This is an optimization exercise on Yosys and OpenROAD, whose aim is small area, a short achievable clock period and few clock cycles, not a production implementation.
Function was checked by simulation only, so behaviour that the tests miss may differ from the original.
Some runs may be left out. An edit can pass the tests and still lose a function that they never use.

==> flow/design.v <==
module ctrl(
    input wire                   clk,
	input wire					 rst,
	input wire                   stallreq_from_id,  
	output wire[5:0]              stall       
);
    assign stall = (rst==1'b1)? 6'b000000: ((stallreq_from_id)? 6'b000011:6'b000000); 
endmodule
module PC
(
    input  wire         clk,
    input  wire         rst,
    input  wire         br_flag,     
    input  wire [31: 0] br_addr,     
    input  wire [ 5: 0] stall,
    output reg  [31: 0] pc
);
    always @(posedge clk, posedge rst) begin
        if(rst) begin
            pc   <= 32'hFFFFFFFC;
        end
        else if(stall[0]==1'b0) begin
            if(br_flag) pc <= br_addr;
            else pc <= pc + 32'd4;
        end
    end
endmodule
module IF_ID
(
    input  wire         clk,
    input  wire         rst,
    input  wire [31: 0] if_pc,
    input  wire [31: 0] if_inst,
    input wire  [ 5: 0] stall,
    output reg  [31: 0] id_pc,       
    output reg  [31: 0] id_inst      
);
    always @(posedge clk, posedge rst) begin
        if(rst) begin
            id_pc   <= 32'b0;
            id_inst <= 32'b0;
        end
        else if(stall[1]==1'b1&&stall[2]==1'b0) begin
            id_pc   <= 32'b0;
            id_inst <= 32'b0;
        end else if (stall[1]==1'b0) begin
            id_pc   <= if_pc;
            id_inst <= if_inst;
        end
    end
endmodule
module ID
(
    input  wire [31: 0] pc,          
    input  wire [31: 0] inst,        
    input  wire         ex_wreg_i,   
    input  wire [ 4: 0] ex_wd_i,     
    input  wire [31: 0] ex_wdata_i,  
    input  wire         mem_wreg_i,  
    input  wire [ 4: 0] mem_wd_i,    
    input  wire [31: 0] mem_wdata_i, 
    output reg  [ 4: 0] r1addr,      
    input  wire [31: 0] r1data,
    output reg  [ 4: 0] r2addr,      
    input  wire [31: 0] r2data,
    output reg [31: 0] opr1,        
    output reg [31: 0] opr2,        
    output reg  [ 3: 0] aluop,       
    output wire [31: 0] offset,
    output reg          wreg,        
    output reg  [ 4: 0] wraddr,
    output reg          br_flag,     
    output reg  [31: 0] br_addr,     
    output reg         stallreq     
);
    wire [ 5: 0] opcode    = inst[31:26];
    wire [ 4: 0] rs        = inst[25:21];
    wire [ 4: 0] rt        = inst[20:16];
    wire [ 4: 0] rd        = inst[15:11];
    wire [ 4: 0] sa        = inst[10: 6];
    wire [ 5: 0] funct     = inst[ 5: 0];
    wire [15: 0] immediate = inst[15: 0];
    wire [25: 0] j_offset  = inst[25: 0];
    wire [ 2: 0] sel       = inst[ 3: 0];
    wire [31: 0] zero_ext = {16'b0, immediate};
    wire [31: 0] sign_ext = {{16{immediate[15]}}, immediate};
    wire [31: 0] lui_ext  = {immediate, 16'b0};
    wire [31: 0] pcp4      = pc + 32'd4;
    wire [31: 0] br_target = pcp4 + (sign_ext << 2);
    reg  [31: 0] ext_imme;
    reg          r1read;
    reg          r2read;
    assign offset = sign_ext;
    always @(*) begin
        aluop     <= 4'h0;
        r1read    <= 1'b0;
        r2read    <= 1'b0;
        wreg      <= 1'b0;
        r1addr    <=  rs;
        r2addr    <=  rt;
        wraddr    <=  rd;
        ext_imme  <= 32'b0;
        br_flag   <= 1'b0;
        br_addr   <= 32'b0;
        stallreq <= 1'b0;
        case (opcode)
            6'b000000: begin
                case (funct)
                    6'b000000: begin
                        aluop     <= 4'h5;
                        r2read    <= 1'b1;
                        wreg      <= 1'b1;
                        ext_imme  <=  sa;
                    end
                    6'b000010: begin
                        aluop     <= 4'h6;
                        r2read    <= 1'b1;
                        wreg      <= 1'b1;
                        ext_imme  <=  sa;
                    end
                    6'b000011: begin
                        aluop     <= 4'h7;
                        r2read    <= 1'b1;
                        wreg      <= 1'b1;
                        ext_imme  <=  sa;
                    end
                    6'b000100: begin
                        aluop     <= 4'h5;
                        r1read    <= 1'b1;
                        r2read    <= 1'b1;
                        wreg      <= 1'b1;
                    end
                    6'b000110: begin
                        aluop     <= 4'h6;
                        r1read    <= 1'b1;
                        r2read    <= 1'b1;
                        wreg      <= 1'b1;
                    end
                    6'b000111: begin
                        aluop     <= 4'h7;
                        r1read    <= 1'b1;
                        r2read    <= 1'b1;
                        wreg      <= 1'b1;
                    end
                    6'b001000: begin
                        r1read    <= 1'b1;
                        br_flag   <= 1'b1;
                        br_addr   <= opr1;
                    end
                    6'b100000,
                    6'b100001: begin
                        aluop     <= 4'hA;
                        r1read    <= 1'b1;
                        r2read    <= 1'b1;
                        wreg      <= 1'b1;
                    end
                    6'b100010,
                    6'b100011: begin
                        aluop     <= 4'hB;
                        r1read    <= 1'b1;
                        r2read    <= 1'b1;
                        wreg      <= 1'b1;
                    end
                    6'b100100: begin
                        aluop     <= 4'h1;
                        r1read    <= 1'b1;
                        r2read    <= 1'b1;
                        wreg      <= 1'b1;
                    end
                    6'b100101: begin
                        aluop     <= 4'h2;
                        r1read    <= 1'b1;
                        r2read    <= 1'b1;
                        wreg      <= 1'b1;
                    end
                    6'b100110: begin
                        aluop     <= 4'h3;
                        r1read    <= 1'b1;
                        r2read    <= 1'b1;
                        wreg      <= 1'b1;
                    end
                    6'b100111: begin
                        aluop     <= 4'h4;
                        r1read    <= 1'b1;
                        r2read    <= 1'b1;
                        wreg      <= 1'b1;
                    end
                    6'b101010: begin
                        aluop     <= 4'h8;
                        r1read    <= 1'b1;
                        r2read    <= 1'b1;
                        wreg      <= 1'b1;
                    end
                    6'b101011: begin
                        aluop     <= 4'h9;
                        r1read    <= 1'b1;
                        r2read    <= 1'b1;
                        wreg      <= 1'b1;
                    end
                endcase
            end
            6'b000010: begin
                br_flag   <= 1'b1;
                br_addr   <= {pcp4[31:28], j_offset, 2'b00};
            end
            6'b000011: begin
                aluop     <= 4'hC;
                wreg      <= 1'b1;
                wraddr    <= 5'd31;
                br_flag   <= 1'b1;
                br_addr   <= {pcp4[31:28], j_offset, 2'b00};
            end
            6'b000100: begin
                r1read    <= 1'b1;
                r2read    <= 1'b1;
                br_flag   <= opr1 == opr2;
                br_addr   <= br_target;
            end
            6'b000101: begin
                r1read    <= 1'b1;
                r2read    <= 1'b1;
                br_flag   <= !(opr1 == opr2);
                br_addr   <= br_target;
            end
            6'b000110: if(rt == 5'b0) begin
                r1read    <= 1'b1;
                br_flag   <= $signed(opr1) <= $signed(32'd0);
                br_addr   <= br_target;
            end
            6'b000111: if(rt == 5'b0) begin
                r1read    <= 1'b1;
                br_flag   <= $signed(opr1) > $signed(32'd0);
                br_addr   <= br_target;
            end
            6'b001000,
            6'b001001: begin
                aluop     <= 4'hA;
                r1read    <= 1'b1;
                wreg      <= 1'b1;
                wraddr    <=  rt;
                ext_imme  <=  sign_ext;
            end
            6'b001010: begin
                aluop     <= 4'h8;
                r1read    <= 1'b1;
                wreg      <= 1'b1;
                wraddr    <=  rt;
                ext_imme  <=  sign_ext;
            end
            6'b001011: begin
                aluop     <= 4'h9;
                r1read    <= 1'b1;
                wreg      <= 1'b1;
                wraddr    <=  rt;
                ext_imme  <=  sign_ext;
            end
            6'b001100: begin
                aluop     <= 4'h1;
                r1read    <= 1'b1;
                wreg      <= 1'b1;
                wraddr    <=  rt;
                ext_imme  <=  zero_ext;
            end
            6'b001101: begin
                aluop     <= 4'h2;
                r1read    <= 1'b1;
                wreg      <= 1'b1;
                wraddr    <=  rt;
                ext_imme  <=  zero_ext;
            end
            6'b001110: begin
                aluop     <= 4'h3;
                r1read    <= 1'b1;
                wreg      <= 1'b1;
                wraddr    <=  rt;
                ext_imme  <=  zero_ext;
            end
            6'b001111: if(rs == 5'b0) begin
                aluop     <= 4'h2;
                r1read    <= 1'b1;
                wreg      <= 1'b1;
                wraddr    <=  rt;
                ext_imme  <=  lui_ext;
            end
            6'b100011: begin
                aluop     <= 4'hD;
                r1read    <= 1'b1;
                wreg      <= 1'b1;
                wraddr    <= rt;
                stallreq  <= 1'b1;
            end
            6'b101011: begin
                aluop     <= 4'hE;
                r1read    <= 1'b1;
                r2read    <= 1'b1;
            end
        endcase
    end
    always @(*) begin
       if ((r1read==1'b1)&&(ex_wreg_i==1'b1)&&(ex_wd_i==r1addr)&&(r1addr!=5'd0))begin
            opr1<=ex_wdata_i;
       end else if ((r1read==1'b1)&&(mem_wreg_i==1'b1)&&(mem_wd_i==r1addr)&&(r1addr!=5'd0))begin
            opr1<=mem_wdata_i;
       end else if(r1read == 1'b1) begin
	  	    opr1<= r1data;
	   end else if(r1read == 1'b0) begin
	  	    opr1<= ext_imme;
	   end else begin
	        opr1= 32'b0;
	   end
    end
    always @(*) begin
       if ((r2read==1'b1)&&(ex_wreg_i==1'b1)&&(ex_wd_i==r2addr)&&(r2addr!=5'd0))begin
            opr2<=ex_wdata_i;
       end else if ((r2read==1'b1)&&(mem_wreg_i==1'b1)&&(mem_wd_i==r2addr)&&(r2addr!=5'd0))begin
            opr2<=mem_wdata_i;
       end else if(r2read == 1'b1) begin
	  	    opr2<= r2data;
	   end else if(r2read == 1'b0) begin
	  	    opr2<= ext_imme;
	   end else begin
	        opr2= 32'b0;
	   end
    end
endmodule
module RegFile
(
    input  wire         clk,
    input  wire         rst,
    input  wire [ 4: 0] r1addr,
    output reg [31: 0] r1data,
    input  wire [ 4: 0] r2addr,
    output reg [31: 0] r2data,
    input  wire         wen,        
    input  wire [ 4: 0] waddr,      
    input  wire [31: 0] wdata       
);
    reg  [31: 0] GPR [31: 0];  
    always @(posedge clk) begin
        if(!rst) begin
            if(wen) GPR[waddr] <= wdata;
        end
    end
    always @(*)begin
        if(rst== 1'b1) begin     
            r1data<=32'b0;
        end else if(r1addr==5'b0) begin 
            r1data<=32'b0;
        end else if((r1addr==waddr)&&wen) begin
            r1data<=wdata;
        end else r1data<=GPR[r1addr];
    end
    always @(*)begin
        if(rst== 1'b1) begin     
            r2data<=32'b0;
        end else if(r2addr==5'b0) begin 
            r2data<=32'b0;
        end else if((r2addr==waddr)&&wen) begin
            r2data<=wdata;
        end else r2data<=GPR[r2addr];
    end
endmodule
module ID_EX
(
    input  wire         clk,
    input  wire         rst,
    input  wire [31: 0] id_pc,
    input  wire [ 3: 0] id_aluop,
    input  wire [31: 0] id_opr1,
    input  wire [31: 0] id_opr2,
    input  wire [31: 0] id_offset,
    input  wire         id_wreg,
    input  wire [ 4: 0] id_wraddr,
    input  wire [ 5: 0] stall,
    output reg  [31: 0] ex_pc,
    output reg  [ 3: 0] ex_aluop,    
    output reg  [31: 0] ex_opr1,     
    output reg  [31: 0] ex_opr2,     
    output reg  [31: 0] ex_offset,
    output reg          ex_wreg,     
    output reg  [ 4: 0] ex_wraddr
);
    always @(posedge clk, posedge rst) begin
        if(rst) begin
            ex_pc      <= 32'b0;
            ex_aluop   <= 4'h0;
            ex_opr1    <= 32'b0;
            ex_opr2    <= 32'b0;
            ex_offset  <= 32'b0;
            ex_wreg    <= 1'b0;
            ex_wraddr  <= 5'b0;
        end
        else if (stall[2]==1'b1&&stall[3]==1'b0) begin
            ex_pc      <= 32'b0;
            ex_aluop   <= 4'h0;
            ex_opr1    <= 32'b0;
            ex_opr2    <= 32'b0;
            ex_offset  <= 32'b0;
            ex_wreg    <= 1'b0;
            ex_wraddr  <= 5'b0;
        end
        else if (stall[2]==1'b0) begin
            ex_pc      <= id_pc;
            ex_aluop   <= id_aluop;
            ex_opr1    <= id_opr1;
            ex_opr2    <= id_opr2;
            ex_offset  <= id_offset;
            ex_wreg    <= id_wreg;
            ex_wraddr  <= id_wraddr;
        end
    end
endmodule
module EX 
(
    input  wire [31: 0] pc,
    input  wire [ 3: 0] aluop,
    input  wire [31: 0] opr1,
    input  wire [31: 0] opr2,
    input  wire [31: 0] offset,
    input  wire         ex_wreg_i,
    output reg          ex_wreg_o,
    input  wire [ 4: 0] ex_wraddr_i,
    output reg  [ 4: 0] ex_wraddr_o,
    output reg  [31: 0] alures,
    output reg          m_wen,       
    output reg  [31: 0] m_addr,      
    output reg  [31: 0] m_dout       
);
    wire [31: 0] abs_opr1 = opr1[31] ? ~opr1 + 32'd1 : opr1;
    wire [31: 0] abs_opr2 = opr2[31] ? ~opr2 + 32'd1 : opr2;
    always @(*) begin
        ex_wreg_o <= ex_wreg_i;
        ex_wraddr_o<=ex_wraddr_i;
    end
    always @(*) begin
        case (aluop)
            4'h5:  alures <= opr2 << opr1[4:0];
            4'h6:  alures <= opr2 >> opr1[4:0];
            4'h7:  alures <= ($signed(opr2)) >>> opr1[4:0];
            4'hA:  alures <= opr1 + opr2;
            4'hB:  alures <= opr1 - opr2;
            4'h1:  alures <= opr1 & opr2;
            4'h2:   alures <= opr1 | opr2;
            4'h3:  alures <= opr1 ^ opr2;
            4'h4:  alures <= ~(opr1 | opr2);
            4'h8:  alures <= $signed(opr1) < $signed(opr2);
            4'h9: alures <= opr1 < opr2;
            4'hC:  alures <= pc + 32'd8;
            default:   alures <= 32'b0;
        endcase
    end
    wire [31: 0] sl_addr = opr1 + offset;
    always @(*) begin
        m_wen   <= 1'b0;
        m_addr  <= 32'b0;
        m_dout  <= 32'b0;
        case (aluop)
            4'hD: begin
                m_addr  <= sl_addr;
            end
            4'hE:  begin
                m_addr  <= sl_addr;
                m_dout  <= opr2;
                m_wen   <= 1'b1;
            end
        endcase
    end
endmodule
module EX_MEM
(
    input  wire            clk,
    input  wire            rst,
    input  wire [ 3: 0] ex_aluop, 
    input  wire [31: 0] ex_alures,
    input  wire         ex_m_wen,
    input  wire [31: 0] ex_m_addr,
    input  wire [31: 0] ex_m_dout,
    input  wire         ex_wreg,
    input  wire [ 4: 0] ex_wraddr,
    input  wire [ 5: 0] stall,
    output reg  [ 3: 0] mem_aluop, 
    output reg  [31: 0] mem_alures,
    output reg          mem_m_wen,       
    output reg  [31: 0] mem_m_addr,
    output reg  [31: 0] mem_m_dout,
    output reg          mem_wreg,
    output reg  [ 4: 0] mem_wraddr
);
    always @(posedge clk, posedge rst) begin
        if(rst) begin
            mem_aluop   <= 4'h0;
            mem_alures  <= 32'b0;
            mem_m_wen   <= 1'b0;
            mem_m_addr  <= 32'b0;
            mem_m_dout  <= 32'b0;
            mem_wreg    <= 1'b0;
            mem_wraddr  <= 5'b0;
        end else if(stall[3] == 1'b1 && stall[4] == 1'b0) begin
            mem_aluop   <= 4'h0;
            mem_alures  <= 32'b0;
            mem_m_wen   <= 1'b0;
            mem_m_addr  <= 32'b0;
            mem_m_dout  <= 32'b0;
            mem_wreg    <= 1'b0;
            mem_wraddr  <= 5'b0;
        end else if (stall[4] == 1'b0) begin
            mem_aluop   <= ex_aluop;
            mem_alures  <= ex_alures;
            mem_m_wen   <= ex_m_wen;
            mem_m_addr  <= ex_m_addr;
            mem_m_dout  <= ex_m_dout;
            mem_wreg    <= ex_wreg;
            mem_wraddr  <= ex_wraddr;
        end
    end
endmodule
module MEM
(
    input wire  [ 3: 0] aluop_i,         
    input wire  [31: 0] alures_i,        
    input wire          m_wen_i,         
    input wire  [31: 0] m_addr_i,        
    input wire  [31: 0] m_dout_i,        
    input wire          wreg_i,          
    input wire  [ 4: 0] wraddr_i,        
    input wire  [31: 0] m_din_i,         
    output reg  [ 3: 0] aluop_o,         
    output reg  [31: 0] alures_o,        
    output reg          wreg_o,          
    output reg  [ 4: 0] wraddr_o,        
    output reg          data_wen_o,      
    output reg  [31: 0] data_addr_o,     
    output reg  [31: 0] data_dout_o,     
    output reg  [31: 0] m_din_o          
);
    always @ (*) begin
        aluop_o     <= aluop_i;
        alures_o    <= alures_i;
        wreg_o      <= wreg_i;
        wraddr_o    <= wraddr_i;
        data_wen_o  <= m_wen_i;
        data_addr_o <= m_addr_i;
        data_dout_o <= m_dout_i;
        m_din_o     <= m_din_i;
    end
endmodule
module MEM_WB
(
    input  wire         clk,
    input  wire         rst,
    input  wire [ 3: 0] mem_aluop, 
    input  wire [31: 0] mem_alures,
    input  wire [31: 0] mem_m_din,
    input  wire         mem_wreg,
    input  wire [ 4: 0] mem_wraddr,
    input  wire [ 5: 0] stall,
    output reg  [ 3: 0] wb_aluop, 
    output reg  [31: 0] wb_alures,
    output reg  [31: 0] wb_m_din,    
    output reg          wb_wreg,     
    output reg  [ 4: 0] wb_wraddr    
);
    always @(posedge clk, posedge rst) begin
        if(rst) begin
            wb_aluop  <= 4'h0;
            wb_alures <= 32'b0;
            wb_m_din  <= 32'b0;
            wb_wreg   <= 1'b0;
            wb_wraddr <= 5'b0;
        end else if(stall[4] == 1'b1 && stall[5] == 1'b0) begin
         wb_aluop  <= 4'h0;
            wb_alures <= 32'b0;
            wb_m_din  <= 32'b0;
            wb_wreg   <= 1'b0;
            wb_wraddr <= 5'b0;
        end else if(stall[4] == 1'b0) begin
            wb_aluop  <= mem_aluop;
            wb_alures <= mem_alures;
            wb_m_din  <= mem_m_din;
            wb_wreg   <= mem_wreg;
            wb_wraddr <= mem_wraddr;
        end
    end
endmodule
module WB
(
    input  wire [ 3: 0] aluop_i,
    input  wire [31: 0] alures_i,
    input  wire [31: 0] m_din_i,     
    input  wire         wreg_i,      
    input  wire [ 4: 0] wraddr_i,    
    output reg          wreg_o,      
    output reg  [ 4: 0] wraddr_o,    
    output reg  [31: 0] wrdata_o     
);
    wire        [31: 0] wb_wrdata;
    assign wb_wrdata = (aluop_i == 4'hD) ? m_din_i : alures_i;
    always @ (*) begin
        wreg_o      <= wreg_i;
        wraddr_o    <= wraddr_i;
        wrdata_o    <= wb_wrdata;
    end
endmodule
module miniMIPS_Top
(
    input  wire         clk,
    input  wire         rst,
    output wire [31: 0] inst_addr,
    input  wire [31: 0] inst_data,
    output wire         data_wen,
    output wire [31: 0] data_addr,
    output wire [31: 0] data_dout,
    input  wire [31: 0] data_din
);
    wire [31: 0] if_pc;
    wire [31: 0] if_inst;
    wire [31: 0] id_pc;
    wire [31: 0] id_inst;
    wire         br_flag;
    wire [31: 0] br_addr;
    wire [ 4: 0] r1addr;
    wire [31: 0] r1data;
    wire [ 4: 0] r2addr;
    wire [31: 0] r2data;
    wire [31: 0] id_opr1;
    wire [31: 0] id_opr2;
    wire [31: 0] id_offset;
    wire [ 3: 0] id_aluop;
    wire         id_wreg;
    wire [ 4: 0] id_wraddr;
    wire [31: 0] ex_pc;
    wire [ 3: 0] ex_aluop;
    wire [31: 0] ex_opr1;
    wire [31: 0] ex_opr2;
    wire [31: 0] ex_offset;
    wire         ex_wreg;
    wire [ 4: 0] ex_wraddr;
    wire [31: 0] ex_alures;
    wire         ex_m_wen;
    wire [31: 0] ex_m_addr;
    wire [31: 0] ex_m_dout;
    wire [ 3: 0] mem_aluop;
    wire [31: 0] mem_alures;
    wire         mem_wreg;
    wire [ 4: 0] mem_wraddr;
    wire         mem_m_wen;
    wire [31: 0] mem_m_addr;
    wire [31: 0] mem_m_dout;
    wire [31: 0] mem_m_din_o;
    wire [ 3: 0] mem_aluop_o;
    wire [31: 0] mem_alures_o;
    wire         mem_wreg_o;
    wire [ 4: 0] mem_wraddr_o;
    wire [ 3: 0] wb_aluop;
    wire [31: 0] wb_alures;
    wire [31: 0] wb_m_din;
    wire         wb_wreg;
    wire [ 4: 0] wb_wraddr;
    wire [31: 0] wb_wrdata;
    wire         wb_wreg_o;
    wire [ 4: 0] wb_wraddr_o;
    wire         stallreq_from_id;
    wire         stallreq_from_ex;
    wire [ 5: 0] stall;
    wire [31: 0] mem_fwd_data;
    assign mem_fwd_data = (mem_aluop_o == 4'hD) ? mem_m_din_o : mem_alures_o;
    wire ex_wreg_i;
    assign ex_wreg_i=ex_wreg;
    wire ex_wreg_o;
    wire [4:0]ex_wraddr_i;
    assign ex_wraddr_i=ex_wraddr;
    wire [4:0]ex_wraddr_o;
    ctrl ctrl
    (
        .clk(clk),
        .rst(rst),
        .stallreq_from_id(stallreq_from_id),
        .stall(stall)
    );
    PC pc
    (
        .clk        ( clk       ),
        .rst        ( rst       ),
        .br_flag    ( br_flag   ),
        .br_addr    ( br_addr   ),
        .pc         ( if_pc     ),
        .stall      ( stall     )
    );
    assign inst_addr = if_pc;
    assign if_inst   = inst_data;
    IF_ID if_id (
        .clk        ( clk       ),
        .rst        ( rst       ),
        .if_pc      ( if_pc     ),
        .if_inst    ( if_inst   ),
        .id_pc      ( id_pc     ),
        .id_inst    ( id_inst   ),
        .stall      ( stall     )
    );
    ID id
    (
        .pc         ( id_pc     ),
        .inst       ( id_inst   ),
        .r1addr     ( r1addr    ),
        .r1data     ( r1data    ),
        .r2addr     ( r2addr    ),
        .r2data     ( r2data    ),
        .opr1       ( id_opr1   ),
        .opr2       ( id_opr2   ),
        .aluop      ( id_aluop  ),
        .offset     ( id_offset ),
        .wreg       ( id_wreg   ),
        .wraddr     ( id_wraddr ),
        .br_flag    ( br_flag   ),
        .br_addr    ( br_addr   ),
        .ex_wreg_i  ( ex_wreg_o   ),
        .ex_wd_i    ( ex_wraddr_o ),
        .ex_wdata_i ( ex_alures ),
        .mem_wreg_i ( mem_wreg_o),
        .mem_wd_i   ( mem_wraddr_o),
        .mem_wdata_i( mem_fwd_data),
        .stallreq   ( stallreq_from_id)
    );
    RegFile rf
    (
        .clk        ( clk        ),
        .rst        ( rst        ), 
        .r1addr     ( r1addr     ),
        .r1data     ( r1data     ),
        .r2addr     ( r2addr     ),
        .r2data     ( r2data     ),
        .wen       ( wb_wreg_o  ),
        .waddr     ( wb_wraddr_o), 
        .wdata     ( wb_wrdata  )
    );
    ID_EX id_ex ( 
        .clk        ( clk       ),
        .rst        ( rst       ),
        .id_pc      ( id_pc     ),
        .id_aluop   ( id_aluop  ),
        .id_opr1    ( id_opr1   ),
        .id_opr2    ( id_opr2   ),
        .id_offset  ( id_offset ),
        .id_wreg    ( id_wreg   ),
        .id_wraddr  ( id_wraddr ),
        .ex_pc      ( ex_pc     ),
        .ex_aluop   ( ex_aluop  ),
        .ex_opr1    ( ex_opr1   ),
        .ex_opr2    ( ex_opr2   ),
        .ex_offset  ( ex_offset ),
        .ex_wreg    ( ex_wreg   ),
        .ex_wraddr  ( ex_wraddr ),
        .stall      ( stall     )
    );
    EX ex 
    (
        .pc         ( ex_pc     ),
        .aluop      ( ex_aluop  ),
        .opr1       ( ex_opr1   ),
        .opr2       ( ex_opr2   ),
        .offset     ( ex_offset ),
        .alures     ( ex_alures ),
        .m_wen      ( ex_m_wen  ),
        .m_addr     ( ex_m_addr ),
        .m_dout     ( ex_m_dout ),
        .ex_wreg_i  (ex_wreg_i),
        .ex_wreg_o  (ex_wreg_o),
        .ex_wraddr_i(ex_wraddr_i),
        .ex_wraddr_o(ex_wraddr_o)
    );
    EX_MEM ex_mem ( 
        .clk        ( clk           ),
        .rst        ( rst           ),
        .ex_aluop   ( ex_aluop      ),
        .ex_alures  ( ex_alures     ),
        .ex_m_wen   ( ex_m_wen      ),
        .ex_m_addr  ( ex_m_addr     ),
        .ex_m_dout  ( ex_m_dout     ),
        .ex_wreg    ( ex_wreg_o       ),
        .ex_wraddr  ( ex_wraddr     ),
        .stall      ( stall         ),
        .mem_aluop  ( mem_aluop     ),
        .mem_alures ( mem_alures    ),
        .mem_m_wen  ( mem_m_wen     ),
        .mem_m_addr ( mem_m_addr    ),
        .mem_m_dout ( mem_m_dout    ),
        .mem_wreg   ( mem_wreg      ),
        .mem_wraddr ( mem_wraddr    )
    );
    MEM mem(
        .aluop_i    ( mem_aluop     ),
        .alures_i   ( mem_alures    ),
        .m_wen_i    ( mem_m_wen     ),
        .m_addr_i   ( mem_m_addr    ),
        .m_dout_i   ( mem_m_dout    ),
        .wreg_i     ( mem_wreg      ),
        .wraddr_i   ( mem_wraddr    ),
        .m_din_i    ( data_din      ),
        .aluop_o    ( mem_aluop_o   ),
        .alures_o   ( mem_alures_o  ),
        .wreg_o     ( mem_wreg_o    ),
        .wraddr_o   ( mem_wraddr_o  ),
        .data_wen_o ( data_wen      ),
        .data_addr_o( data_addr     ),
        .data_dout_o( data_dout     ),
        .m_din_o    ( mem_m_din_o   )
    );
    MEM_WB mem_wb (
        .clk        ( clk           ),
        .rst        ( rst           ),
        .mem_aluop  ( mem_aluop_o   ),
        .mem_alures ( mem_alures_o  ),
        .mem_m_din  ( mem_m_din_o   ),
        .mem_wreg   ( mem_wreg_o    ),
        .mem_wraddr ( mem_wraddr_o  ),
        .stall      ( stall         ),
        .wb_aluop   ( wb_aluop      ),
        .wb_alures  ( wb_alures     ),
        .wb_m_din   ( wb_m_din      ),
        .wb_wreg    ( wb_wreg       ),
        .wb_wraddr  ( wb_wraddr     )
    );
    WB wb(
        .aluop_i    ( wb_aluop      ),
        .alures_i   ( wb_alures     ),
        .m_din_i    ( wb_m_din      ),
        .wreg_i     ( wb_wreg       ),
        .wraddr_i   ( wb_wraddr     ),
        .wreg_o     ( wb_wreg_o     ),
        .wraddr_o   ( wb_wraddr_o   ),
        .wrdata_o   ( wb_wrdata     )
    );
endmodule
==> flow/run.sh <==
#!/bin/bash
# synth_recipe.tcl (not shown) runs the flow's synth.tcl, then flattens the netlist and writes it again
# the make line also repeats each setting of config.mk as NAME=value (left out here)
make -C /OpenROAD-flow-scripts/flow DESIGN_CONFIG=/design/flow/config.mk WORK_HOME=/design/flow/orfs CLKGATE_MAP_FILE= SYNTH_SCRIPT=/design/flow/synth_recipe.tcl finish
==> flow/config.mk <==
export PLATFORM = sky130hd
export DESIGN_NAME = miniMIPS_Top
export DESIGN_NICKNAME = miniMIPS_Top
export VERILOG_FILES = /design/flow/design.v
export SDC_FILE = /design/flow/constraint.sdc
export NUM_CORES = 4
export LEC_CHECK = 0
export CAP_MARGIN = 20
export CORE_MARGIN = 2
export CORE_UTILIZATION = 40
export SLEW_MARGIN = 20
==> flow/constraint.sdc <==
create_clock -name core_clock -period 9.0 [get_ports {clk}]
set_input_delay 1.8000 -clock core_clock [delete_from_list [all_inputs] [get_ports {clk}]]
set_output_delay 1.8000 -clock core_clock [all_outputs]
set_load 0.01 [all_outputs]
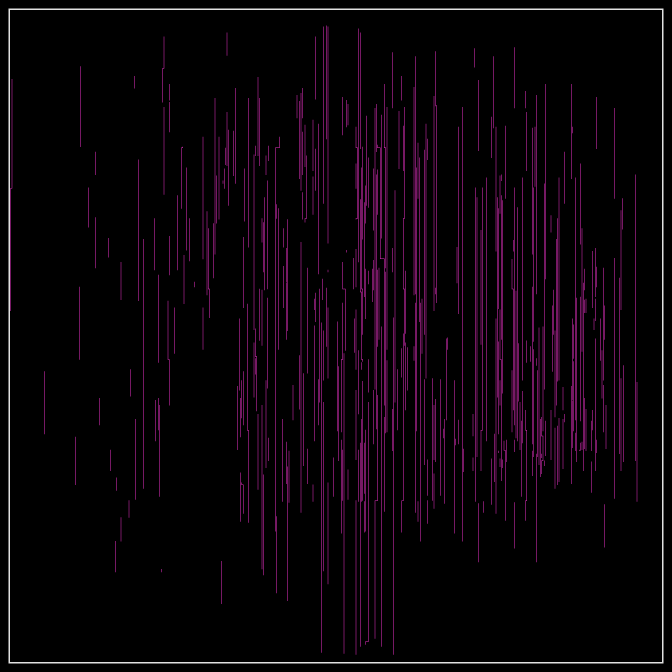
(run_1/layer_met4.png)
259 nets have wire on it. The wires run mostly vertical. The layer carries 22.5 mm of wire.

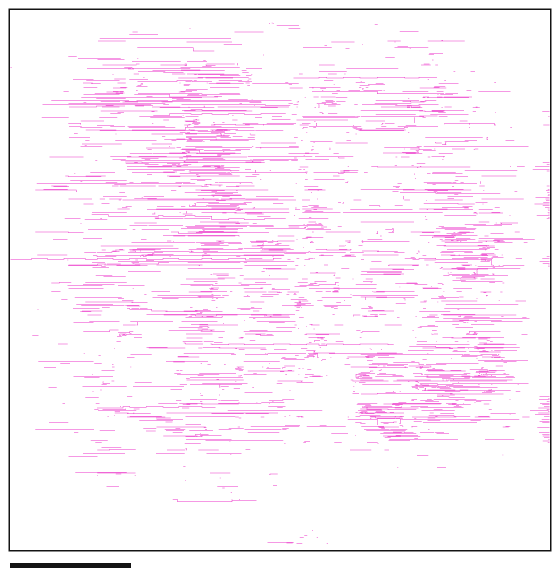
(run_1/layer_met3.png)
Scale bar: 100 µm.
The layer carries 27.5 mm of wire. 919 nets have wire on it. The wires run mostly horizontal.

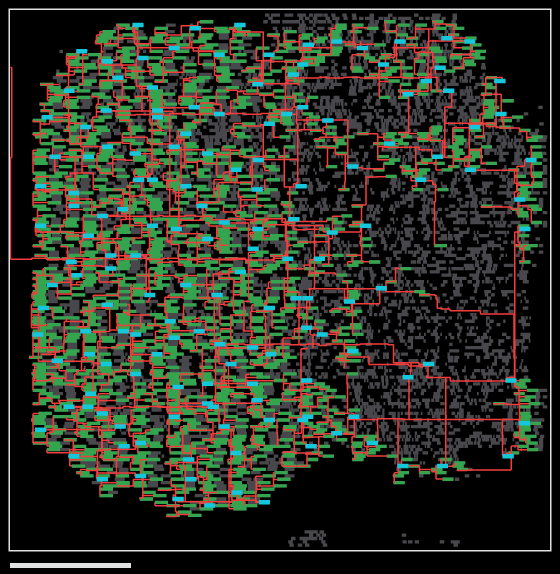
(run_1/clk_routes.png)
Scale bar: 100 µm.
Key: flip-flops = green [count 1423]; clock wires = red [length 18800 µm]; clock drivers = cyan [count 158]
There are 159 routed clock nets.

==> results.rst, run 1 <==
.. list-table::
   :header-rows: 1

   * - Metric
     - Value
   * - Register with the most flip-flops
     - rf.GPR
   * - Category of the worst setup path launch point
     - flop
   * - Hold-fix buffers at CTS
     - 0
   * - Worst min-delay path class
     - flop to flop
   * - Final number of setup-violating endpoints
     - 0
   * - Simple-Gate Fraction of Synth Area
     - 8.706%
   * - Ports placed on the boundary
     - about 160
   * - Nonclk buf count
     - 370
   * - Proportion of synthesized area in mux cells
     - around 21%
   * - Distinct cell type count after synthesis
     - 109
   * - DRC
     - 0
   * - GRT overflow
     - 0
   * - Number of antenna cells inserted
     - 2
   * - Global-route total usage across every layer
     - 30.11%
   * - Synth Register Bits
     - 1423
   * - CTS tree
     - built
   * - Critical Setup Path Class
     - flop to flop
   * - Count of inverters not on the clock network in the layout
     - 199
   * - # rows
     - 162
   * - Multi-input gate area
     - 35350 µm²
   * - Mean cell area of the mapped netlist
     - about 14 µm²
   * - Finished Core Util
     - 45.69%
   * - Worst-case clock skew
     - 0.06886 ns
   * - Max-cap viol count
     - 0
   * - Fraction of standard cell area in multi-input logic
     - 39.76%
   * - Status
     - no timing/DRC/antenna violations
   * - Slack of the critical path
     - 0.9611 ns
   * - Total number of multi-input combinational cells
     - 3751
Testbench counts for the RTL of run 1, summed over its fixed seeds: cycles 60,340.
[run 1: cell usage after synthesis (15+ instances only)]
| library cell | n |
|---|---|
| sky130_fd_sc_hd__a32oi_1 | 19 |
| sky130_fd_sc_hd__nor3_1 | 130 |
| sky130_fd_sc_hd__nand2b_1 | 49 |
| sky130_fd_sc_hd__buf_2 | 94 |
| sky130_fd_sc_hd__mux2_2 | 64 |
| sky130_fd_sc_hd__a21oi_1 | 248 |
| sky130_fd_sc_hd__inv_1 | 189 |
| sky130_fd_sc_hd__and3_1 | 52 |
| sky130_fd_sc_hd__clkbuf_1 | 225 |
| sky130_fd_sc_hd__a222oi_1 | 32 |
| sky130_fd_sc_hd__xnor2_1 | 116 |
| sky130_fd_sc_hd__o21ai_0 | 158 |
| sky130_fd_sc_hd__or2_2 | 16 |
| sky130_fd_sc_hd__a22oi_1 | 89 |
| sky130_fd_sc_hd__nor4_1 | 39 |
| sky130_fd_sc_hd__and2_1 | 31 |
| sky130_fd_sc_hd__nor2b_1 | 92 |
| sky130_fd_sc_hd__xor2_1 | 54 |
| sky130_fd_sc_hd__nand4_1 | 50 |
| sky130_fd_sc_hd__o21a_1 | 28 |
| sky130_fd_sc_hd__buf_4 | 34 |
| sky130_fd_sc_hd__mux4_2 | 589 |
| sky130_fd_sc_hd__o31ai_1 | 16 |
| sky130_fd_sc_hd__nand2_1 | 292 |
| sky130_fd_sc_hd__or3_1 | 29 |
| sky130_fd_sc_hd__a211oi_1 | 71 |
| sky130_fd_sc_hd__o21bai_1 | 17 |
| sky130_fd_sc_hd__dfstp_2 | 30 |
| sky130_fd_sc_hd__o21ai_1 | 15 |
| sky130_fd_sc_hd__dfrtp_1 | 369 |
| sky130_fd_sc_hd__a21o_1 | 26 |
| sky130_fd_sc_hd__nand3_1 | 115 |
| sky130_fd_sc_hd__ha_1 | 175 |
| sky130_fd_sc_hd__o221ai_1 | 32 |
| sky130_fd_sc_hd__o22ai_1 | 42 |
| sky130_fd_sc_hd__a2111oi_0 | 19 |
| sky130_fd_sc_hd__a31oi_1 | 45 |
| sky130_fd_sc_hd__mux2i_1 | 218 |
| sky130_fd_sc_hd__nor2_1 | 395 |
| sky130_fd_sc_hd__buf_1 | 38 |
| sky130_fd_sc_hd__a221oi_1 | 33 |
| sky130_fd_sc_hd__edfxtp_1 | 1024 |
| sky130_fd_sc_hd__o211ai_1 | 55 |
| sky130_fd_sc_hd__nand3b_1 | 18 |
[run 1: cells by family after synthesis]
kind of cell | count (synthesis)
compound gates | 1153
mux | 872
buf+inv | 595
simple gates | 1377
xor+xnor | 170
flops | 1423
fa+ha+maj | 179
[run 1: cell usage in the layout, fill, tap and decap left out, types with 34 or more instances in the layout]
cell type and count:
sky130_fd_sc_hd__a31oi_1 45, sky130_fd_sc_hd__dfrtp_1 355, sky130_fd_sc_hd__nor4_1 37, sky130_fd_sc_hd__inv_1 186
sky130_fd_sc_hd__mux2_2 64, sky130_fd_sc_hd__mux4_2 589, sky130_fd_sc_hd__o22ai_1 42, sky130_fd_sc_hd__ha_1 175
sky130_fd_sc_hd__and3_1 52, sky130_fd_sc_hd__nor2b_1 88, sky130_fd_sc_hd__nand4_1 50, sky130_fd_sc_hd__nand2b_1 48
sky130_fd_sc_hd__nor2_4 34, sky130_fd_sc_hd__clkdlybuf4s50_1 162, sky130_fd_sc_hd__nor2_1 356, sky130_fd_sc_hd__buf_4 192
sky130_fd_sc_hd__nand3_1 115, sky130_fd_sc_hd__xnor2_1 115, sky130_fd_sc_hd__mux2i_1 218, sky130_fd_sc_hd__nand2_1 292
sky130_fd_sc_hd__edfxtp_1 1024, sky130_fd_sc_hd__a211oi_1 70, sky130_fd_sc_hd__a22oi_1 89, sky130_fd_sc_hd__nor3_1 126
sky130_fd_sc_hd__o21ai_0 158, sky130_fd_sc_hd__xor2_1 54, sky130_fd_sc_hd__a21oi_1 247, sky130_fd_sc_hd__clkbuf_16 162
sky130_fd_sc_hd__o211ai_1 55
[run 1: metal layers]
| metal | routed length, µm | GRT usage, % | share of wire, % | vias to the layer above |
|---|---|---|---|---|
| met5 | 64 | 0 | 0.021 | - |
| met4 | 22480 | 18.72 | 7.4 | 10 |
| met3 | 27530 | 6.295 | 9.1 | 858 |
| met2 | 142000 | 47.96 | 47 | 3354 |
| met1 | 111700 | 37.61 | 37 | 29250 |
| li1 | - | - | - | 23250 |
==> run 2: a larger rewrite; changed files in full <==
==> flow/design.v <==
module miniMIPS_Top
(
    input  wire         clk,
    input  wire         rst,
    output wire [31: 0] inst_addr,
    input  wire [31: 0] inst_data,
    output wire         data_wen,
    output wire [31: 0] data_addr,
    output wire [31: 0] data_dout,
    input  wire [31: 0] data_din
);
    reg  [31: 0] fpc;            
    reg  [31: 0] d_inst;         
    reg  [31: 0] e_op1;
    reg  [31: 0] e_op2;
    reg  [31: 0] e_aux;          
    reg  [ 4: 0] e_rd;           
    reg          e_wen;
    reg          e_sub;
    reg  [ 1: 0] e_rsel;         
    reg  [ 1: 0] e_lop;          
    reg          e_sltu;
    reg          e_shr;          
    reg          e_sar;          
    reg          e_load;
    reg          e_store;
    reg          e_br;
    reg  [ 1: 0] e_bc;           
    reg          e_jr;
    wire [31: 0] b_in  = e_sub ? ~e_op2 : e_op2;
    wire [33: 0] sum34 = {1'b0, e_op1, 1'b1} + {1'b0, b_in, e_sub};
    wire [32: 0] sum33 = sum34[33:1];
    wire [31: 0] sum   = sum33[31:0];
    wire         slt_s = (e_op1[31] ^ e_op2[31]) ? e_op1[31] : sum[31];
    wire         slt_u = ~sum33[32];
    wire         slt   = e_sltu ? slt_u : slt_s;
    reg  [31: 0] lres;
    always @(*) begin
        case (e_lop)
            2'd0: lres = e_op1 & e_op2;
            2'd1: lres = e_op1 | e_op2;
            2'd2: lres = e_op1 ^ e_op2;
            default: lres = ~(e_op1 | e_op2);
        endcase
    end
    wire [31: 0] sh_in;
    wire [31: 0] sh_out;
    wire [31: 0] sh_r;
    genvar gi;
    generate
        for (gi = 0; gi < 32; gi = gi + 1) begin : g_rev
            assign sh_in[gi]  = e_shr ? e_op2[gi] : e_op2[31-gi];
            assign sh_out[gi] = e_shr ? sh_r[gi]  : sh_r[31-gi];
        end
    endgenerate
    wire         sh_fill = e_sar & e_op2[31];
    wire [63: 0] sh_w    = {{32{sh_fill}}, sh_in} >> e_op1[4:0];
    assign sh_r = sh_w[31:0];
    reg  [31: 0] alu_res;
    always @(*) begin
        case (e_rsel)
            2'd0: alu_res = sum;
            2'd1: alu_res = lres;
            2'd2: alu_res = {31'b0, slt};
            default: alu_res = sh_out;
        endcase
    end
    wire [31: 0] ex_res = e_load ? data_din : alu_res;
    assign data_addr = sum;
    assign data_wen  = e_store;
    assign data_dout = e_aux;
    wire         eq    = (e_op1 == e_op2);
    wire         bcnd  = e_bc[1] ? (e_op1[31] | eq) : eq;
    wire         taken = e_br & (bcnd ^ e_bc[0]);
    wire [31: 0] seq_or_jr = e_jr ? e_op1 : fpc;
    assign inst_addr = taken ? e_aux : seq_or_jr;
    wire [31: 0] pc_inc = inst_addr + 32'd4;
    wire [31: 0] rf [0:31];
    assign rf[0] = 32'b0;
    generate
        for (gi = 1; gi < 32; gi = gi + 1) begin : g_rf
            reg [31: 0] q;
            always @(posedge clk) begin
                if (e_wen && e_rd == gi) q <= ex_res;
            end
            assign rf[gi] = q;
        end
    endgenerate
    wire [ 5: 0] opc   = d_inst[31:26];
    wire [ 4: 0] rs    = d_inst[25:21];
    wire [ 4: 0] rt    = d_inst[20:16];
    wire [ 4: 0] rd    = d_inst[15:11];
    wire [ 4: 0] sa    = d_inst[10: 6];
    wire [ 5: 0] fn    = d_inst[ 5: 0];
    wire [15: 0] imm   = d_inst[15: 0];
    wire         i_mem   = opc[5];                        
    wire         i_ialu  = ~opc[5] & opc[3];              
    wire         i_low   = ~opc[5] & ~opc[3];             
    wire         i_spec  = i_low & ~opc[2] & ~opc[1];     
    wire         i_j     = i_low & ~opc[2] & opc[1];      
    wire         i_jal   = i_j & opc[0];
    wire         i_br    = i_low & opc[2];
    wire         i_load  = i_mem & ~opc[3];
    wire         i_store = i_mem & opc[3];
    wire         r_alu   = fn[5];                         
    wire         r_jr    = ~fn[5] & fn[3];
    wire         r_sh    = ~fn[5] & ~fn[3];
    wire         r_shi   = r_sh & ~fn[2];                 
    reg  [ 4: 0] dst;
    always @(*) begin
        if (i_spec)      dst = r_jr ? 5'd0 : rd;
        else if (i_jal)  dst = 5'd31;
        else if (i_ialu | i_load) dst = rt;
        else             dst = 5'd0;
    end
    reg          c_sub;
    reg  [ 1: 0] c_rsel;
    reg  [ 1: 0] c_lop;
    reg          c_sltu;
    always @(*) begin
        c_sub  = 1'b0;
        c_rsel = 2'd0;
        c_lop  = 2'd0;
        c_sltu = 1'b0;
        if (i_spec) begin
            if (r_sh) c_rsel = 2'd3;
            else if (fn[3]) begin            
                c_sub = 1'b1; c_rsel = 2'd2; c_sltu = fn[0];
            end else if (fn[2]) begin        
                c_rsel = 2'd1; c_lop = fn[1:0];
            end else begin                   
                c_sub = fn[1];
            end
        end else if (i_ialu) begin
            case (opc[2:0])
                3'b010: begin c_sub = 1'b1; c_rsel = 2'd2; end
                3'b011: begin c_sub = 1'b1; c_rsel = 2'd2; c_sltu = 1'b1; end
                3'b100: begin c_rsel = 2'd1; c_lop = 2'd0; end
                3'b101: begin c_rsel = 2'd1; c_lop = 2'd1; end
                3'b110: begin c_rsel = 2'd1; c_lop = 2'd2; end
                3'b111: begin c_rsel = 2'd1; c_lop = 2'd1; end    
                default: ;
            endcase
        end
    end
    wire [31: 0] sext = {{16{imm[15]}}, imm};
    reg  [31: 0] imm32;
    always @(*) begin
        if (i_jal)                                imm32 = 32'b0;
        else if (i_ialu & (opc[2:0] == 3'b111))   imm32 = {imm, 16'b0};
        else if (i_ialu & opc[2])                 imm32 = {16'b0, imm};
        else                                      imm32 = sext;
    end
    wire         use_imm = ~i_low | i_jal;
    wire         use_sa  = i_spec & r_shi;
    wire [31: 0] br_target = fpc + {sext[29:0], 2'b00};
    wire [31: 0] rs_rf = rf[rs];
    wire [31: 0] rt_rf = rf[rt];
    wire         hit_s = e_wen & (e_rd == rs);
    wire         hit_t = e_wen & (e_rd == rt);
    wire [31: 0] op1_o = use_sa ? {27'b0, sa} : (i_jal ? pc_inc : rs_rf);
    wire [31: 0] op2_o = use_imm ? imm32 : rt_rf;
    wire [31: 0] aux_o = i_store ? rt_rf : br_target;
    wire [31: 0] op1_n = (hit_s & ~use_sa & ~i_jal) ? ex_res : op1_o;
    wire [31: 0] op2_n = (hit_t & ~use_imm)          ? ex_res : op2_o;
    wire [31: 0] aux_n = (hit_t & i_store)           ? ex_res : aux_o;
    wire [31: 0] j_target = {fpc[31:28], d_inst[25:0], 2'b00};
    always @(posedge clk, posedge rst) begin
        if (rst) begin
            fpc    <= 32'b0;
            d_inst <= 32'b0;
        end else begin
            fpc    <= i_j ? j_target : pc_inc;
            d_inst <= inst_data;
        end
    end
    always @(posedge clk, posedge rst) begin
        if (rst) begin
            e_rd    <= 5'd0;
            e_wen   <= 1'b0;
            e_load  <= 1'b0;
            e_store <= 1'b0;
            e_br    <= 1'b0;
            e_jr    <= 1'b0;
        end else begin
            e_rd    <= dst;
            e_wen   <= (dst != 5'd0);
            e_load  <= i_load;
            e_store <= i_store;
            e_br    <= i_br;
            e_jr    <= i_spec & r_jr;
        end
    end
    always @(posedge clk) begin
        e_op1  <= op1_n;
        e_op2  <= op2_n;
        e_aux  <= aux_n;
        e_sub  <= c_sub;
        e_rsel <= c_rsel;
        e_lop  <= c_lop;
        e_sltu <= c_sltu;
        e_shr  <= fn[1];
        e_sar  <= fn[0];
        e_bc   <= opc[1:0];
    end
endmodule
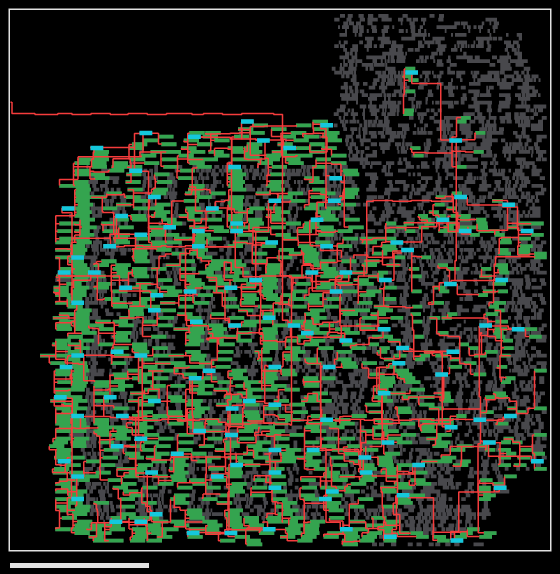
(run_2/clk_routes.png)
Scale bar: 100 µm.
Key: clock drivers = cyan [count 119]; clock wires = red [length 14600 µm]; flip-flops = green [count 1171]
There are 120 routed clock nets.

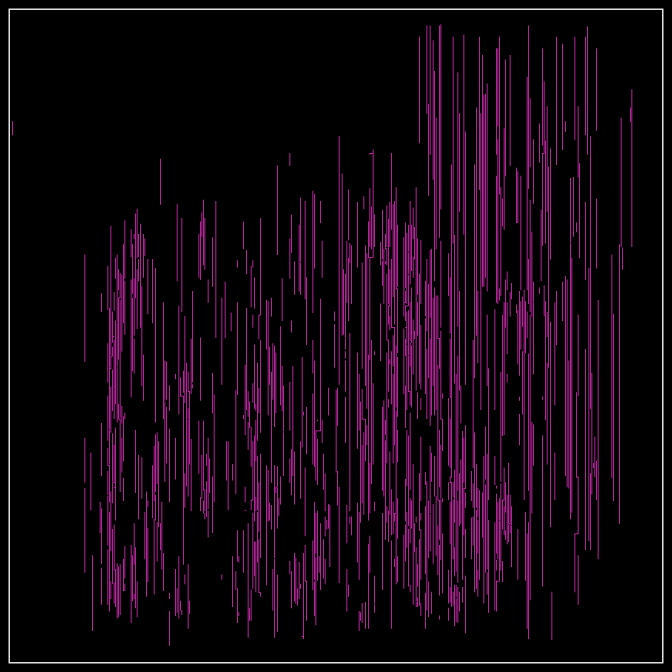
(run_2/layer_met4.png)
detailed-route wire length: 307200 µm
via total after detailed routing: 54400

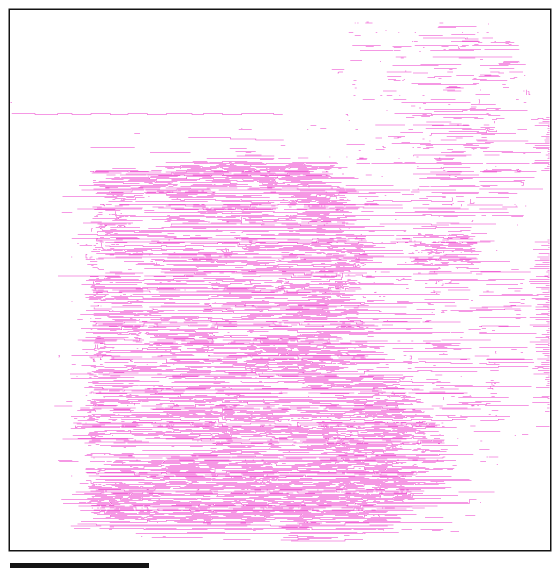
(run_2/layer_met3.png)
Scale bar: 100 µm.
met3 usage: 19.49%

==> run 2 against run 1 <==
Effect of this change:
- clock skew shrank 0.016 ns
- first-iteration DRC count grew 41%
- non-clock buffer count shrank 22
- final cell count shrank 15%
- design area shrank 23%
- worst setup slack gained 0.47 ns
==> results.rst, run 2 <==
.. list-table::
   :header-rows: 1

   * - Metric
     - Value
   * - Synth Register Bits
     - 1171 (-18%)
   * - Placed Area
     - 64140 µm²
   * - Simple-Gate Fraction of Synth Area
     - 10.39% (+1.7 points)
   * - Proportion of synthesized area in mux cells
     - 4.456% (-16 points)
   * - Clock Latency Late Sink
     - 0.80 ns
   * - Crit-path max FO
     - 45
   * - Area growth from synthesis to layout
     - 15.20%
   * - Average vias per placed instance
     - 7.437
   * - Hold-fix buffers at CTS
     - 0 (unchanged)
   * - Wire length of the first global-routing pass
     - 411400 µm
   * - Data required time of the worst path
     - 7.20 ns
   * - GRT overflow
     - 0 (unchanged)
   * - Max-cap viol count
     - 0 (unchanged)
   * - Critical R2R Launch
     - e_op1[0]$_DFF_P_
   * - Worst min-delay path class
     - flop to flop
   * - Leading cell types by count after synthesis
     - sky130_fd_sc_hd__edfxtp_1, sky130_fd_sc_hd__a22oi_1, sky130_fd_sc_hd__nand2_1
   * - Warning count from the yosys run
     - 1
   * - Status
     - no timing/DRC/antenna violations
   * - Cell with the most instances after synthesis
     - sky130_fd_sc_hd__edfxtp_1
   * - Tcrit/Tclk final
     - 84.14%
   * - DRC
     - 0 (unchanged)
   * - Register with the most flip-flops
     - g_rf.q
   * - Mapped cell area
     - 59330 µm²
   * - Finished Core Util
     - 46.34% (+0.65 points)
   * - CTS tree
     - built
   * - Most common library cell in the layout ignoring fill and taps
     - sky130_fd_sc_hd__edfxtp_1
   * - Post-CTS Resized
     - 0
   * - Global-route total usage across every layer
     - 39.25% (+9.1 points)
   * - # rows
     - 141 (-13%)
   * - Worst-case clock skew
     - 0.05330 ns (-0.01556 ns)
   * - Number of cells traversed by the worst register-to-register path
     - 15
   * - Top_reg_cell synth
     - sky130_fd_sc_hd__edfxtp_1
   * - Most frequent cells in the layout
     - sky130_fd_sc_hd__edfxtp_1, sky130_fd_sc_hd__a22oi_1, sky130_fd_sc_hd__nand2_1
   * - Post-layout nets
     - 5458
   * - Final number of setup-violating endpoints
     - 0 (unchanged)
   * - Category of the worst setup path launch point
     - flop
   * - Critical Setup Path Class
     - flop to output pin
   * - Ports placed on the boundary
     - 163 (unchanged)
   * - Mean cell area of the mapped netlist
     - 11.52 µm² (-15%)
   * - Distinct cell type count after synthesis
     - 90 (-17%)
Testbench counts for the RTL of run 2, summed over its fixed seeds: cycles 53,830.
## run 2: cell types whose count changed in the layout (fill, tap and decap cells not counted), moves of 46 or more
cell,delta
sky130_fd_sc_hd__xnor2_1,-64
sky130_fd_sc_hd__a22oi_1,+789
sky130_fd_sc_hd__nor2b_1,-67
sky130_fd_sc_hd__nand2_1,+225
sky130_fd_sc_hd__dfrtp_1,-283
sky130_fd_sc_hd__mux4_2,-540
sky130_fd_sc_hd__mux2i_1,-133
sky130_fd_sc_hd__nor2_1,-125
sky130_fd_sc_hd__inv_1,-53
sky130_fd_sc_hd__nor2_4,+60
sky130_fd_sc_hd__ha_1,-46
sky130_fd_sc_hd__nor3_1,-54
sky130_fd_sc_hd__dfxtp_1,+100
## run 2: layout make-up
class | instances | area [µm²] | share of cell area (%)
Clock inverter | 82 | 935.9 | 1.369
Tap cell | 1930 | 2415 | 3.533
Timing Repair Buffer | 348 | 3080 | 4.507
Antenna cell | 22 | 55.05 | 0.08054
Multi-Input combinational cell | 3483 | 24490 | 35.83
Clock buffer | 141 | 3112 | 4.553
Sequential cell | 1171 | 33750 | 49.37
Inverter | 138 | 519.2 | 0.7597
## run 2: logic make-up after synthesis
| family | count (synthesis) |
|---|---|
| compound gates | 1694 |
| simple gates | 1343 |
| flops | 1171 |
| buf+inv | 498 |
| mux | 195 |
| fa+ha+maj | 131 |
| xor+xnor | 120 |
## run 2: how the worst max path moves through the flow
stage                                start           endpoint  slack (ns)
after floorplan           e_op1[4]$_DFF_P_  e_op1[24]$_DFF_P_        3.55
after global placement    e_op1[0]$_DFF_P_      inst_addr[16]        2.34
after detailed placement  e_op1[0]$_DFF_P_      inst_addr[12]        2.28
after CTS                 e_op1[0]$_DFF_P_      inst_addr[12]        1.46
after global routing      e_op1[0]$_DFF_P_      inst_addr[12]        1.15
final                     e_op1[0]$_DFF_P_      inst_addr[12]        1.43
## run 2: per-stage QoR
stage          instances  setup slack (ns)
2_1_floorplan       5152             3.549
3_3_place_gp        7066             2.344
3_5_place_dp        7066             2.279
4_1_cts             7289             1.458
5_1_grt             7297             1.153
6_report            7315             1.427
## run 2: worst max-delay path, stage by stage (launching register included)
cell and delay [ns]:
sky130_fd_sc_hd__dfxtp_2 0.31, sky130_fd_sc_hd__buf_4 0.45, sky130_fd_sc_hd__inv_2 0.40, sky130_fd_sc_hd__ha_1 0.41, sky130_fd_sc_hd__nor4_1 0.67, sky130_fd_sc_hd__nand4_1 0.16
sky130_fd_sc_hd__o2bb2a_1 0.40, sky130_fd_sc_hd__mux2_2 0.71, sky130_fd_sc_hd__buf_4 0.49, sky130_fd_sc_hd__nor2_1 0.09, sky130_fd_sc_hd__a21oi_1 0.26, sky130_fd_sc_hd__inv_1 0.08
sky130_fd_sc_hd__clkdlybuf4s50_1 0.49
## run 2: layer usage
metal | vias to the layer above | part of all wire, % | global-route usage, %
li1 | 20580 | - | -
met1 | 26250 | 33 | 47.68
met2 | 5944 | 40 | 54.22
met3 | 1611 | 18 | 19.49
met4 | 18 | 9.0 | 26.64
met5 | - | 0.061 | 0.6380
==> run 3: changes to the inputs <==
--- a/flow/design.v
+++ b/flow/design.v
@@ -13,2 +13,6 @@
     reg  [31: 0] d_inst;         
+    reg  [31: 0] d_rs;           
+    reg  [31: 0] d_rt;
+    reg          d_hs;           
+    reg          d_ht;
     reg  [31: 0] e_op1;
@@ -16,4 +20,5 @@
     reg  [31: 0] e_aux;          
-    reg  [ 4: 0] e_rd;           
-    reg          e_wen;
+    reg  [31: 0] e_addr;         
+    reg  [ 4: 0] e_rd;
+    reg          e_wen;          
     reg          e_sub;
@@ -26,5 +31,5 @@
     reg          e_store;
-    reg          e_br;
+    reg          e_br;           
     reg  [ 1: 0] e_bc;           
-    reg          e_jr;
+    reg          e_pred;         
     wire [31: 0] b_in  = e_sub ? ~e_op2 : e_op2;
@@ -68,11 +73,9 @@
     wire [31: 0] ex_res = e_load ? data_din : alu_res;
-    assign data_addr = sum;
+    assign inst_addr = fpc;
+    assign data_addr = e_addr;
     assign data_wen  = e_store;
     assign data_dout = e_aux;
-    wire         eq    = (e_op1 == e_op2);
-    wire         bcnd  = e_bc[1] ? (e_op1[31] | eq) : eq;
-    wire         taken = e_br & (bcnd ^ e_bc[0]);
-    wire [31: 0] seq_or_jr = e_jr ? e_op1 : fpc;
-    assign inst_addr = taken ? e_aux : seq_or_jr;
-    wire [31: 0] pc_inc = inst_addr + 32'd4;
+    wire         eq_e   = (e_op1 == e_op2);
+    wire         cnd_e  = (e_bc[1] ? (e_op1[31] | eq_e) : eq_e) ^ e_bc[0];
+    wire         miss   = e_br & (cnd_e ^ e_pred);
     wire [31: 0] rf [0:31];
@@ -104,3 +107,2 @@
     wire         i_store = i_mem & opc[3];
-    wire         r_alu   = fn[5];                         
     wire         r_jr    = ~fn[5] & fn[3];
@@ -108,2 +110,3 @@
     wire         r_shi   = r_sh & ~fn[2];                 
+    wire         i_jr    = i_spec & r_jr;
     reg  [ 4: 0] dst;
@@ -155,14 +158,48 @@
     wire         use_sa  = i_spec & r_shi;
+    wire [31: 0] rs_rf = d_rs;
+    wire [31: 0] rt_rf = d_rt;
+    wire         hit_s = d_hs;           
+    wire         hit_t = d_ht;
+    wire [31: 0] rs_v  = hit_s ? ex_res : rs_rf;
+    wire [31: 0] rt_v  = hit_t ? ex_res : rt_rf;
+    wire [31: 0] pc_inc    = fpc + 32'd4;
     wire [31: 0] br_target = fpc + {sext[29:0], 2'b00};
-    wire [31: 0] rs_rf = rf[rs];
-    wire [31: 0] rt_rf = rf[rt];
-    wire         hit_s = e_wen & (e_rd == rs);
-    wire         hit_t = e_wen & (e_rd == rt);
+    wire [31: 0] j_target  = {fpc[31:28], d_inst[25:0], 2'b00};
+    wire         stall   = i_mem & hit_s;
+    wire         bubble  = stall | miss;
+    wire [31: 0] addr_n  = rs_rf + sext;
+    wire [31: 0] bs      = (hit_s & e_load) ? data_din : rs_rf;
+    wire [31: 0] bt      = (hit_t & e_load) ? data_din : rt_rf;
+    wire         eq_d    = (bs == bt);
+    wire         cnd_d   = (opc[1] ? (bs[31] | eq_d) : eq_d) ^ opc[0];
+    wire         dep_alu = ((hit_s | (hit_t & ~opc[1])) & ~e_load);
+    wire         pred    = imm[15];                       
+    wire         tk_d    = dep_alu ? pred : cnd_d;
     wire [31: 0] op1_o = use_sa ? {27'b0, sa} : (i_jal ? pc_inc : rs_rf);
     wire [31: 0] op2_o = use_imm ? imm32 : rt_rf;
-    wire [31: 0] aux_o = i_store ? rt_rf : br_target;
     wire [31: 0] op1_n = (hit_s & ~use_sa & ~i_jal) ? ex_res : op1_o;
     wire [31: 0] op2_n = (hit_t & ~use_imm)          ? ex_res : op2_o;
-    wire [31: 0] aux_n = (hit_t & i_store)           ? ex_res : aux_o;
-    wire [31: 0] j_target = {fpc[31:28], d_inst[25:0], 2'b00};
+    wire [31: 0] aux_n = i_store ? rt_v : (pred ? pc_inc : br_target);
+    reg  [31: 0] fpc_n;
+    always @(*) begin
+        if (miss)                 fpc_n = e_aux;
+        else if (stall)           fpc_n = fpc;
+        else if (i_jr)            fpc_n = rs_v;
+        else if (i_j)             fpc_n = j_target;
+        else if (i_br & tk_d)     fpc_n = br_target;
+        else                      fpc_n = pc_inc;
+    end
+    wire [ 4: 0] f_rs   = inst_data[25:21];
+    wire [ 4: 0] f_rt   = inst_data[20:16];
+    wire [31: 0] f_rs_v = (e_wen & (e_rd == f_rs)) ? ex_res : rf[f_rs];
+    wire [31: 0] f_rt_v = (e_wen & (e_rd == f_rt)) ? ex_res : rf[f_rt];
+    always @(posedge clk) begin
+        if (stall) begin
+            d_rs <= rs_v;
+            d_rt <= rt_v;
+        end else begin
+            d_rs <= f_rs_v;
+            d_rt <= f_rt_v;
+        end
+    end
     always @(posedge clk, posedge rst) begin
@@ -171,5 +208,10 @@
             d_inst <= 32'b0;
+            d_hs   <= 1'b0;
+            d_ht   <= 1'b0;
         end else begin
-            fpc    <= i_j ? j_target : pc_inc;
-            d_inst <= inst_data;
+            fpc    <= fpc_n;
+            d_hs   <= ~bubble & (dst != 5'd0) & (dst == f_rs);
+            d_ht   <= ~bubble & (dst != 5'd0) & (dst == f_rt);
+            if (miss)        d_inst <= 32'b0;
+            else if (!stall) d_inst <= inst_data;
         end
@@ -183,10 +225,8 @@
             e_br    <= 1'b0;
-            e_jr    <= 1'b0;
         end else begin
             e_rd    <= dst;
-            e_wen   <= (dst != 5'd0);
-            e_load  <= i_load;
-            e_store <= i_store;
-            e_br    <= i_br;
-            e_jr    <= i_spec & r_jr;
+            e_wen   <= (dst != 5'd0) & ~stall;
+            e_load  <= i_load & ~stall;
+            e_store <= i_store & ~stall;
+            e_br    <= i_br & dep_alu;
         end
@@ -197,2 +237,3 @@
         e_aux  <= aux_n;
+        e_addr <= addr_n;
         e_sub  <= c_sub;
@@ -204,2 +245,3 @@
         e_bc   <= opc[1:0];
+        e_pred <= pred;
     end
--- a/flow/config.mk
+++ b/flow/config.mk
@@ -9,3 +9,4 @@
 export CORE_MARGIN = 2
-export CORE_UTILIZATION = 40
+export CORE_UTILIZATION = 50
+export SETUP_SLACK_MARGIN = 5
 export SLEW_MARGIN = 20
==> run 3 against run 2 <==
Effect of this change:
- design area rose by 15%
- wire length rose by 9.3%
- still clean on timing, DRC and antenna
==> results.rst, run 3 <==
.. list-table::
   :header-rows: 1

   * - Metric
     - Value
   * - Mean cell area of the mapped netlist
     - 11.55 µm² (+0.31%)
   * - Area growth from synthesis to layout
     - 20.55%
   * - Critical Setup Path Class
     - flop to flop
   * - Worst-case clock skew
     - 0.03615 ns (-0.01715 ns)
   * - Category of the worst setup path launch point
     - flop
   * - Cell breakdown of the critical path
     - buf_4 -> buf_12 -> buf_16 -> xor2_1 -> ha_1 -> and2_1 -> or3b_1 -> a31o_4 -> a21boi_4 -> a31oi_1 -> xnor2_1 -> a211oi_4 -> a21oi_4 -> buf_12 -> a221oi_4 -> a21oi_2
   * - GRT overflow
     - 0 (unchanged)
   * - CTS tree
     - built
   * - Crit-path max cell delay
     - 0.51 ns (-0.20 ns)
   * - Clock Latency Late Sink
     - 0.80 ns (about the same)
   * - Cell with the most instances after synthesis
     - sky130_fd_sc_hd__edfxtp_1
   * - Ports placed on the boundary
     - 163 (unchanged)
   * - Wire length of the first global-routing pass
     - 449900 µm (+9.3%)
   * - Warning count from the yosys run
     - 1 (unchanged)
   * - Slack of the critical path
     - 4.858 ns (+3.431 ns)
   * - Crit-path max FO
     - 17 (-62%)
   * - Mapped cell area
     - 65030 µm² (+9.6%)
   * - Status
     - no timing/DRC/antenna violations
   * - Synth Register Bits
     - 1269 (+8.4%)
   * - Worst min-delay path class
     - flop to flop
   * - Top cell family by delay on the critical path
     - compound AO/OA/AOI/OAI gates
   * - Distinct cell type count after synthesis
     - 92 (+2.2%)
   * - Leading cell types by count after synthesis
     - sky130_fd_sc_hd__edfxtp_1, sky130_fd_sc_hd__a22oi_1, sky130_fd_sc_hd__nand2_1
   * - Final number of setup-violating endpoints
     - 0 (unchanged)
   * - Top_reg_cell synth
     - sky130_fd_sc_hd__edfxtp_1
   * - DRC
     - 0 (unchanged)
   * - Data required time of the worst path
     - 9.64 ns (+2.44 ns)
   * - Via total after detailed routing
     - 60370 (+11%)
   * - Most common library cell in the layout ignoring fill and taps
     - sky130_fd_sc_hd__edfxtp_1
Testbench counts for the RTL of run 3, summed over its fixed seeds: cycles 55,170.
run 3: worst reg2reg max path, delay by kind of cell (launching register included):
family          cells  cell delay [ns]
compound gates      7             1.55
flops               1             0.41
buf+inv             4             0.64
fa+ha+maj           1             0.37
simple gates        2             0.68
xor+xnor            2             0.34
run 3: cell type report:
class,count,area (µm²)
Timing Repair inverter,6,45.04
Inverter,152,594.3
Clock inverter,67,850.8
Timing Repair Buffer,543,5470
Tap cell,1742,2180
Multi-Input combinational cell,3811,29710
Antenna cell,24,60.06
Clock buffer,174,3721
Fill cell,10440,50930
Sequential cell,1269,35760
run 3: path summary, 6_finish.rpt:
check                                 start  cells past startpoint                     to
hold / removal             e_aux[7]$_DFF_P_                      2     fpc[7]$_DFFE_PP0P_
setup / recovery              e_sub$_DFF_P_                     16       d_rt[26]$_DFF_P_
hold reg to reg            e_aux[7]$_DFF_P_                      2     fpc[7]$_DFFE_PP0P_
max in group asynchronous               rst                      3  d_inst[2]$_DFFE_PP0P_
setup reg to reg              e_sub$_DFF_P_                     16       d_rt[26]$_DFF_P_
min in group asynchronous               rst                      2      e_store$_DFF_PP0_
run 3: routing by layer:
layer / track usage (%) / up-vias / wire [µm]
met3: 20.65 / 2107 / 54610
met2: 69.93 / 6370 / 135200
met1: 57.35 / 28820 / 106700
met4: 41.45 / 28 / 38430
met5: 1.997 / - / 806
li1: - / 23050 / -
run 3: kinds of logic after synthesis:
group | Yosys count | share of synthesized area (%)
AO/OA/AOI/OAI | 1894 | 21.31
AND/OR/NAND/NOR | 1282 | 9.174
flip-flops | 1269 | 54.91
buffers and inverters | 552 | 3.311
adder cells (fa/ha/maj) | 165 | 3.198
multiplexers | 219 | 4.764
XOR/XNOR | 248 | 3.340
run 3: what timing repair did:
action,in CTS,in global routing
setup buffers,106,65
gates resized for setup,381,261
endpoints found under the setup margin,951,441
pin swaps,62,72
cloned,15,11
run 3: per-stage QoR:
stage	instances	hold slack, ns
after floorplan	5629	0.3454
after global placement	7325	0.4825
after detailed placement	7326	0.4845
after CTS	7688	0.4940
after global routing	7774	0.5177
final	7788	0.4946
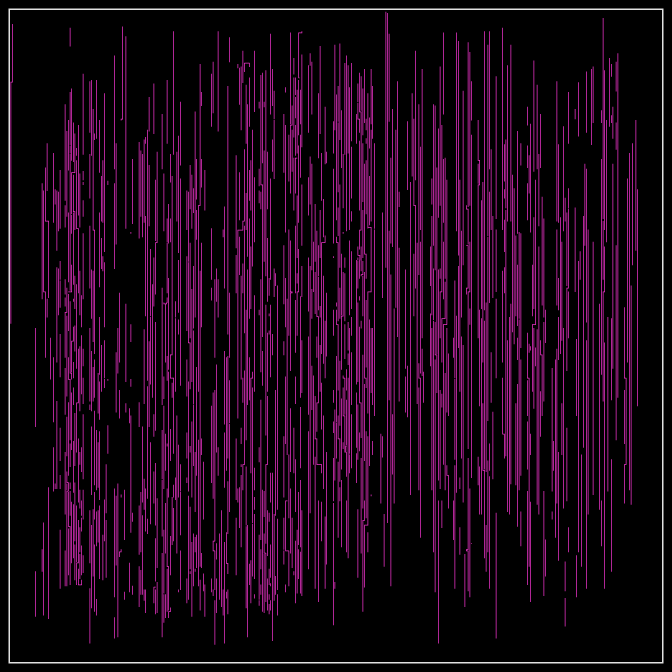
(run_3/layer_met4.png)
434 nets have wire on it. The layer carries 38.4 mm of wire. The wires run mostly vertical. The layer holds 11% of the routed length.

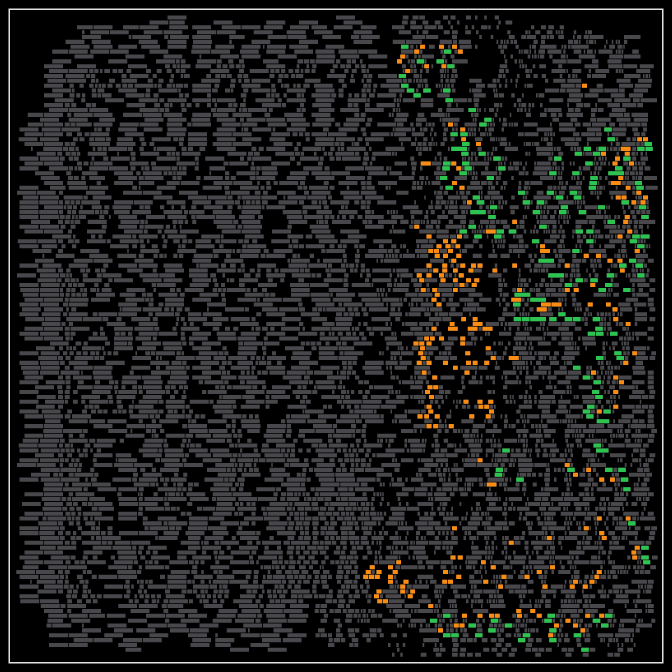
(run_3/logic_types.png)
Key: xor and xnor cells = orange [cells 248]; fa/ha/maj cells = green [cells 165]

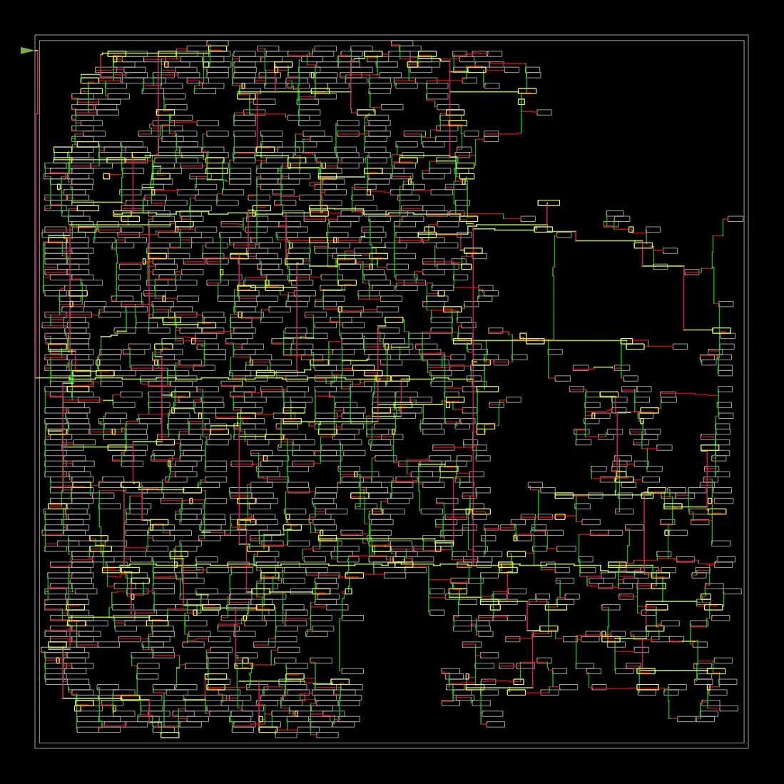
(run_3/clocks.png)
total CTS buffers: 136
number of sinks on the clock net: 1269
number of clock buffers in the layout: 174
number of sequential cells in the layout: 1269

==> run 4: changes to the inputs <==
--- a/flow/design.v
+++ b/flow/design.v
@@ -19,3 +19,2 @@
     reg  [31: 0] e_op2;
-    reg  [31: 0] e_aux;          
     reg  [31: 0] e_addr;         
@@ -24,3 +23,10 @@
     reg          e_sub;
-    reg  [ 1: 0] e_rsel;         
+    reg          e_ssum;         
+    reg          e_slog;         
+    reg          e_sslt;         
+    reg          e_ssh;          
+    reg  [ 4: 0] e_sa;           
+    reg          w_en;           
+    reg  [ 4: 0] w_rd;
+    reg  [31: 0] w_res;
     reg  [ 1: 0] e_lop;          
@@ -61,14 +67,9 @@
     wire         sh_fill = e_sar & e_op2[31];
-    wire [63: 0] sh_w    = {{32{sh_fill}}, sh_in} >> e_op1[4:0];
+    wire [63: 0] sh_w    = {{32{sh_fill}}, sh_in} >> e_sa;
     assign sh_r = sh_w[31:0];
-    reg  [31: 0] alu_res;
-    always @(*) begin
-        case (e_rsel)
-            2'd0: alu_res = sum;
-            2'd1: alu_res = lres;
-            2'd2: alu_res = {31'b0, slt};
-            default: alu_res = sh_out;
-        endcase
-    end
-    wire [31: 0] ex_res = e_load ? data_din : alu_res;
+    wire [31: 0] ex_res = ({32{e_ssum}} & sum)
+                        | ({32{e_slog}} & lres)
+                        | {31'b0, e_sslt & slt}
+                        | ({32{e_ssh}}  & sh_out)
+                        | ({32{e_load}} & data_din);
     assign inst_addr = fpc;
@@ -76,3 +77,3 @@
     assign data_wen  = e_store;
-    assign data_dout = e_aux;
+    assign data_dout = e_op2;
     wire         eq_e   = (e_op1 == e_op2);
@@ -86,3 +87,3 @@
             always @(posedge clk) begin
-                if (e_wen && e_rd == gi) q <= ex_res;
+                if (w_en && w_rd == gi) q <= w_res;
             end
@@ -156,3 +157,3 @@
     end
-    wire         use_imm = ~i_low | i_jal;
+    wire         use_imm = i_ialu | i_load | i_jal;
     wire         use_sa  = i_spec & r_shi;
@@ -170,7 +171,5 @@
     wire [31: 0] addr_n  = rs_rf + sext;
-    wire [31: 0] bs      = (hit_s & e_load) ? data_din : rs_rf;
-    wire [31: 0] bt      = (hit_t & e_load) ? data_din : rt_rf;
-    wire         eq_d    = (bs == bt);
-    wire         cnd_d   = (opc[1] ? (bs[31] | eq_d) : eq_d) ^ opc[0];
-    wire         dep_alu = ((hit_s | (hit_t & ~opc[1])) & ~e_load);
+    wire         eq_d    = (rs_rf == rt_rf);
+    wire         cnd_d   = (opc[1] ? (rs_rf[31] | eq_d) : eq_d) ^ opc[0];
+    wire         dep_alu = hit_s | (hit_t & ~opc[1]);
     wire         pred    = imm[15];                       
@@ -181,6 +180,6 @@
     wire [31: 0] op2_n = (hit_t & ~use_imm)          ? ex_res : op2_o;
-    wire [31: 0] aux_n = i_store ? rt_v : (pred ? pc_inc : br_target);
+    wire [31: 0] ea_n  = i_br ? (pred ? pc_inc : br_target) : addr_n;
     reg  [31: 0] fpc_n;
     always @(*) begin
-        if (miss)                 fpc_n = e_aux;
+        if (miss)                 fpc_n = e_addr;
         else if (stall)           fpc_n = fpc;
@@ -193,4 +192,6 @@
     wire [ 4: 0] f_rt   = inst_data[20:16];
-    wire [31: 0] f_rs_v = (e_wen & (e_rd == f_rs)) ? ex_res : rf[f_rs];
-    wire [31: 0] f_rt_v = (e_wen & (e_rd == f_rt)) ? ex_res : rf[f_rt];
+    wire [31: 0] f_rs_v = (e_wen & (e_rd == f_rs)) ? ex_res :
+                          (w_en  & (w_rd == f_rs)) ? w_res  : rf[f_rs];
+    wire [31: 0] f_rt_v = (e_wen & (e_rd == f_rt)) ? ex_res :
+                          (w_en  & (w_rd == f_rt)) ? w_res  : rf[f_rt];
     always @(posedge clk) begin
@@ -211,3 +212,3 @@
         end else begin
-            fpc    <= fpc_n;
+            fpc    <= {fpc_n[31:2], 2'b00};
             d_hs   <= ~bubble & (dst != 5'd0) & (dst == f_rs);
@@ -233,9 +234,22 @@
     end
+    always @(posedge clk, posedge rst) begin
+        if (rst) begin
+            w_en <= 1'b0;
+            w_rd <= 5'd0;
+        end else begin
+            w_en <= e_wen;
+            w_rd <= e_rd;
+        end
+    end
     always @(posedge clk) begin
+        w_res  <= ex_res;
         e_op1  <= op1_n;
         e_op2  <= op2_n;
-        e_aux  <= aux_n;
-        e_addr <= addr_n;
+        e_addr <= ea_n;
         e_sub  <= c_sub;
-        e_rsel <= c_rsel;
+        e_ssum <= (c_rsel == 2'd0) & ~i_load;
+        e_slog <= (c_rsel == 2'd1);
+        e_sslt <= (c_rsel == 2'd2);
+        e_ssh  <= (c_rsel == 2'd3);
+        e_sa   <= (c_rsel == 2'd3) ? op1_n[4:0] : 5'd0;
         e_lop  <= c_lop;
--- a/flow/config.mk
+++ b/flow/config.mk
@@ -9,3 +9,3 @@
 export CORE_MARGIN = 2
-export CORE_UTILIZATION = 50
+export CORE_UTILIZATION = 45
 export SETUP_SLACK_MARGIN = 5
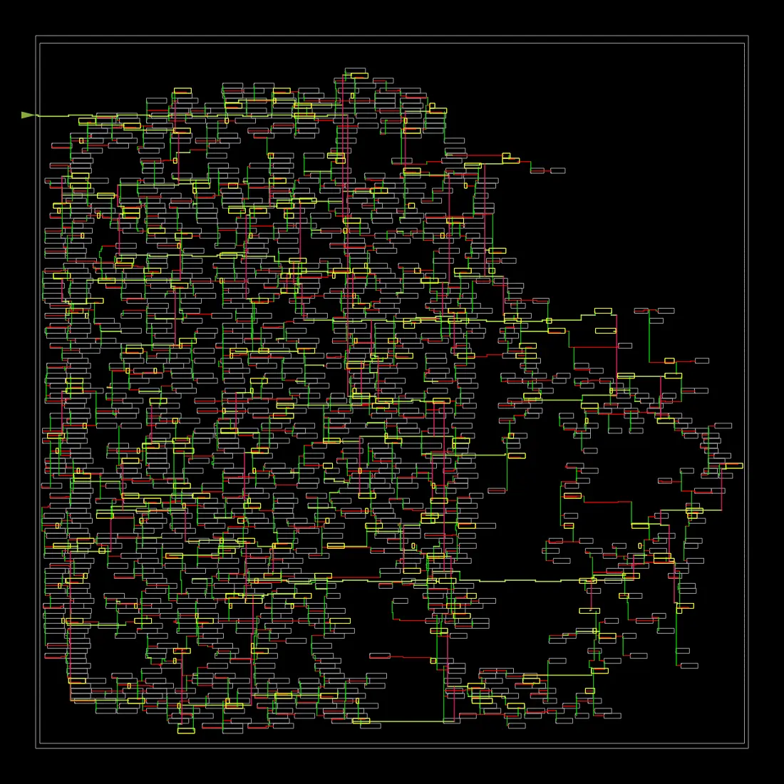
(run_4/clocks.png)
number of clock buffers in the layout: 192
total CTS buffers: 137
number of sequential cells in the layout: 1280

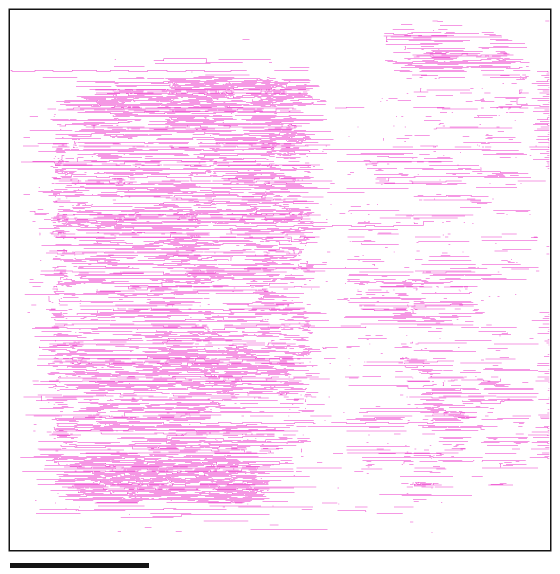
(run_4/layer_met3.png)
Scale bar: 100 µm.
detailed-route wire length: 329000 µm
met3 usage: 16.51%
via total after detailed routing: 59660

==> run 4 against run 3 <==
Effect of this change:
- still clean
- register-to-register slack gained 0.13 ns
- first-iteration DRC count decreased by 5.2%
- largest cell class unchanged
==> results.rst, run 4 <==
.. list-table::
   :header-rows: 1

   * - Metric
     - Value
   * - Filler Cells Inserted
     - 12530 (+20%)
   * - XOR/XNOR Fraction of Synth Area
     - 2.692% (-0.65 points)
   * - Data required time of the worst path
     - 9.64 ns (about the same)
   * - Mean cell area of the mapped netlist
     - 11.64 µm² (+0.78%)
   * - Synth Register Bits
     - 1280 (+0.87%)
   * - Met2 WL post-DR
     - 136000 µm (+0.55%)
   * - Final number of setup-violating endpoints
     - 0 (unchanged)
   * - Top_reg_cell synth
     - sky130_fd_sc_hd__edfxtp_1
   * - Synthesized-area fraction occupied by adder cells
     - 3.272% (+0.075 points)
   * - Area growth from synthesis to layout
     - 16.50%
   * - Multi-input gate area
     - 29140 µm² (-1.9%)
   * - CTS tree
     - built
   * - Mapped cell area
     - 66220 µm² (+1.8%)
   * - Leading cell types by count after synthesis
     - sky130_fd_sc_hd__edfxtp_1, sky130_fd_sc_hd__a22oi_1, sky130_fd_sc_hd__clkbuf_1
   * - Placed Instances
     - 7517 (+2.6%)
   * - Main combinational cell family by area after synthesis
     - compound AO/OA/AOI/OAI gates
   * - Compound-cell area share of the yosys netlist
     - 21.69% (+0.38 points)
   * - Crit-path max FO
     - 22 (+5)
   * - Warning count from the yosys run
     - 1 (unchanged)
   * - Worst-case clock skew
     - 0.04807 ns (+0.01192 ns)
   * - Slack of the critical path
     - 4.859 ns (+0.001370 ns)
   * - Distinct cell type count after synthesis
     - 93 (+1.1%)
   * - Ports placed on the boundary
     - 163 (unchanged)
   * - Wire length the detailed router placed on met1
     - 112400 µm (+5.3%)
   * - Status
     - no timing/DRC/antenna violations
   * - Topmost layer with routed signal wires
     - met5
   * - Wire length of the first global-routing pass
     - 448600 µm (-0.29%)
   * - DRC
     - 0 (unchanged)
   * - GRT overflow
     - 0 (unchanged)
   * - Worst min-delay path class
     - flop to flop
   * - Critical Setup Path Class
     - input pin to flop
   * - Proportion of synthesized area in mux cells
     - 4.595% (-0.17 points)
Testbench counts for the RTL of run 4, summed over its fixed seeds: cycles 55,394.
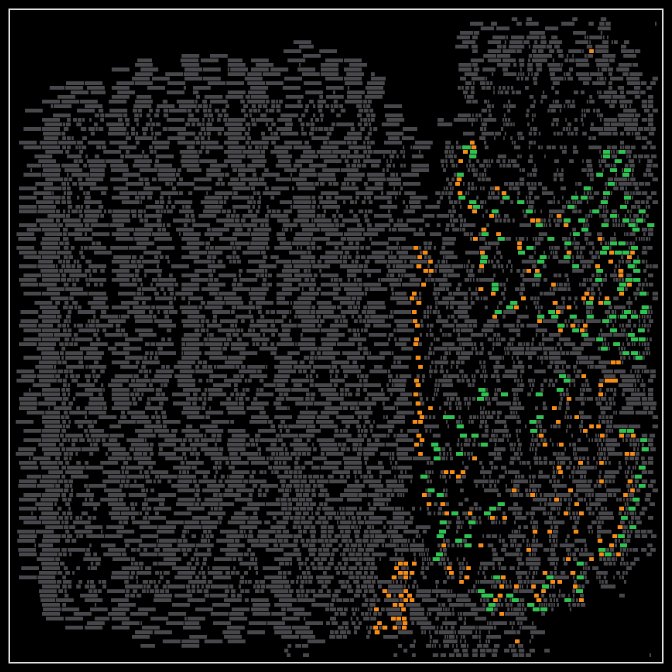
(run_4/logic_types.png)
post-layout instance count excluding filler cells: 7846
most common library cell in the layout ignoring fill and taps: sky130_fd_sc_hd__edfxtp_1
fraction of standard cell area in multi-input logic: 37.77%

==> run 4: cell count changes in the layout (fill, tap and decap cells not counted), moves of 51 or more <==
cell,delta
sky130_fd_sc_hd__a22o_1,-51
sky130_fd_sc_hd__a22oi_1,+130
sky130_fd_sc_hd__buf_4,-62
sky130_fd_sc_hd__nand3_1,+121
sky130_fd_sc_hd__nand4_1,-55
sky130_fd_sc_hd__nor2_1,-61
==> run 4: timing repair <==
item                       CTS  global route
cloned                       1             0
pin swaps                   17            18
gates resized for setup    225           119
hold endpoints to repair     0             0
hold buffers                 0             0
setup endpoints to repair  192           104
buffers inserted            40            35
==> run 4: through the flow <==
step           instance area (µm²)
2_1_floorplan                66400
4_1_cts                      76350
3_3_place_gp                 70740
3_5_place_dp                 70740
5_1_grt                      77140
6_report                     77150
==> run 4: routing by layer <==
| layer | vias to the layer above | global-route usage, % |
|---|---|---|
| met1 | 28840 | 52.99 |
| met2 | 6058 | 61.46 |
| met3 | 1694 | 16.51 |
| met5 | - | 0 |
| li1 | 23050 | - |
| met4 | 16 | 27.22 |
==> run 4: cell type report <==
cell class	count	area share [%]
inverters	165	0.8093
flip-flops and latches	1280	47.14
well taps	1917	3.109
diodes	5	0.01622
clock inverters	56	0.8288
clock buffers	192	5.031
multi-input cells	3803	37.77
repair buffers	428	5.294
==> run 4: worst max-delay path, stage by stage <==
cell and delay [ns]:
sky130_fd_sc_hd__buf_4 0.24, sky130_fd_sc_hd__nand3b_1 0.22, sky130_fd_sc_hd__buf_4 0.19, sky130_fd_sc_hd__nor2_4 0.15
sky130_fd_sc_hd__buf_6 0.31, sky130_fd_sc_hd__a22o_1 0.28, sky130_fd_sc_hd__a221oi_1 0.20, sky130_fd_sc_hd__nand3_1 0.13
sky130_fd_sc_hd__or4_1 0.66, sky130_fd_sc_hd__a221oi_2 0.43, sky130_fd_sc_hd__a21oi_1 0.09
==> run 4: logic make-up (layout without fill, tap and decap cells) <==
logic type,Yosys count,in the layout
compound gates,1947,1947
xor+xnor,202,202
fa+ha+maj,172,172
buf+inv,607,841
flops,1280,1280
mux,197,197
other cells,2,9
simple gates,1281,1281
==> run 4: path summary, 6_finish.rpt <==
| path | to | start | depth (start not counted) |
|---|---|---|---|
| max in group asynchronous | d_inst[15]$_DFFE_PP0P_ | rst | 3 |
| hold reg to reg | w_en$_DFF_PP0_ | e_wen$_DFF_PP0_ | 0 |
| hold / removal | w_en$_DFF_PP0_ | e_wen$_DFF_PP0_ | 0 |
| setup / recovery | d_rs[14]$_DFF_P_ | inst_data[24] | 11 |
| min in group asynchronous | w_rd[1]$_DFF_PP0_ | rst | 2 |
| setup reg to reg | fpc[9]$_DFFE_PP0P_ | e_sa[2]$_SDFF_PN0_ | 9 |
==> run 5: changes to the inputs <==
--- a/flow/design.v
+++ b/flow/design.v
@@ -40,7 +40,6 @@
     reg          e_pred;         
-    wire [31: 0] b_in  = e_sub ? ~e_op2 : e_op2;
-    wire [33: 0] sum34 = {1'b0, e_op1, 1'b1} + {1'b0, b_in, e_sub};
+    wire [33: 0] sum34 = {1'b0, e_op1, 1'b1} + {1'b0, e_op2, e_sub};
     wire [32: 0] sum33 = sum34[33:1];
     wire [31: 0] sum   = sum33[31:0];
-    wire         slt_s = (e_op1[31] ^ e_op2[31]) ? e_op1[31] : sum[31];
+    wire         slt_s = (e_op1[31] ^ ~e_op2[31]) ? e_op1[31] : sum[31];
     wire         slt_u = ~sum33[32];
@@ -177,5 +176,5 @@
     wire [31: 0] op1_o = use_sa ? {27'b0, sa} : (i_jal ? pc_inc : rs_rf);
-    wire [31: 0] op2_o = use_imm ? imm32 : rt_rf;
+    wire [31: 0] op2_o = (use_imm ? imm32 : rt_rf) ^ {32{c_sub}};
     wire [31: 0] op1_n = (hit_s & ~use_sa & ~i_jal) ? ex_res : op1_o;
-    wire [31: 0] op2_n = (hit_t & ~use_imm)          ? ex_res : op2_o;
+    wire [31: 0] op2_n = (hit_t & ~use_imm)          ? (ex_res ^ {32{c_sub}}) : op2_o;
     wire [31: 0] ea_n  = i_br ? (pred ? pc_inc : br_target) : addr_n;
==> run 5 against run 4 <==
Effect of this change:
- clock skew increased by 0.0072 ns
- non-clock buffer count decreased by 34
- first-iteration DRC count increased by 1.4%
- via count decreased by 2.5%
- critical endpoint is now d_rs[21]$_DFF_P_
- register-to-register slack improved by 0.05 ns
- count of clock-buffer cells in the layout decreased by 28
- synthesized cell count decreased by 2.2%
- synthesized area decreased by 2.0%
==> results.rst, run 5 <==
.. list-table::
   :header-rows: 1

   * - Metric
     - Value
   * - Slack of the critical path
     - 4.898 ns (+0.03887 ns)
   * - Crit-path max FO
     - 17 (-23%)
   * - Maximum number of buffers from clock root to sink
     - 3
   * - Leading cell types by count after synthesis
     - sky130_fd_sc_hd__edfxtp_1, sky130_fd_sc_hd__a22oi_1, sky130_fd_sc_hd__clkbuf_1
   * - Synth Register Bits
     - 1280 (unchanged)
   * - Placed Area
     - 69210 µm² (-2.2%)
   * - Most common library cell in the layout ignoring fill and taps
     - sky130_fd_sc_hd__edfxtp_1
   * - Mapped cell area
     - 64910 µm² (-2.0%)
   * - CTS tree
     - built
   * - Post-layout nets
     - 5887
   * - Via total after detailed routing
     - 58140 (-2.5%)
   * - Cell breakdown of the critical path
     - buf_4 -> or3b_4 -> nor2_4 -> buf_4 -> buf_8 -> a22o_1 -> a221oi_1 -> nand3_1 -> or4_4 -> a221oi_1 -> a21oi_1
   * - Critical Setup Path Class
     - input pin to flop
   * - Main area contributors after synthesis
     - sky130_fd_sc_hd__edfxtp_1, sky130_fd_sc_hd__a22oi_1, sky130_fd_sc_hd__dfxtp_1, sky130_fd_sc_hd__a221oi_1, sky130_fd_sc_hd__dfrtp_1
   * - Hold-fix buffers at CTS
     - 0 (unchanged)
   * - Worst-case clock skew
     - 0.05530 ns (+0.007234 ns)
   * - Max FFs per register
     - slightly below 1000
   * - Synthesized-area fraction occupied by adder cells
     - 2.610% (-0.66 points)
   * - Final number of setup-violating endpoints
     - 0 (unchanged)
   * - Top cell family by delay on the critical path
     - simple AND/OR/NAND/NOR gates
   * - Status
     - no timing/DRC/antenna violations
   * - Detailed-route wire length
     - 314700 µm (-4.4%)
   * - Final non-filler cell area
     - 75980 µm² (-1.5%)
   * - Compound-cell area share of the yosys netlist
     - 21.87% (+0.19 points)
   * - Crit path buf inv count
     - 3 (unchanged)
   * - Data required time of the worst path
     - 9.63 ns (about the same)
   * - Distinct cell type count after synthesis
     - 92 (-1.1%)
   * - Cell type of the slowest stage on the worst timing path
     - sky130_fd_sc_hd__or4_4
   * - Length of the first detailed-routing pass in iterations
     - 11
   * - Mean cell area of the mapped netlist
     - 11.66 µm² (+0.18%)
   * - Reg clk slew, reported paths
     - roughly 0.060 ns
   * - Worst min-delay path class
     - flop to flop
   * - DRC
     - 0 (unchanged)
   * - Crit-path max cell delay
     - 0.62 ns (-0.04 ns)
   * - Area growth from synthesis to layout
     - 17.05%
   * - GRT overflow
     - 0 (unchanged)
   * - Main combinational cell family by area after synthesis
     - compound AO/OA/AOI/OAI gates
   * - Total CTS buffers
     - 135 (-1.5%)
   * - Warning count from the yosys run
     - 1 (unchanged)
   * - Wire length of the first global-routing pass
     - 425900 µm (-5.1%)
   * - Top_reg_cell synth
     - sky130_fd_sc_hd__edfxtp_1
Testbench counts for the RTL of run 5, summed over its fixed seeds: cycles 55,394.
[run 5: cell types whose count changed in the layout (fill, tap and decap cells not counted), sizes merged, moves of 17 or more]
cell,change
ha,-41
a21oi,+28
o21ai,+28
buf,-33
xor2,-40
clkbuf,-28
nand3,-17
xnor2,+29
[run 5: layout make-up]
| class | instances | area share [%] |
|---|---|---|
| clock inverter | 78 | 1.464 |
| inverter | 174 | 0.8613 |
| sequential | 1280 | 47.95 |
| timing repair buffer | 394 | 5.001 |
| tap | 1903 | 3.134 |
| clock buffer | 164 | 4.723 |
| antenna | 12 | 0.03952 |
| multi-input combinational | 3703 | 36.83 |
[run 5: worst paths after layout]
path / from / endpoint / slack, ns / cells after the start
hold reg to reg: e_wen$_DFF_PP0_ / w_en$_DFF_PP0_ / 0.45 / 0
min in group asynchronous: rst / fpc[18]$_DFFE_PP0P_ / 1.40 / 2
max in group asynchronous: rst / d_hs$_DFF_PP0_ / 6.36 / 3
hold / removal: e_wen$_DFF_PP0_ / w_en$_DFF_PP0_ / 0.45 / 0
setup reg to reg: e_op1[6]$_DFF_P_ / flop / 5.04 / 21
setup / recovery: inst_data[22] / d_rs[21]$_DFF_P_ / 4.90 / 11
[run 5: logic make-up (layout without fill, tap and decap cells)]
family | after synthesis | in the layout
fa+ha+maj | 133 | 133
buf+inv | 584 | 810
xor+xnor | 190 | 190
mux | 178 | 178
simple gates | 1254 | 1254
flops | 1280 | 1280
compound gates | 1944 | 1944
other cells | 2 | 16
[run 5: repair_timing]
action / in CTS / in global routing
setup endpoints to repair: 194 / 102
gates resized for setup: 266 / 151
hold endpoints to repair: 0 / 0
buffers inserted: 60 / 23
pin swaps: 23 / 27
[run 5: metrics by stage]
stage | instances | utilization [%]
after floorplan | 5567 | -
after global placement | 7371 | 48.29
after detailed placement | 7371 | 48.30
after CTS | 7673 | 52.47
after global routing | 7696 | 53.00
final | 7708 | 53.02
[run 5: routing by layer]
layer  vias to the layer above  routed length [µm]  GRT usage [%]  part of all wire, %
li1                      22530                   -              -                    -
met5                         -                 203        0.03249                0.065
met1                     28050              105800          50.58                   34
met4                        18               27560          26.86                  8.8
met3                      1683               52790          18.36                   17
met2                      5859              128400          59.26                   41
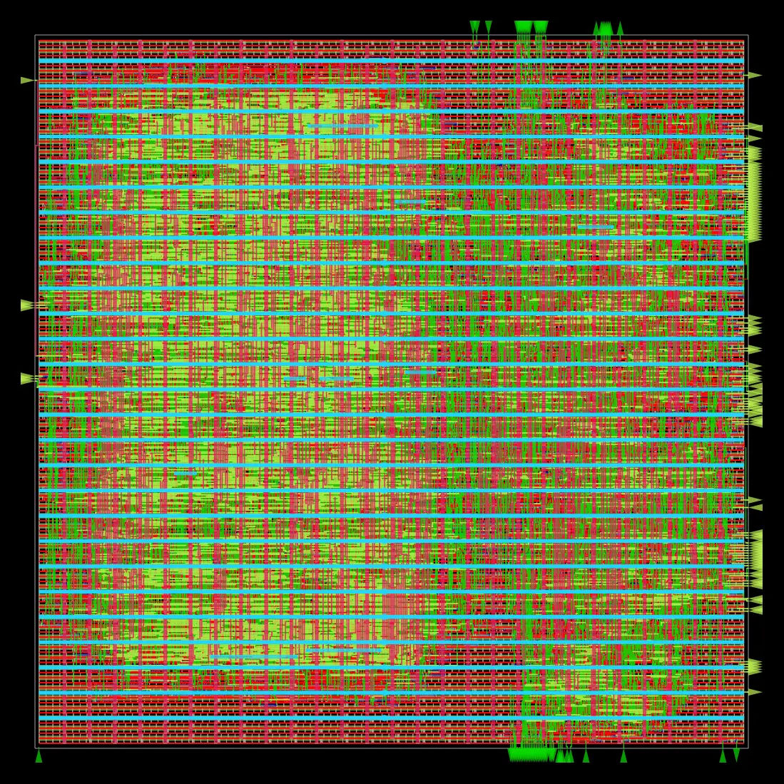
(run_5/chip.png)
Finished Core Util: 53.02%
Die W: 383.8 µm
ports placed on the boundary: 163

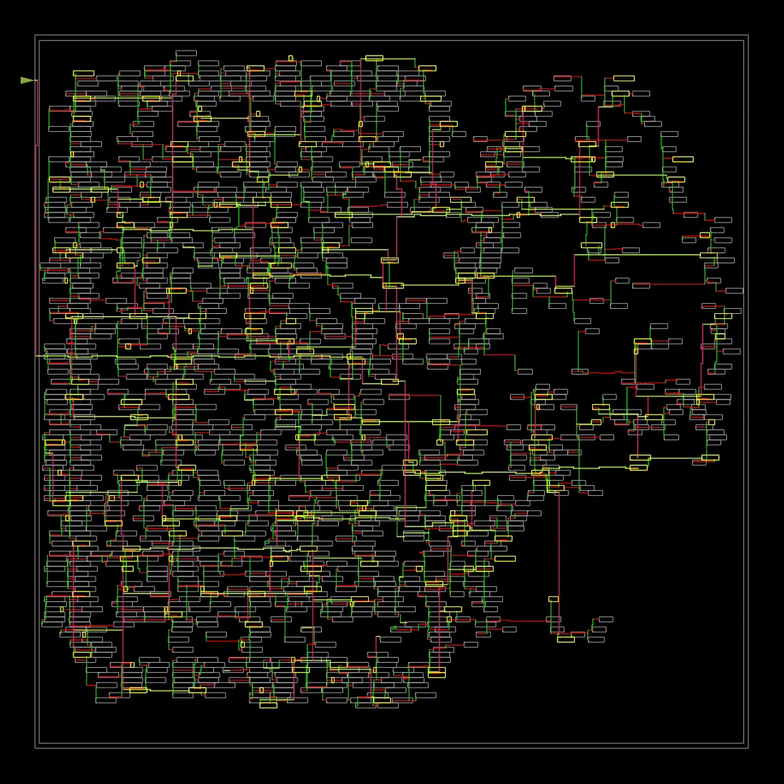
(run_5/clocks.png)
Clock Latency Late Sink: 0.81 ns

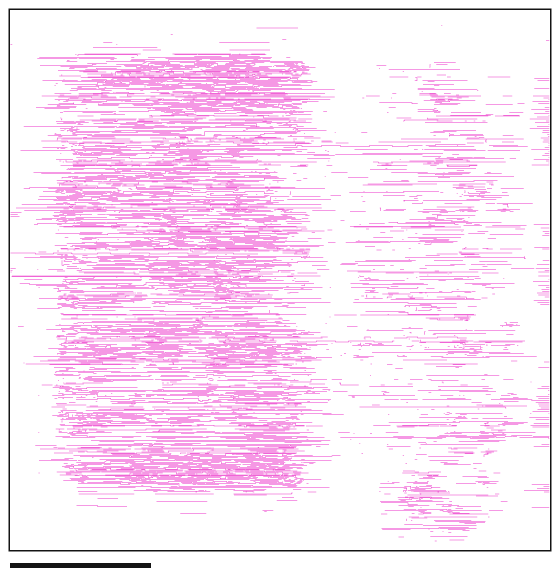
(run_5/layer_met3.png)
Scale bar: 100 µm.
The wires run mostly horizontal. The layer holds 17% of the routed length. The layer carries 52.8 mm of wire. 1020 nets have wire on it.

==> run_5/logic_types.png <==
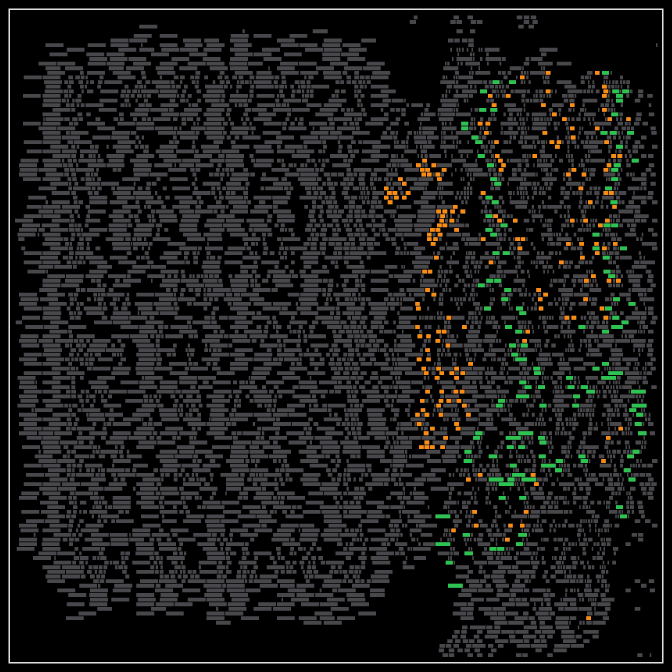

==> run 6: changes to the inputs <==
--- a/flow/design.v
+++ b/flow/design.v
@@ -17,2 +17,4 @@
     reg          d_ht;
+    reg          d_ws;           
+    reg          d_wt;
     reg  [31: 0] e_op1;
@@ -41,7 +43,5 @@
     wire [33: 0] sum34 = {1'b0, e_op1, 1'b1} + {1'b0, e_op2, e_sub};
-    wire [32: 0] sum33 = sum34[33:1];
-    wire [31: 0] sum   = sum33[31:0];
-    wire         slt_s = (e_op1[31] ^ ~e_op2[31]) ? e_op1[31] : sum[31];
-    wire         slt_u = ~sum33[32];
-    wire         slt   = e_sltu ? slt_u : slt_s;
+    wire [31: 0] sum   = sum34[32:1];
+    wire         b31   = ~e_op2[31];
+    wire         slt   = (e_op1[31] ^ b31) ? (e_sltu ? b31 : e_op1[31]) : sum[31];
     reg  [31: 0] lres;
@@ -158,4 +158,4 @@
     wire         use_sa  = i_spec & r_shi;
-    wire [31: 0] rs_rf = d_rs;
-    wire [31: 0] rt_rf = d_rt;
+    wire [31: 0] rs_rf = d_ws ? w_res : d_rs;
+    wire [31: 0] rt_rf = d_wt ? w_res : d_rt;
     wire         hit_s = d_hs;           
@@ -191,10 +191,8 @@
     wire [ 4: 0] f_rt   = inst_data[20:16];
-    wire [31: 0] f_rs_v = (e_wen & (e_rd == f_rs)) ? ex_res :
-                          (w_en  & (w_rd == f_rs)) ? w_res  : rf[f_rs];
-    wire [31: 0] f_rt_v = (e_wen & (e_rd == f_rt)) ? ex_res :
-                          (w_en  & (w_rd == f_rt)) ? w_res  : rf[f_rt];
+    wire [31: 0] f_rs_v = (w_en & (w_rd == f_rs)) ? w_res : rf[f_rs];
+    wire [31: 0] f_rt_v = (w_en & (w_rd == f_rt)) ? w_res : rf[f_rt];
     always @(posedge clk) begin
         if (stall) begin
-            d_rs <= rs_v;
-            d_rt <= rt_v;
+            d_rs <= rs_rf;
+            d_rt <= rt_rf;
         end else begin
@@ -210,2 +208,4 @@
             d_ht   <= 1'b0;
+            d_ws   <= 1'b0;
+            d_wt   <= 1'b0;
         end else begin
@@ -214,2 +214,9 @@
             d_ht   <= ~bubble & (dst != 5'd0) & (dst == f_rt);
+            if (stall) begin                 
+                d_ws <= d_hs;
+                d_wt <= d_ht;
+            end else begin
+                d_ws <= ~miss & e_wen & (e_rd == f_rs);
+                d_wt <= ~miss & e_wen & (e_rd == f_rt);
+            end
             if (miss)        d_inst <= 32'b0;
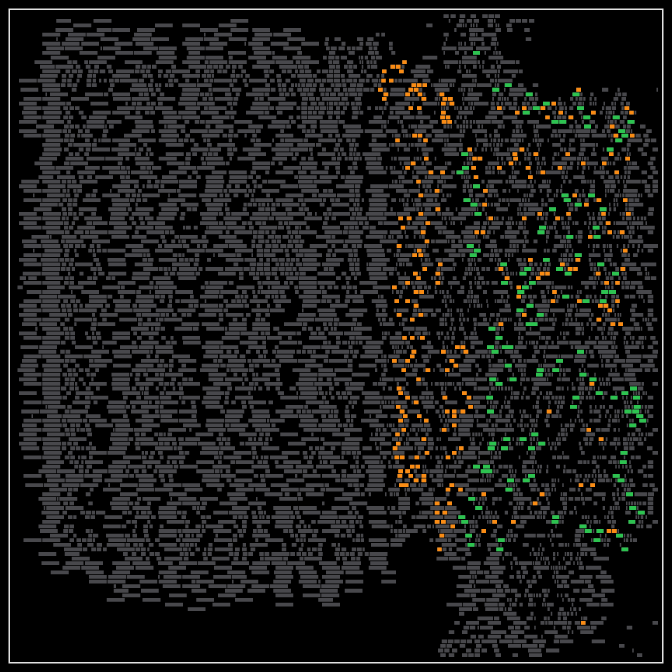
(run_6/logic_types.png)
Key: fa/ha/maj cells = green [cells 132, where a vertical strip on the right]; xor and xnor cells = orange [cells 240]

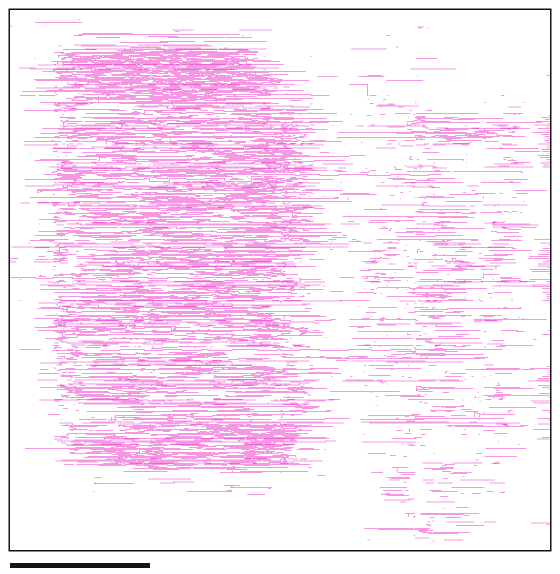
(run_6/layer_met3.png)
Scale bar: 100 µm.
The layer carries 52.0 mm of wire. The layer holds 16% of the routed length. The longest straight run is 199 µm. The wires run mostly horizontal.

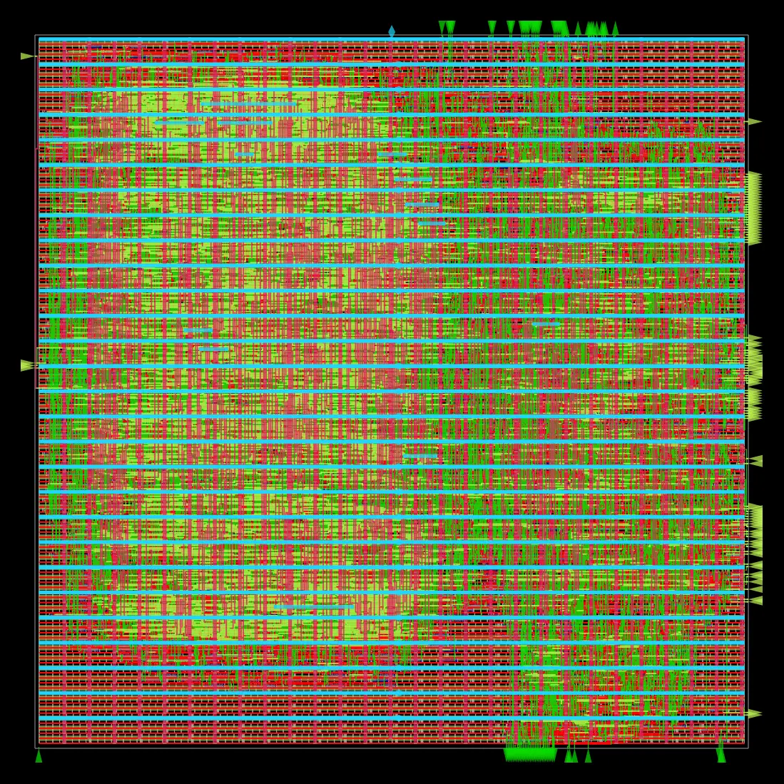
(run_6/chip.png)
# rows: 140
final non-filler cell area: 76200 µm²
Die W: 385.8 µm
area of the die: 148900 µm²

==> run 6 against run 5 <==
Effect of this change:
- still clean
- design area grew 0.29%
- synthesized cell count grew 0.68%
- register-to-register slack lost 0.04 ns
- wire length grew 2.6%
- non-clock buffer count grew 48
- count of clock-buffer cells in the layout shrank 3
- critical endpoint is now d_rs[1]$_DFF_P_
==> results.rst, run 6 <==
.. list-table::
   :header-rows: 1

   * - Metric
     - Value
   * - Status
     - no timing/DRC/antenna violations
   * - Slack of the critical path
     - 4.718 ns (-0.1794 ns)
   * - Distinct cell type count after synthesis
     - 92 (unchanged)
   * - Total CTS buffers
     - 135 (unchanged)
   * - Cell type of the slowest stage on the worst timing path
     - sky130_fd_sc_hd__or4_4
   * - Synth Register Bits
     - 1282 (+0.16%)
   * - Number of cells traversed by the worst register-to-register path
     - 12 (-43%)
   * - Ports placed on the boundary
     - 163 (unchanged)
   * - GRT overflow
     - 0 (unchanged)
   * - DRC
     - 0 (unchanged)
   * - Post-layout nets
     - 5976 (+1.5%)
   * - Maximum number of buffers from clock root to sink
     - 3 (unchanged)
   * - Critical R2R Launch
     - e_op2[21]$_DFF_P_
   * - Cell breakdown of the critical path
     - clkdlybuf4s50_1 -> buf_8 -> nor2_1 -> nand2_2 -> nor2_4 -> buf_12 -> buf_4 -> a221oi_1 -> nand3_1 -> or4_4 -> a221oi_4 -> a21oi_1
   * - Clock Latency Late Sink
     - 0.81 ns (about the same)
   * - Worst-case clock skew
     - 0.04086 ns (-0.01444 ns)
   * - Critical path depth
     - 12 (+1)
   * - Mean cell area of the mapped netlist
     - 11.71 µm² (+0.39%)
   * - Leading cell types by count after synthesis
     - sky130_fd_sc_hd__edfxtp_1, sky130_fd_sc_hd__a221oi_1, sky130_fd_sc_hd__a22o_1
   * - Final number of setup-violating endpoints
     - 0 (unchanged)
   * - Launch point of the critical path
     - inst_data[22]
   * - Length of the first detailed-routing pass in iterations
     - 14 (+3)
   * - Placed Area
     - 70100 µm² (+1.3%)
   * - Instance count along the most critical hold path
     - 0 (unchanged)
   * - Detailed-route wire length
     - 322800 µm (+2.6%)
   * - Wire length of the first global-routing pass
     - 437400 µm (+2.7%)
   * - Main area contributors after synthesis
     - sky130_fd_sc_hd__edfxtp_1, sky130_fd_sc_hd__dfxtp_1, sky130_fd_sc_hd__a221oi_1, sky130_fd_sc_hd__a22o_1, sky130_fd_sc_hd__dfrtp_1
   * - Data required time of the worst path
     - 9.64 ns (about the same)
   * - Area growth from synthesis to layout
     - 16.14%
   * - Mapped cell area
     - 65610 µm² (+1.1%)
   * - Via total after detailed routing
     - 58870 (+1.3%)
   * - Most common library cell in the layout ignoring fill and taps
     - sky130_fd_sc_hd__edfxtp_1
   * - Warning count from the yosys run
     - 1 (unchanged)
   * - Top cell family by delay on the critical path
     - simple AND/OR/NAND/NOR gates
   * - Reg clk slew, reported paths
     - 0.06 ns (about the same)
   * - Crit path buf inv count
     - 4 (+1)
Testbench counts for the RTL of run 6, summed over its fixed seeds: cycles 55,394.
==> run 6: kinds of logic (layout without fill, tap and decap cells) <==
kind of cell | Yosys count | after routing | share of synthesized area (%)
XOR/XNOR | 240 | 240 | 3.204
other | 1 | 6 | 0.005716
flip-flops | 1282 | 1282 | 54.87
AO/OA/AOI/OAI | 1955 | 1955 | 22.16
adder cells (fa/ha/maj) | 132 | 132 | 2.552
AND/OR/NAND/NOR | 1198 | 1203 | 8.597
multiplexers | 229 | 229 | 5.020
buffers and inverters | 566 | 843 | 3.597
==> run 6: final cells by class <==
class | instances | area [µm²] | share of cell area (%)
well taps | 1917 | 2399 | 3.148
repair inverters | 1 | 5.005 | 0.006568
clock buffers | 161 | 3570 | 4.685
diodes | 4 | 10.01 | 0.01314
flip-flops and latches | 1282 | 36070 | 47.34
clock inverters | 84 | 810.8 | 1.064
inverters | 155 | 586.8 | 0.7701
multi-input cells | 3761 | 28680 | 37.63
repair buffers | 442 | 4071 | 5.343
==> run 6: worst paths after layout <==
path | to | slack [ns]
worst max register to register | fpc[30]$_DFFE_PP0P_ | 5.00
worst min register to register | w_en$_DFF_PP0_ | 0.41
min in group asynchronous | d_inst[29]$_DFFE_PP0P_ | 1.41
worst max-delay path | d_rs[1]$_DFF_P_ | 4.72
max in group asynchronous | d_inst[0]$_DFFE_PP0P_ | 6.37
worst min-delay path | w_en$_DFF_PP0_ | 0.41
==> run 6: timing repair <==
action / 4_1_cts / 5_1_grt
pin swaps: 34 / 10
resized for setup: 179 / 99
setup buffers: 75 / 13
cloned: 4 / 2
hold buffers: 0 / 0
endpoints found under the setup margin: 167 / 105
==> run 6: stage by stage <==
| stage | hold WS (ns) | util [%] | instances |
|---|---|---|---|
| CTS | 0.4125 | 52.13 | 7788 |
| finish | 0.4110 | 52.47 | 7807 |
| detailed placement | 0.3884 | 48.28 | 7464 |
| global placement | 0.3993 | 48.24 | 7462 |
| global route | 0.4164 | 52.46 | 7803 |
| floorplan | 0.3454 | - | 5604 |
==> run 6: layer usage <==
| metal | wire length [µm] | global-route usage (%) | up-vias |
|---|---|---|---|
| li1 | - | - | 22880 |
| met1 | 105300 | 49.77 | 28110 |
| met2 | 132700 | 61.47 | 5909 |
| met3 | 52010 | 18.45 | 1945 |
| met4 | 32490 | 31.00 | 26 |
| met5 | 270 | 0.2924 | - |
==> run_6/layer_met4.png <==
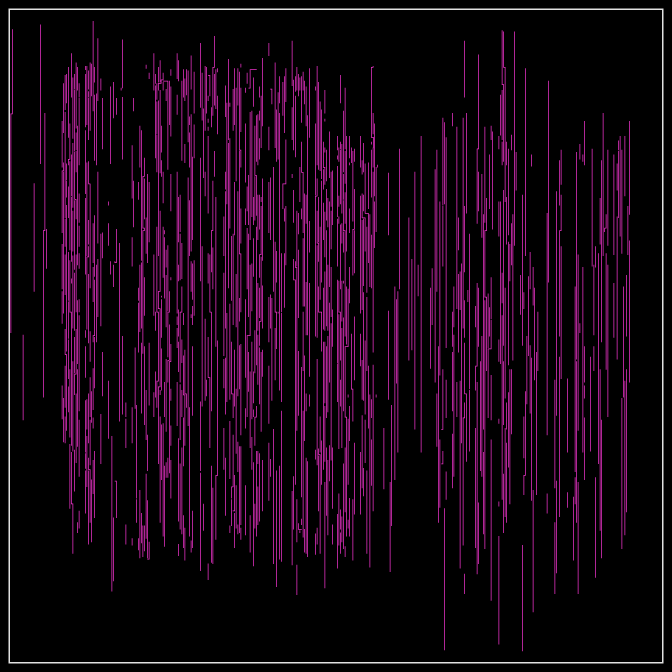

==> run 7: changes to the inputs <==
--- a/flow/design.v
+++ b/flow/design.v
@@ -19,2 +19,4 @@
     reg          d_wt;
+    reg          d_vs;           
+    reg          d_vt;           
     reg  [31: 0] e_op1;
@@ -33,2 +35,3 @@
     reg  [31: 0] w_res;
+    reg  [31: 0] v_res;          
     reg  [ 1: 0] e_lop;          
@@ -158,4 +161,4 @@
     wire         use_sa  = i_spec & r_shi;
-    wire [31: 0] rs_rf = d_ws ? w_res : d_rs;
-    wire [31: 0] rt_rf = d_wt ? w_res : d_rt;
+    wire [31: 0] rs_rf = d_ws ? w_res : (d_vs ? v_res : d_rs);
+    wire [31: 0] rt_rf = d_wt ? w_res : (d_vt ? v_res : d_rt);
     wire         hit_s = d_hs;           
@@ -167,5 +170,5 @@
     wire [31: 0] j_target  = {fpc[31:28], d_inst[25:0], 2'b00};
-    wire         stall   = i_mem & hit_s;
+    wire         stall   = i_mem & (hit_s | d_ws | d_vs);
     wire         bubble  = stall | miss;
-    wire [31: 0] addr_n  = rs_rf + sext;
+    wire [31: 0] addr_n  = d_rs + sext;
     wire         eq_d    = (rs_rf == rt_rf);
@@ -191,8 +194,8 @@
     wire [ 4: 0] f_rt   = inst_data[20:16];
-    wire [31: 0] f_rs_v = (w_en & (w_rd == f_rs)) ? w_res : rf[f_rs];
-    wire [31: 0] f_rt_v = (w_en & (w_rd == f_rt)) ? w_res : rf[f_rt];
+    wire [31: 0] f_rs_v = rf[f_rs];
+    wire [31: 0] f_rt_v = rf[f_rt];
     always @(posedge clk) begin
         if (stall) begin
-            d_rs <= rs_rf;
-            d_rt <= rt_rf;
+            d_rs <= rs_v;
+            d_rt <= rt_v;
         end else begin
@@ -210,2 +213,4 @@
             d_wt   <= 1'b0;
+            d_vs   <= 1'b0;
+            d_vt   <= 1'b0;
         end else begin
@@ -215,4 +220,6 @@
             if (stall) begin                 
-                d_ws <= d_hs;
-                d_wt <= d_ht;
+                d_ws <= 1'b0;
+                d_wt <= 1'b0;
+                d_vs <= 1'b0;
+                d_vt <= 1'b0;
             end else begin
@@ -220,2 +227,4 @@
                 d_wt <= ~miss & e_wen & (e_rd == f_rt);
+                d_vs <= ~miss & w_en & (w_rd == f_rs);
+                d_vt <= ~miss & w_en & (w_rd == f_rt);
             end
@@ -251,2 +260,3 @@
         w_res  <= ex_res;
+        v_res  <= w_res;
         e_op1  <= op1_n;
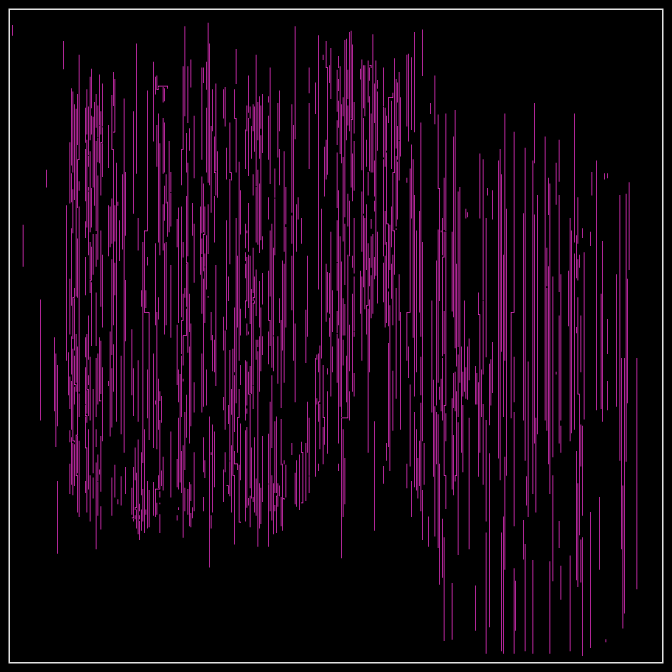
(run_7/layer_met4.png)
detailed-route wire length: 319900 µm
via total after detailed routing: 58510

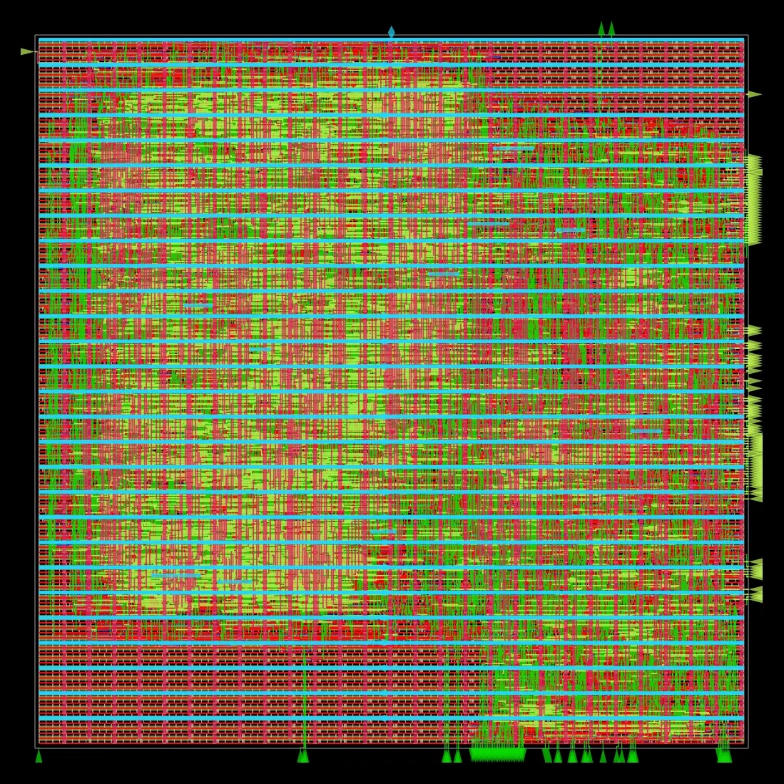
(run_7/chip.png)
area of the die: 149100 µm²
final non-filler cell area: 77000 µm²
Finished Core Util: 53.03%
vertical die dimension: 386.1 µm

==> run 7 against run 6 <==
Effect of this change:
- highest routed layer unchanged
- non-clock buffer count increased by 7
- count of clock-buffer cells in the layout increased by 11
- register-to-register slack got worse by 0.07 ns
- utilization increased by 0.55 points
- largest cell class unchanged
- wire length decreased by 0.91%
==> results.rst, run 7 <==
.. list-table::
   :header-rows: 1

   * - Metric
     - Value
   * - Status
     - no timing/DRC/antenna violations
   * - Multi-input gate area
     - 28340 µm² (-1.2%)
   * - Instance count along the most critical hold path
     - 0 (unchanged)
   * - Wire length of the first global-routing pass
     - 433200 µm (-0.97%)
   * - Fraction of met2 tracks used by global routing
     - 59.16% (-2.3 points)
   * - Terminus of the critical flop-to-flop path
     - e_sa[2]$_SDFF_PN0_
   * - Length of the first detailed-routing pass in iterations
     - 11 (-3)
   * - Distinct cell type count after synthesis
     - 87 (-5.4%)
   * - Number of cells traversed by the worst register-to-register path
     - 11 (-1)
   * - Simple-Gate Fraction of Synth Area
     - 8.755% (+0.16 points)
   * - Critical R2R Launch
     - d_inst[31]$_DFFE_PP0P_
   * - GRT overflow
     - 0 (unchanged)
   * - Main area contributors after synthesis
     - sky130_fd_sc_hd__edfxtp_1, sky130_fd_sc_hd__dfxtp_1, sky130_fd_sc_hd__a22o_1, sky130_fd_sc_hd__a221oi_1, sky130_fd_sc_hd__a22oi_1
   * - # rows
     - 140 (unchanged)
   * - Placed Area
     - 70450 µm² (+0.49%)
   * - Total CTS buffers
     - 139 (+3.0%)
   * - Share of synthesized registers carrying an async set or reset
     - 6.231%
   * - Area growth from synthesis to layout
     - 17.21%
   * - Post-layout instance count excluding filler cells
     - 7833 (+0.33%)
   * - Synthesized-area fraction occupied by adder cells
     - 2.548% (-0.0036 points)
   * - Mean cell area of the mapped netlist
     - 11.71 µm² (about the same)
   * - Post-layout nets
     - 5992 (+0.27%)
   * - Main combinational cell family by area after synthesis
     - compound AO/OA/AOI/OAI gates
   * - DRC
     - 0 (unchanged)
   * - Ports placed on the boundary
     - 163 (unchanged)
   * - Placed Instances
     - 7487 (+0.31%)
   * - XOR/XNOR Fraction of Synth Area
     - 2.546% (-0.66 points)
   * - Area used by sequential logic in the layout
     - 36750 µm² (+1.9%)
   * - End point of the most critical hold path
     - w_en$_DFF_PP0_
   * - Data required time of the worst path
     - 9.74 ns (+0.10 ns)
   * - Reg clk slew, reported paths
     - 0.06 ns (about the same)
   * - Most common library cell in the layout ignoring fill and taps
     - sky130_fd_sc_hd__edfxtp_1
   * - Mapped cell area
     - 65700 µm² (+0.14%)
   * - Leading cell types by count after synthesis
     - sky130_fd_sc_hd__edfxtp_1, sky130_fd_sc_hd__nand2_1, sky130_fd_sc_hd__a22oi_1
Testbench counts for the RTL of run 7, summed over its fixed seeds: cycles 55,394.
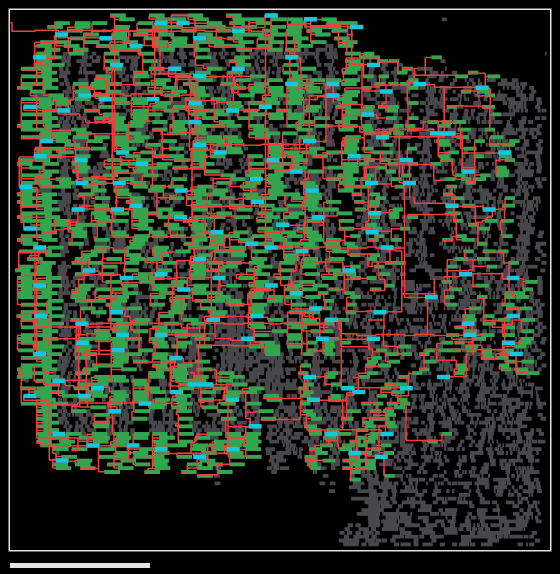
(run_7/clk_routes.png)
Scale bar: 100 µm.
Key: flip-flops = green [count 1316]; clock drivers = cyan [count 139]; clock wires = red [length 16300 µm]
Position of the flops: spread over the die. There are 140 routed clock nets.

run 7: worst max path at each step:
stage,start,end,slack (ns),cells past startpoint
3_5_place_dp,inst_data[25],d_rs[19]$_DFF_P_,2.88,9
6_report,inst_data[22],d_rs[25]$_DFF_P_,4.79,10
3_3_place_gp,inst_data[25],d_rs[19]$_DFF_P_,2.89,9
5_1_grt,d_vs$_DFF_PP0_,fpc[25]$_DFFE_PP0P_,4.95,12
4_1_cts,e_sa[0]$_SDFF_PN0_,e_op1[17]$_DFF_P_,4.90,10
2_1_floorplan,rst,d_hs$_DFF_PP0_,5.09,1
run 7: repair_timing:
action	CTS	global route
endpoints found under the setup margin	160	103
gates cloned	3	1
hold buffers	0	0
buffers inserted	46	33
resized for setup	172	73
pin swaps	26	27
run 7: final cells by class:
cell class,count,share of cell area (%)
Sequential cell,1316,47.73
Multi-Input combinational cell,3733,36.81
Timing Repair Buffer,449,5.322
Clock buffer,172,4.839
Tap cell,1917,3.115
Clock inverter,83,1.399
Inverter,155,0.7637
Antenna cell,8,0.02600
run 7: worst max-delay path, stage by stage:
cell and delay, ns:
sky130_fd_sc_hd__clkdlybuf4s15_2 0.44, sky130_fd_sc_hd__or3_1 0.66, sky130_fd_sc_hd__nor2_4 0.55, sky130_fd_sc_hd__buf_4 0.38, sky130_fd_sc_hd__buf_4 0.42, sky130_fd_sc_hd__a22o_1 0.19
sky130_fd_sc_hd__a221oi_1 0.05, sky130_fd_sc_hd__nand4_1 0.19, sky130_fd_sc_hd__nor3_1 0.12, sky130_fd_sc_hd__o22ai_1 0.10
run 7: kinds of logic after synthesis:
| logic type | after synthesis |
|---|---|
| adder cells (fa/ha/maj) | 132 |
| multiplexers | 280 |
| flip-flops | 1316 |
| AND/OR/NAND/NOR | 1237 |
| other | 1 |
| XOR/XNOR | 191 |
| buffers and inverters | 565 |
| AO/OA/AOI/OAI | 1888 |
run 7: per-layer routing:
layer / part of all wire [%] / vias up
met2: 40 / 5941
met4: 9.6 / 20
met1: 34 / 28030
li1: - / 22780
met3: 17 / 1744
met5: 0.050 / -
run 7: metrics by stage:
stage	worst slack, ns	util, %	hold slack, ns
after floorplan	5.092	-	0.3454
after global placement	2.887	48.51	0.3663
after detailed placement	2.885	48.51	0.3895
after CTS	4.901	52.58	0.4049
after global routing	4.954	53.01	0.4096
final	4.788	53.03	0.3995

## Gallery

Clock routing.
panel A
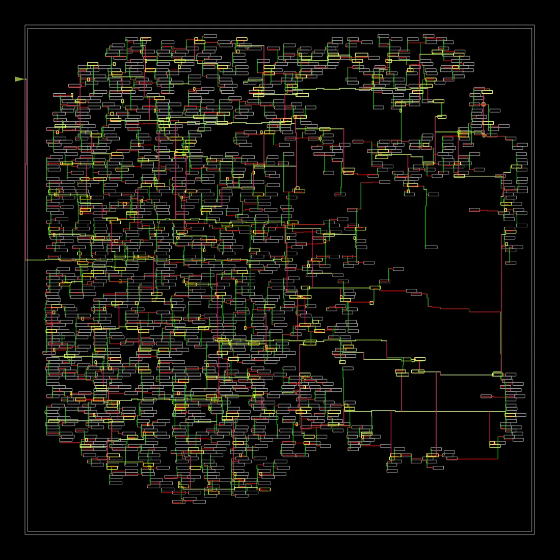
panel B
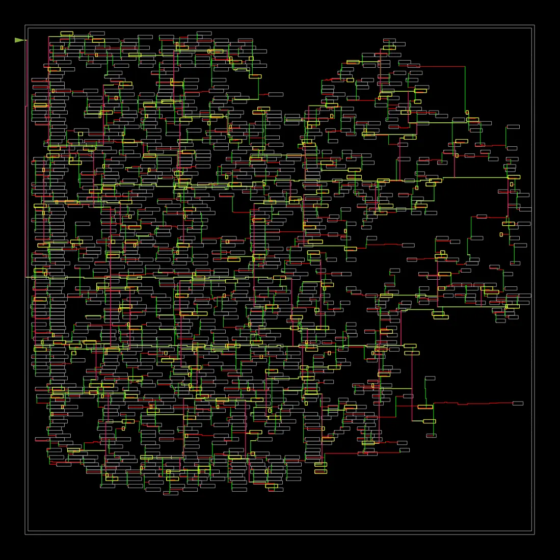
panel C
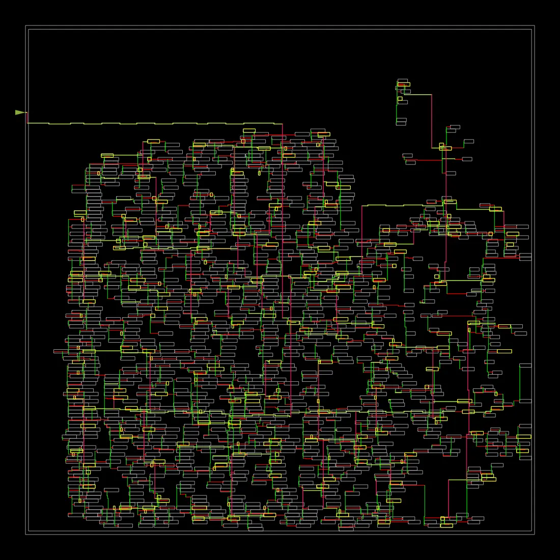
panel D
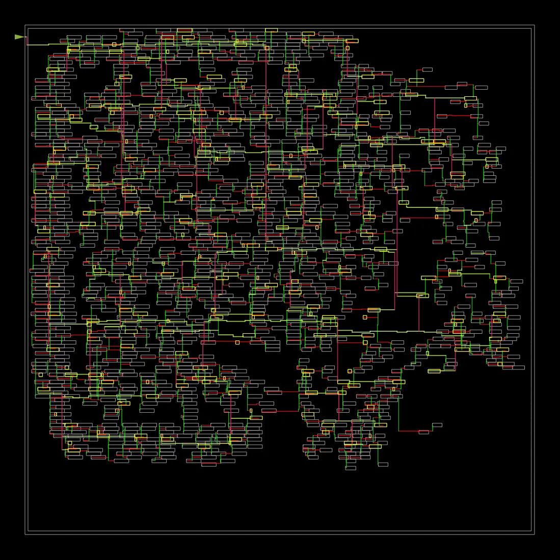
panel B -> run 6
panel D -> run 7
panel A -> run 1
panel C -> run 2


==> layout pictures side by side <==
Routed clock nets over the placement.
Scale bar: 100 µm.
Plate I
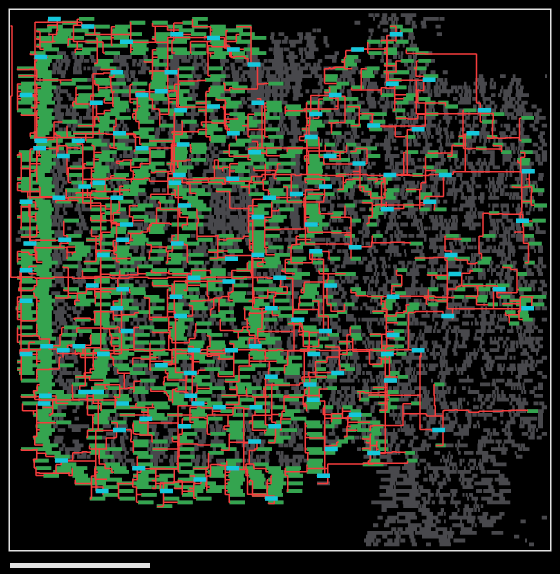
Plate II
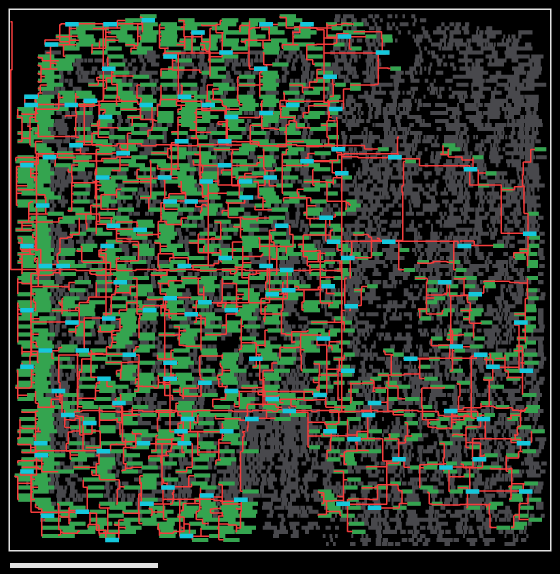
Plate III
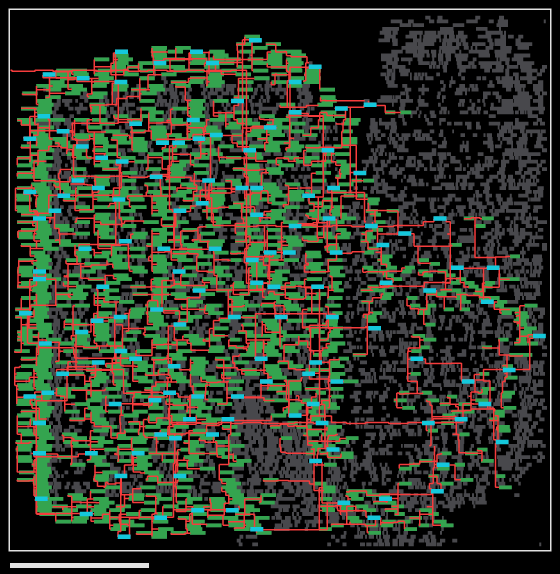
Plate III comes from run 4.
Plate I comes from run 6.
Plate II comes from run 3.

Key to Plate II:
Key: flip-flops = green [count 1269]; clock drivers = cyan [count 136]; clock wires = red [length 15500 µm]
Position of the flops: spread over the die.

what the ideal ports hide:
No port has a modelled driver above. Below, the same layouts with a new extraction and two added sets of constraints. Step 1, drivers: a clkbuf_16 drives clk and a buf_2 each remaining input, both assumed. Step 2 adds t to the input delays and takes it off the output delays; t is the mean of the earliest and latest rising clock arrival at the registers after step 1. Input paths then give back, and output paths get back, about the clock's delay inside the block. a / b / c = ideal / step 1 / step 2; a / b = the first two.
run	t (ns)	slack for setup (ns)	worst register clock-pin slew, ns	cell pins on the clock port's net
run 1	0.889	0.961 / 0.961 / 0.671	0.07 / 0.07	1
run 2	0.850	1.427 / 1.350 / 2.171	0.07 / 0.07	1
run 3	0.859	4.858 / 4.759 / 3.900	0.07 / 0.07	1
run 4	0.859	4.859 / 4.917 / 4.059	0.07 / 0.07	1
run 5	0.858	4.898 / 4.823 / 3.965	0.07 / 0.07	1
run 6	0.873	4.718 / 4.767 / 3.894	0.07 / 0.07	1
run 7	0.899	4.788 / 4.827 / 3.927	0.07 / 0.07	1
After both steps setup and hold are still met in every run listed. The setup slack of run 3, which loses most, moves by -0.099 ns with the drivers and by -0.958 ns with both steps.
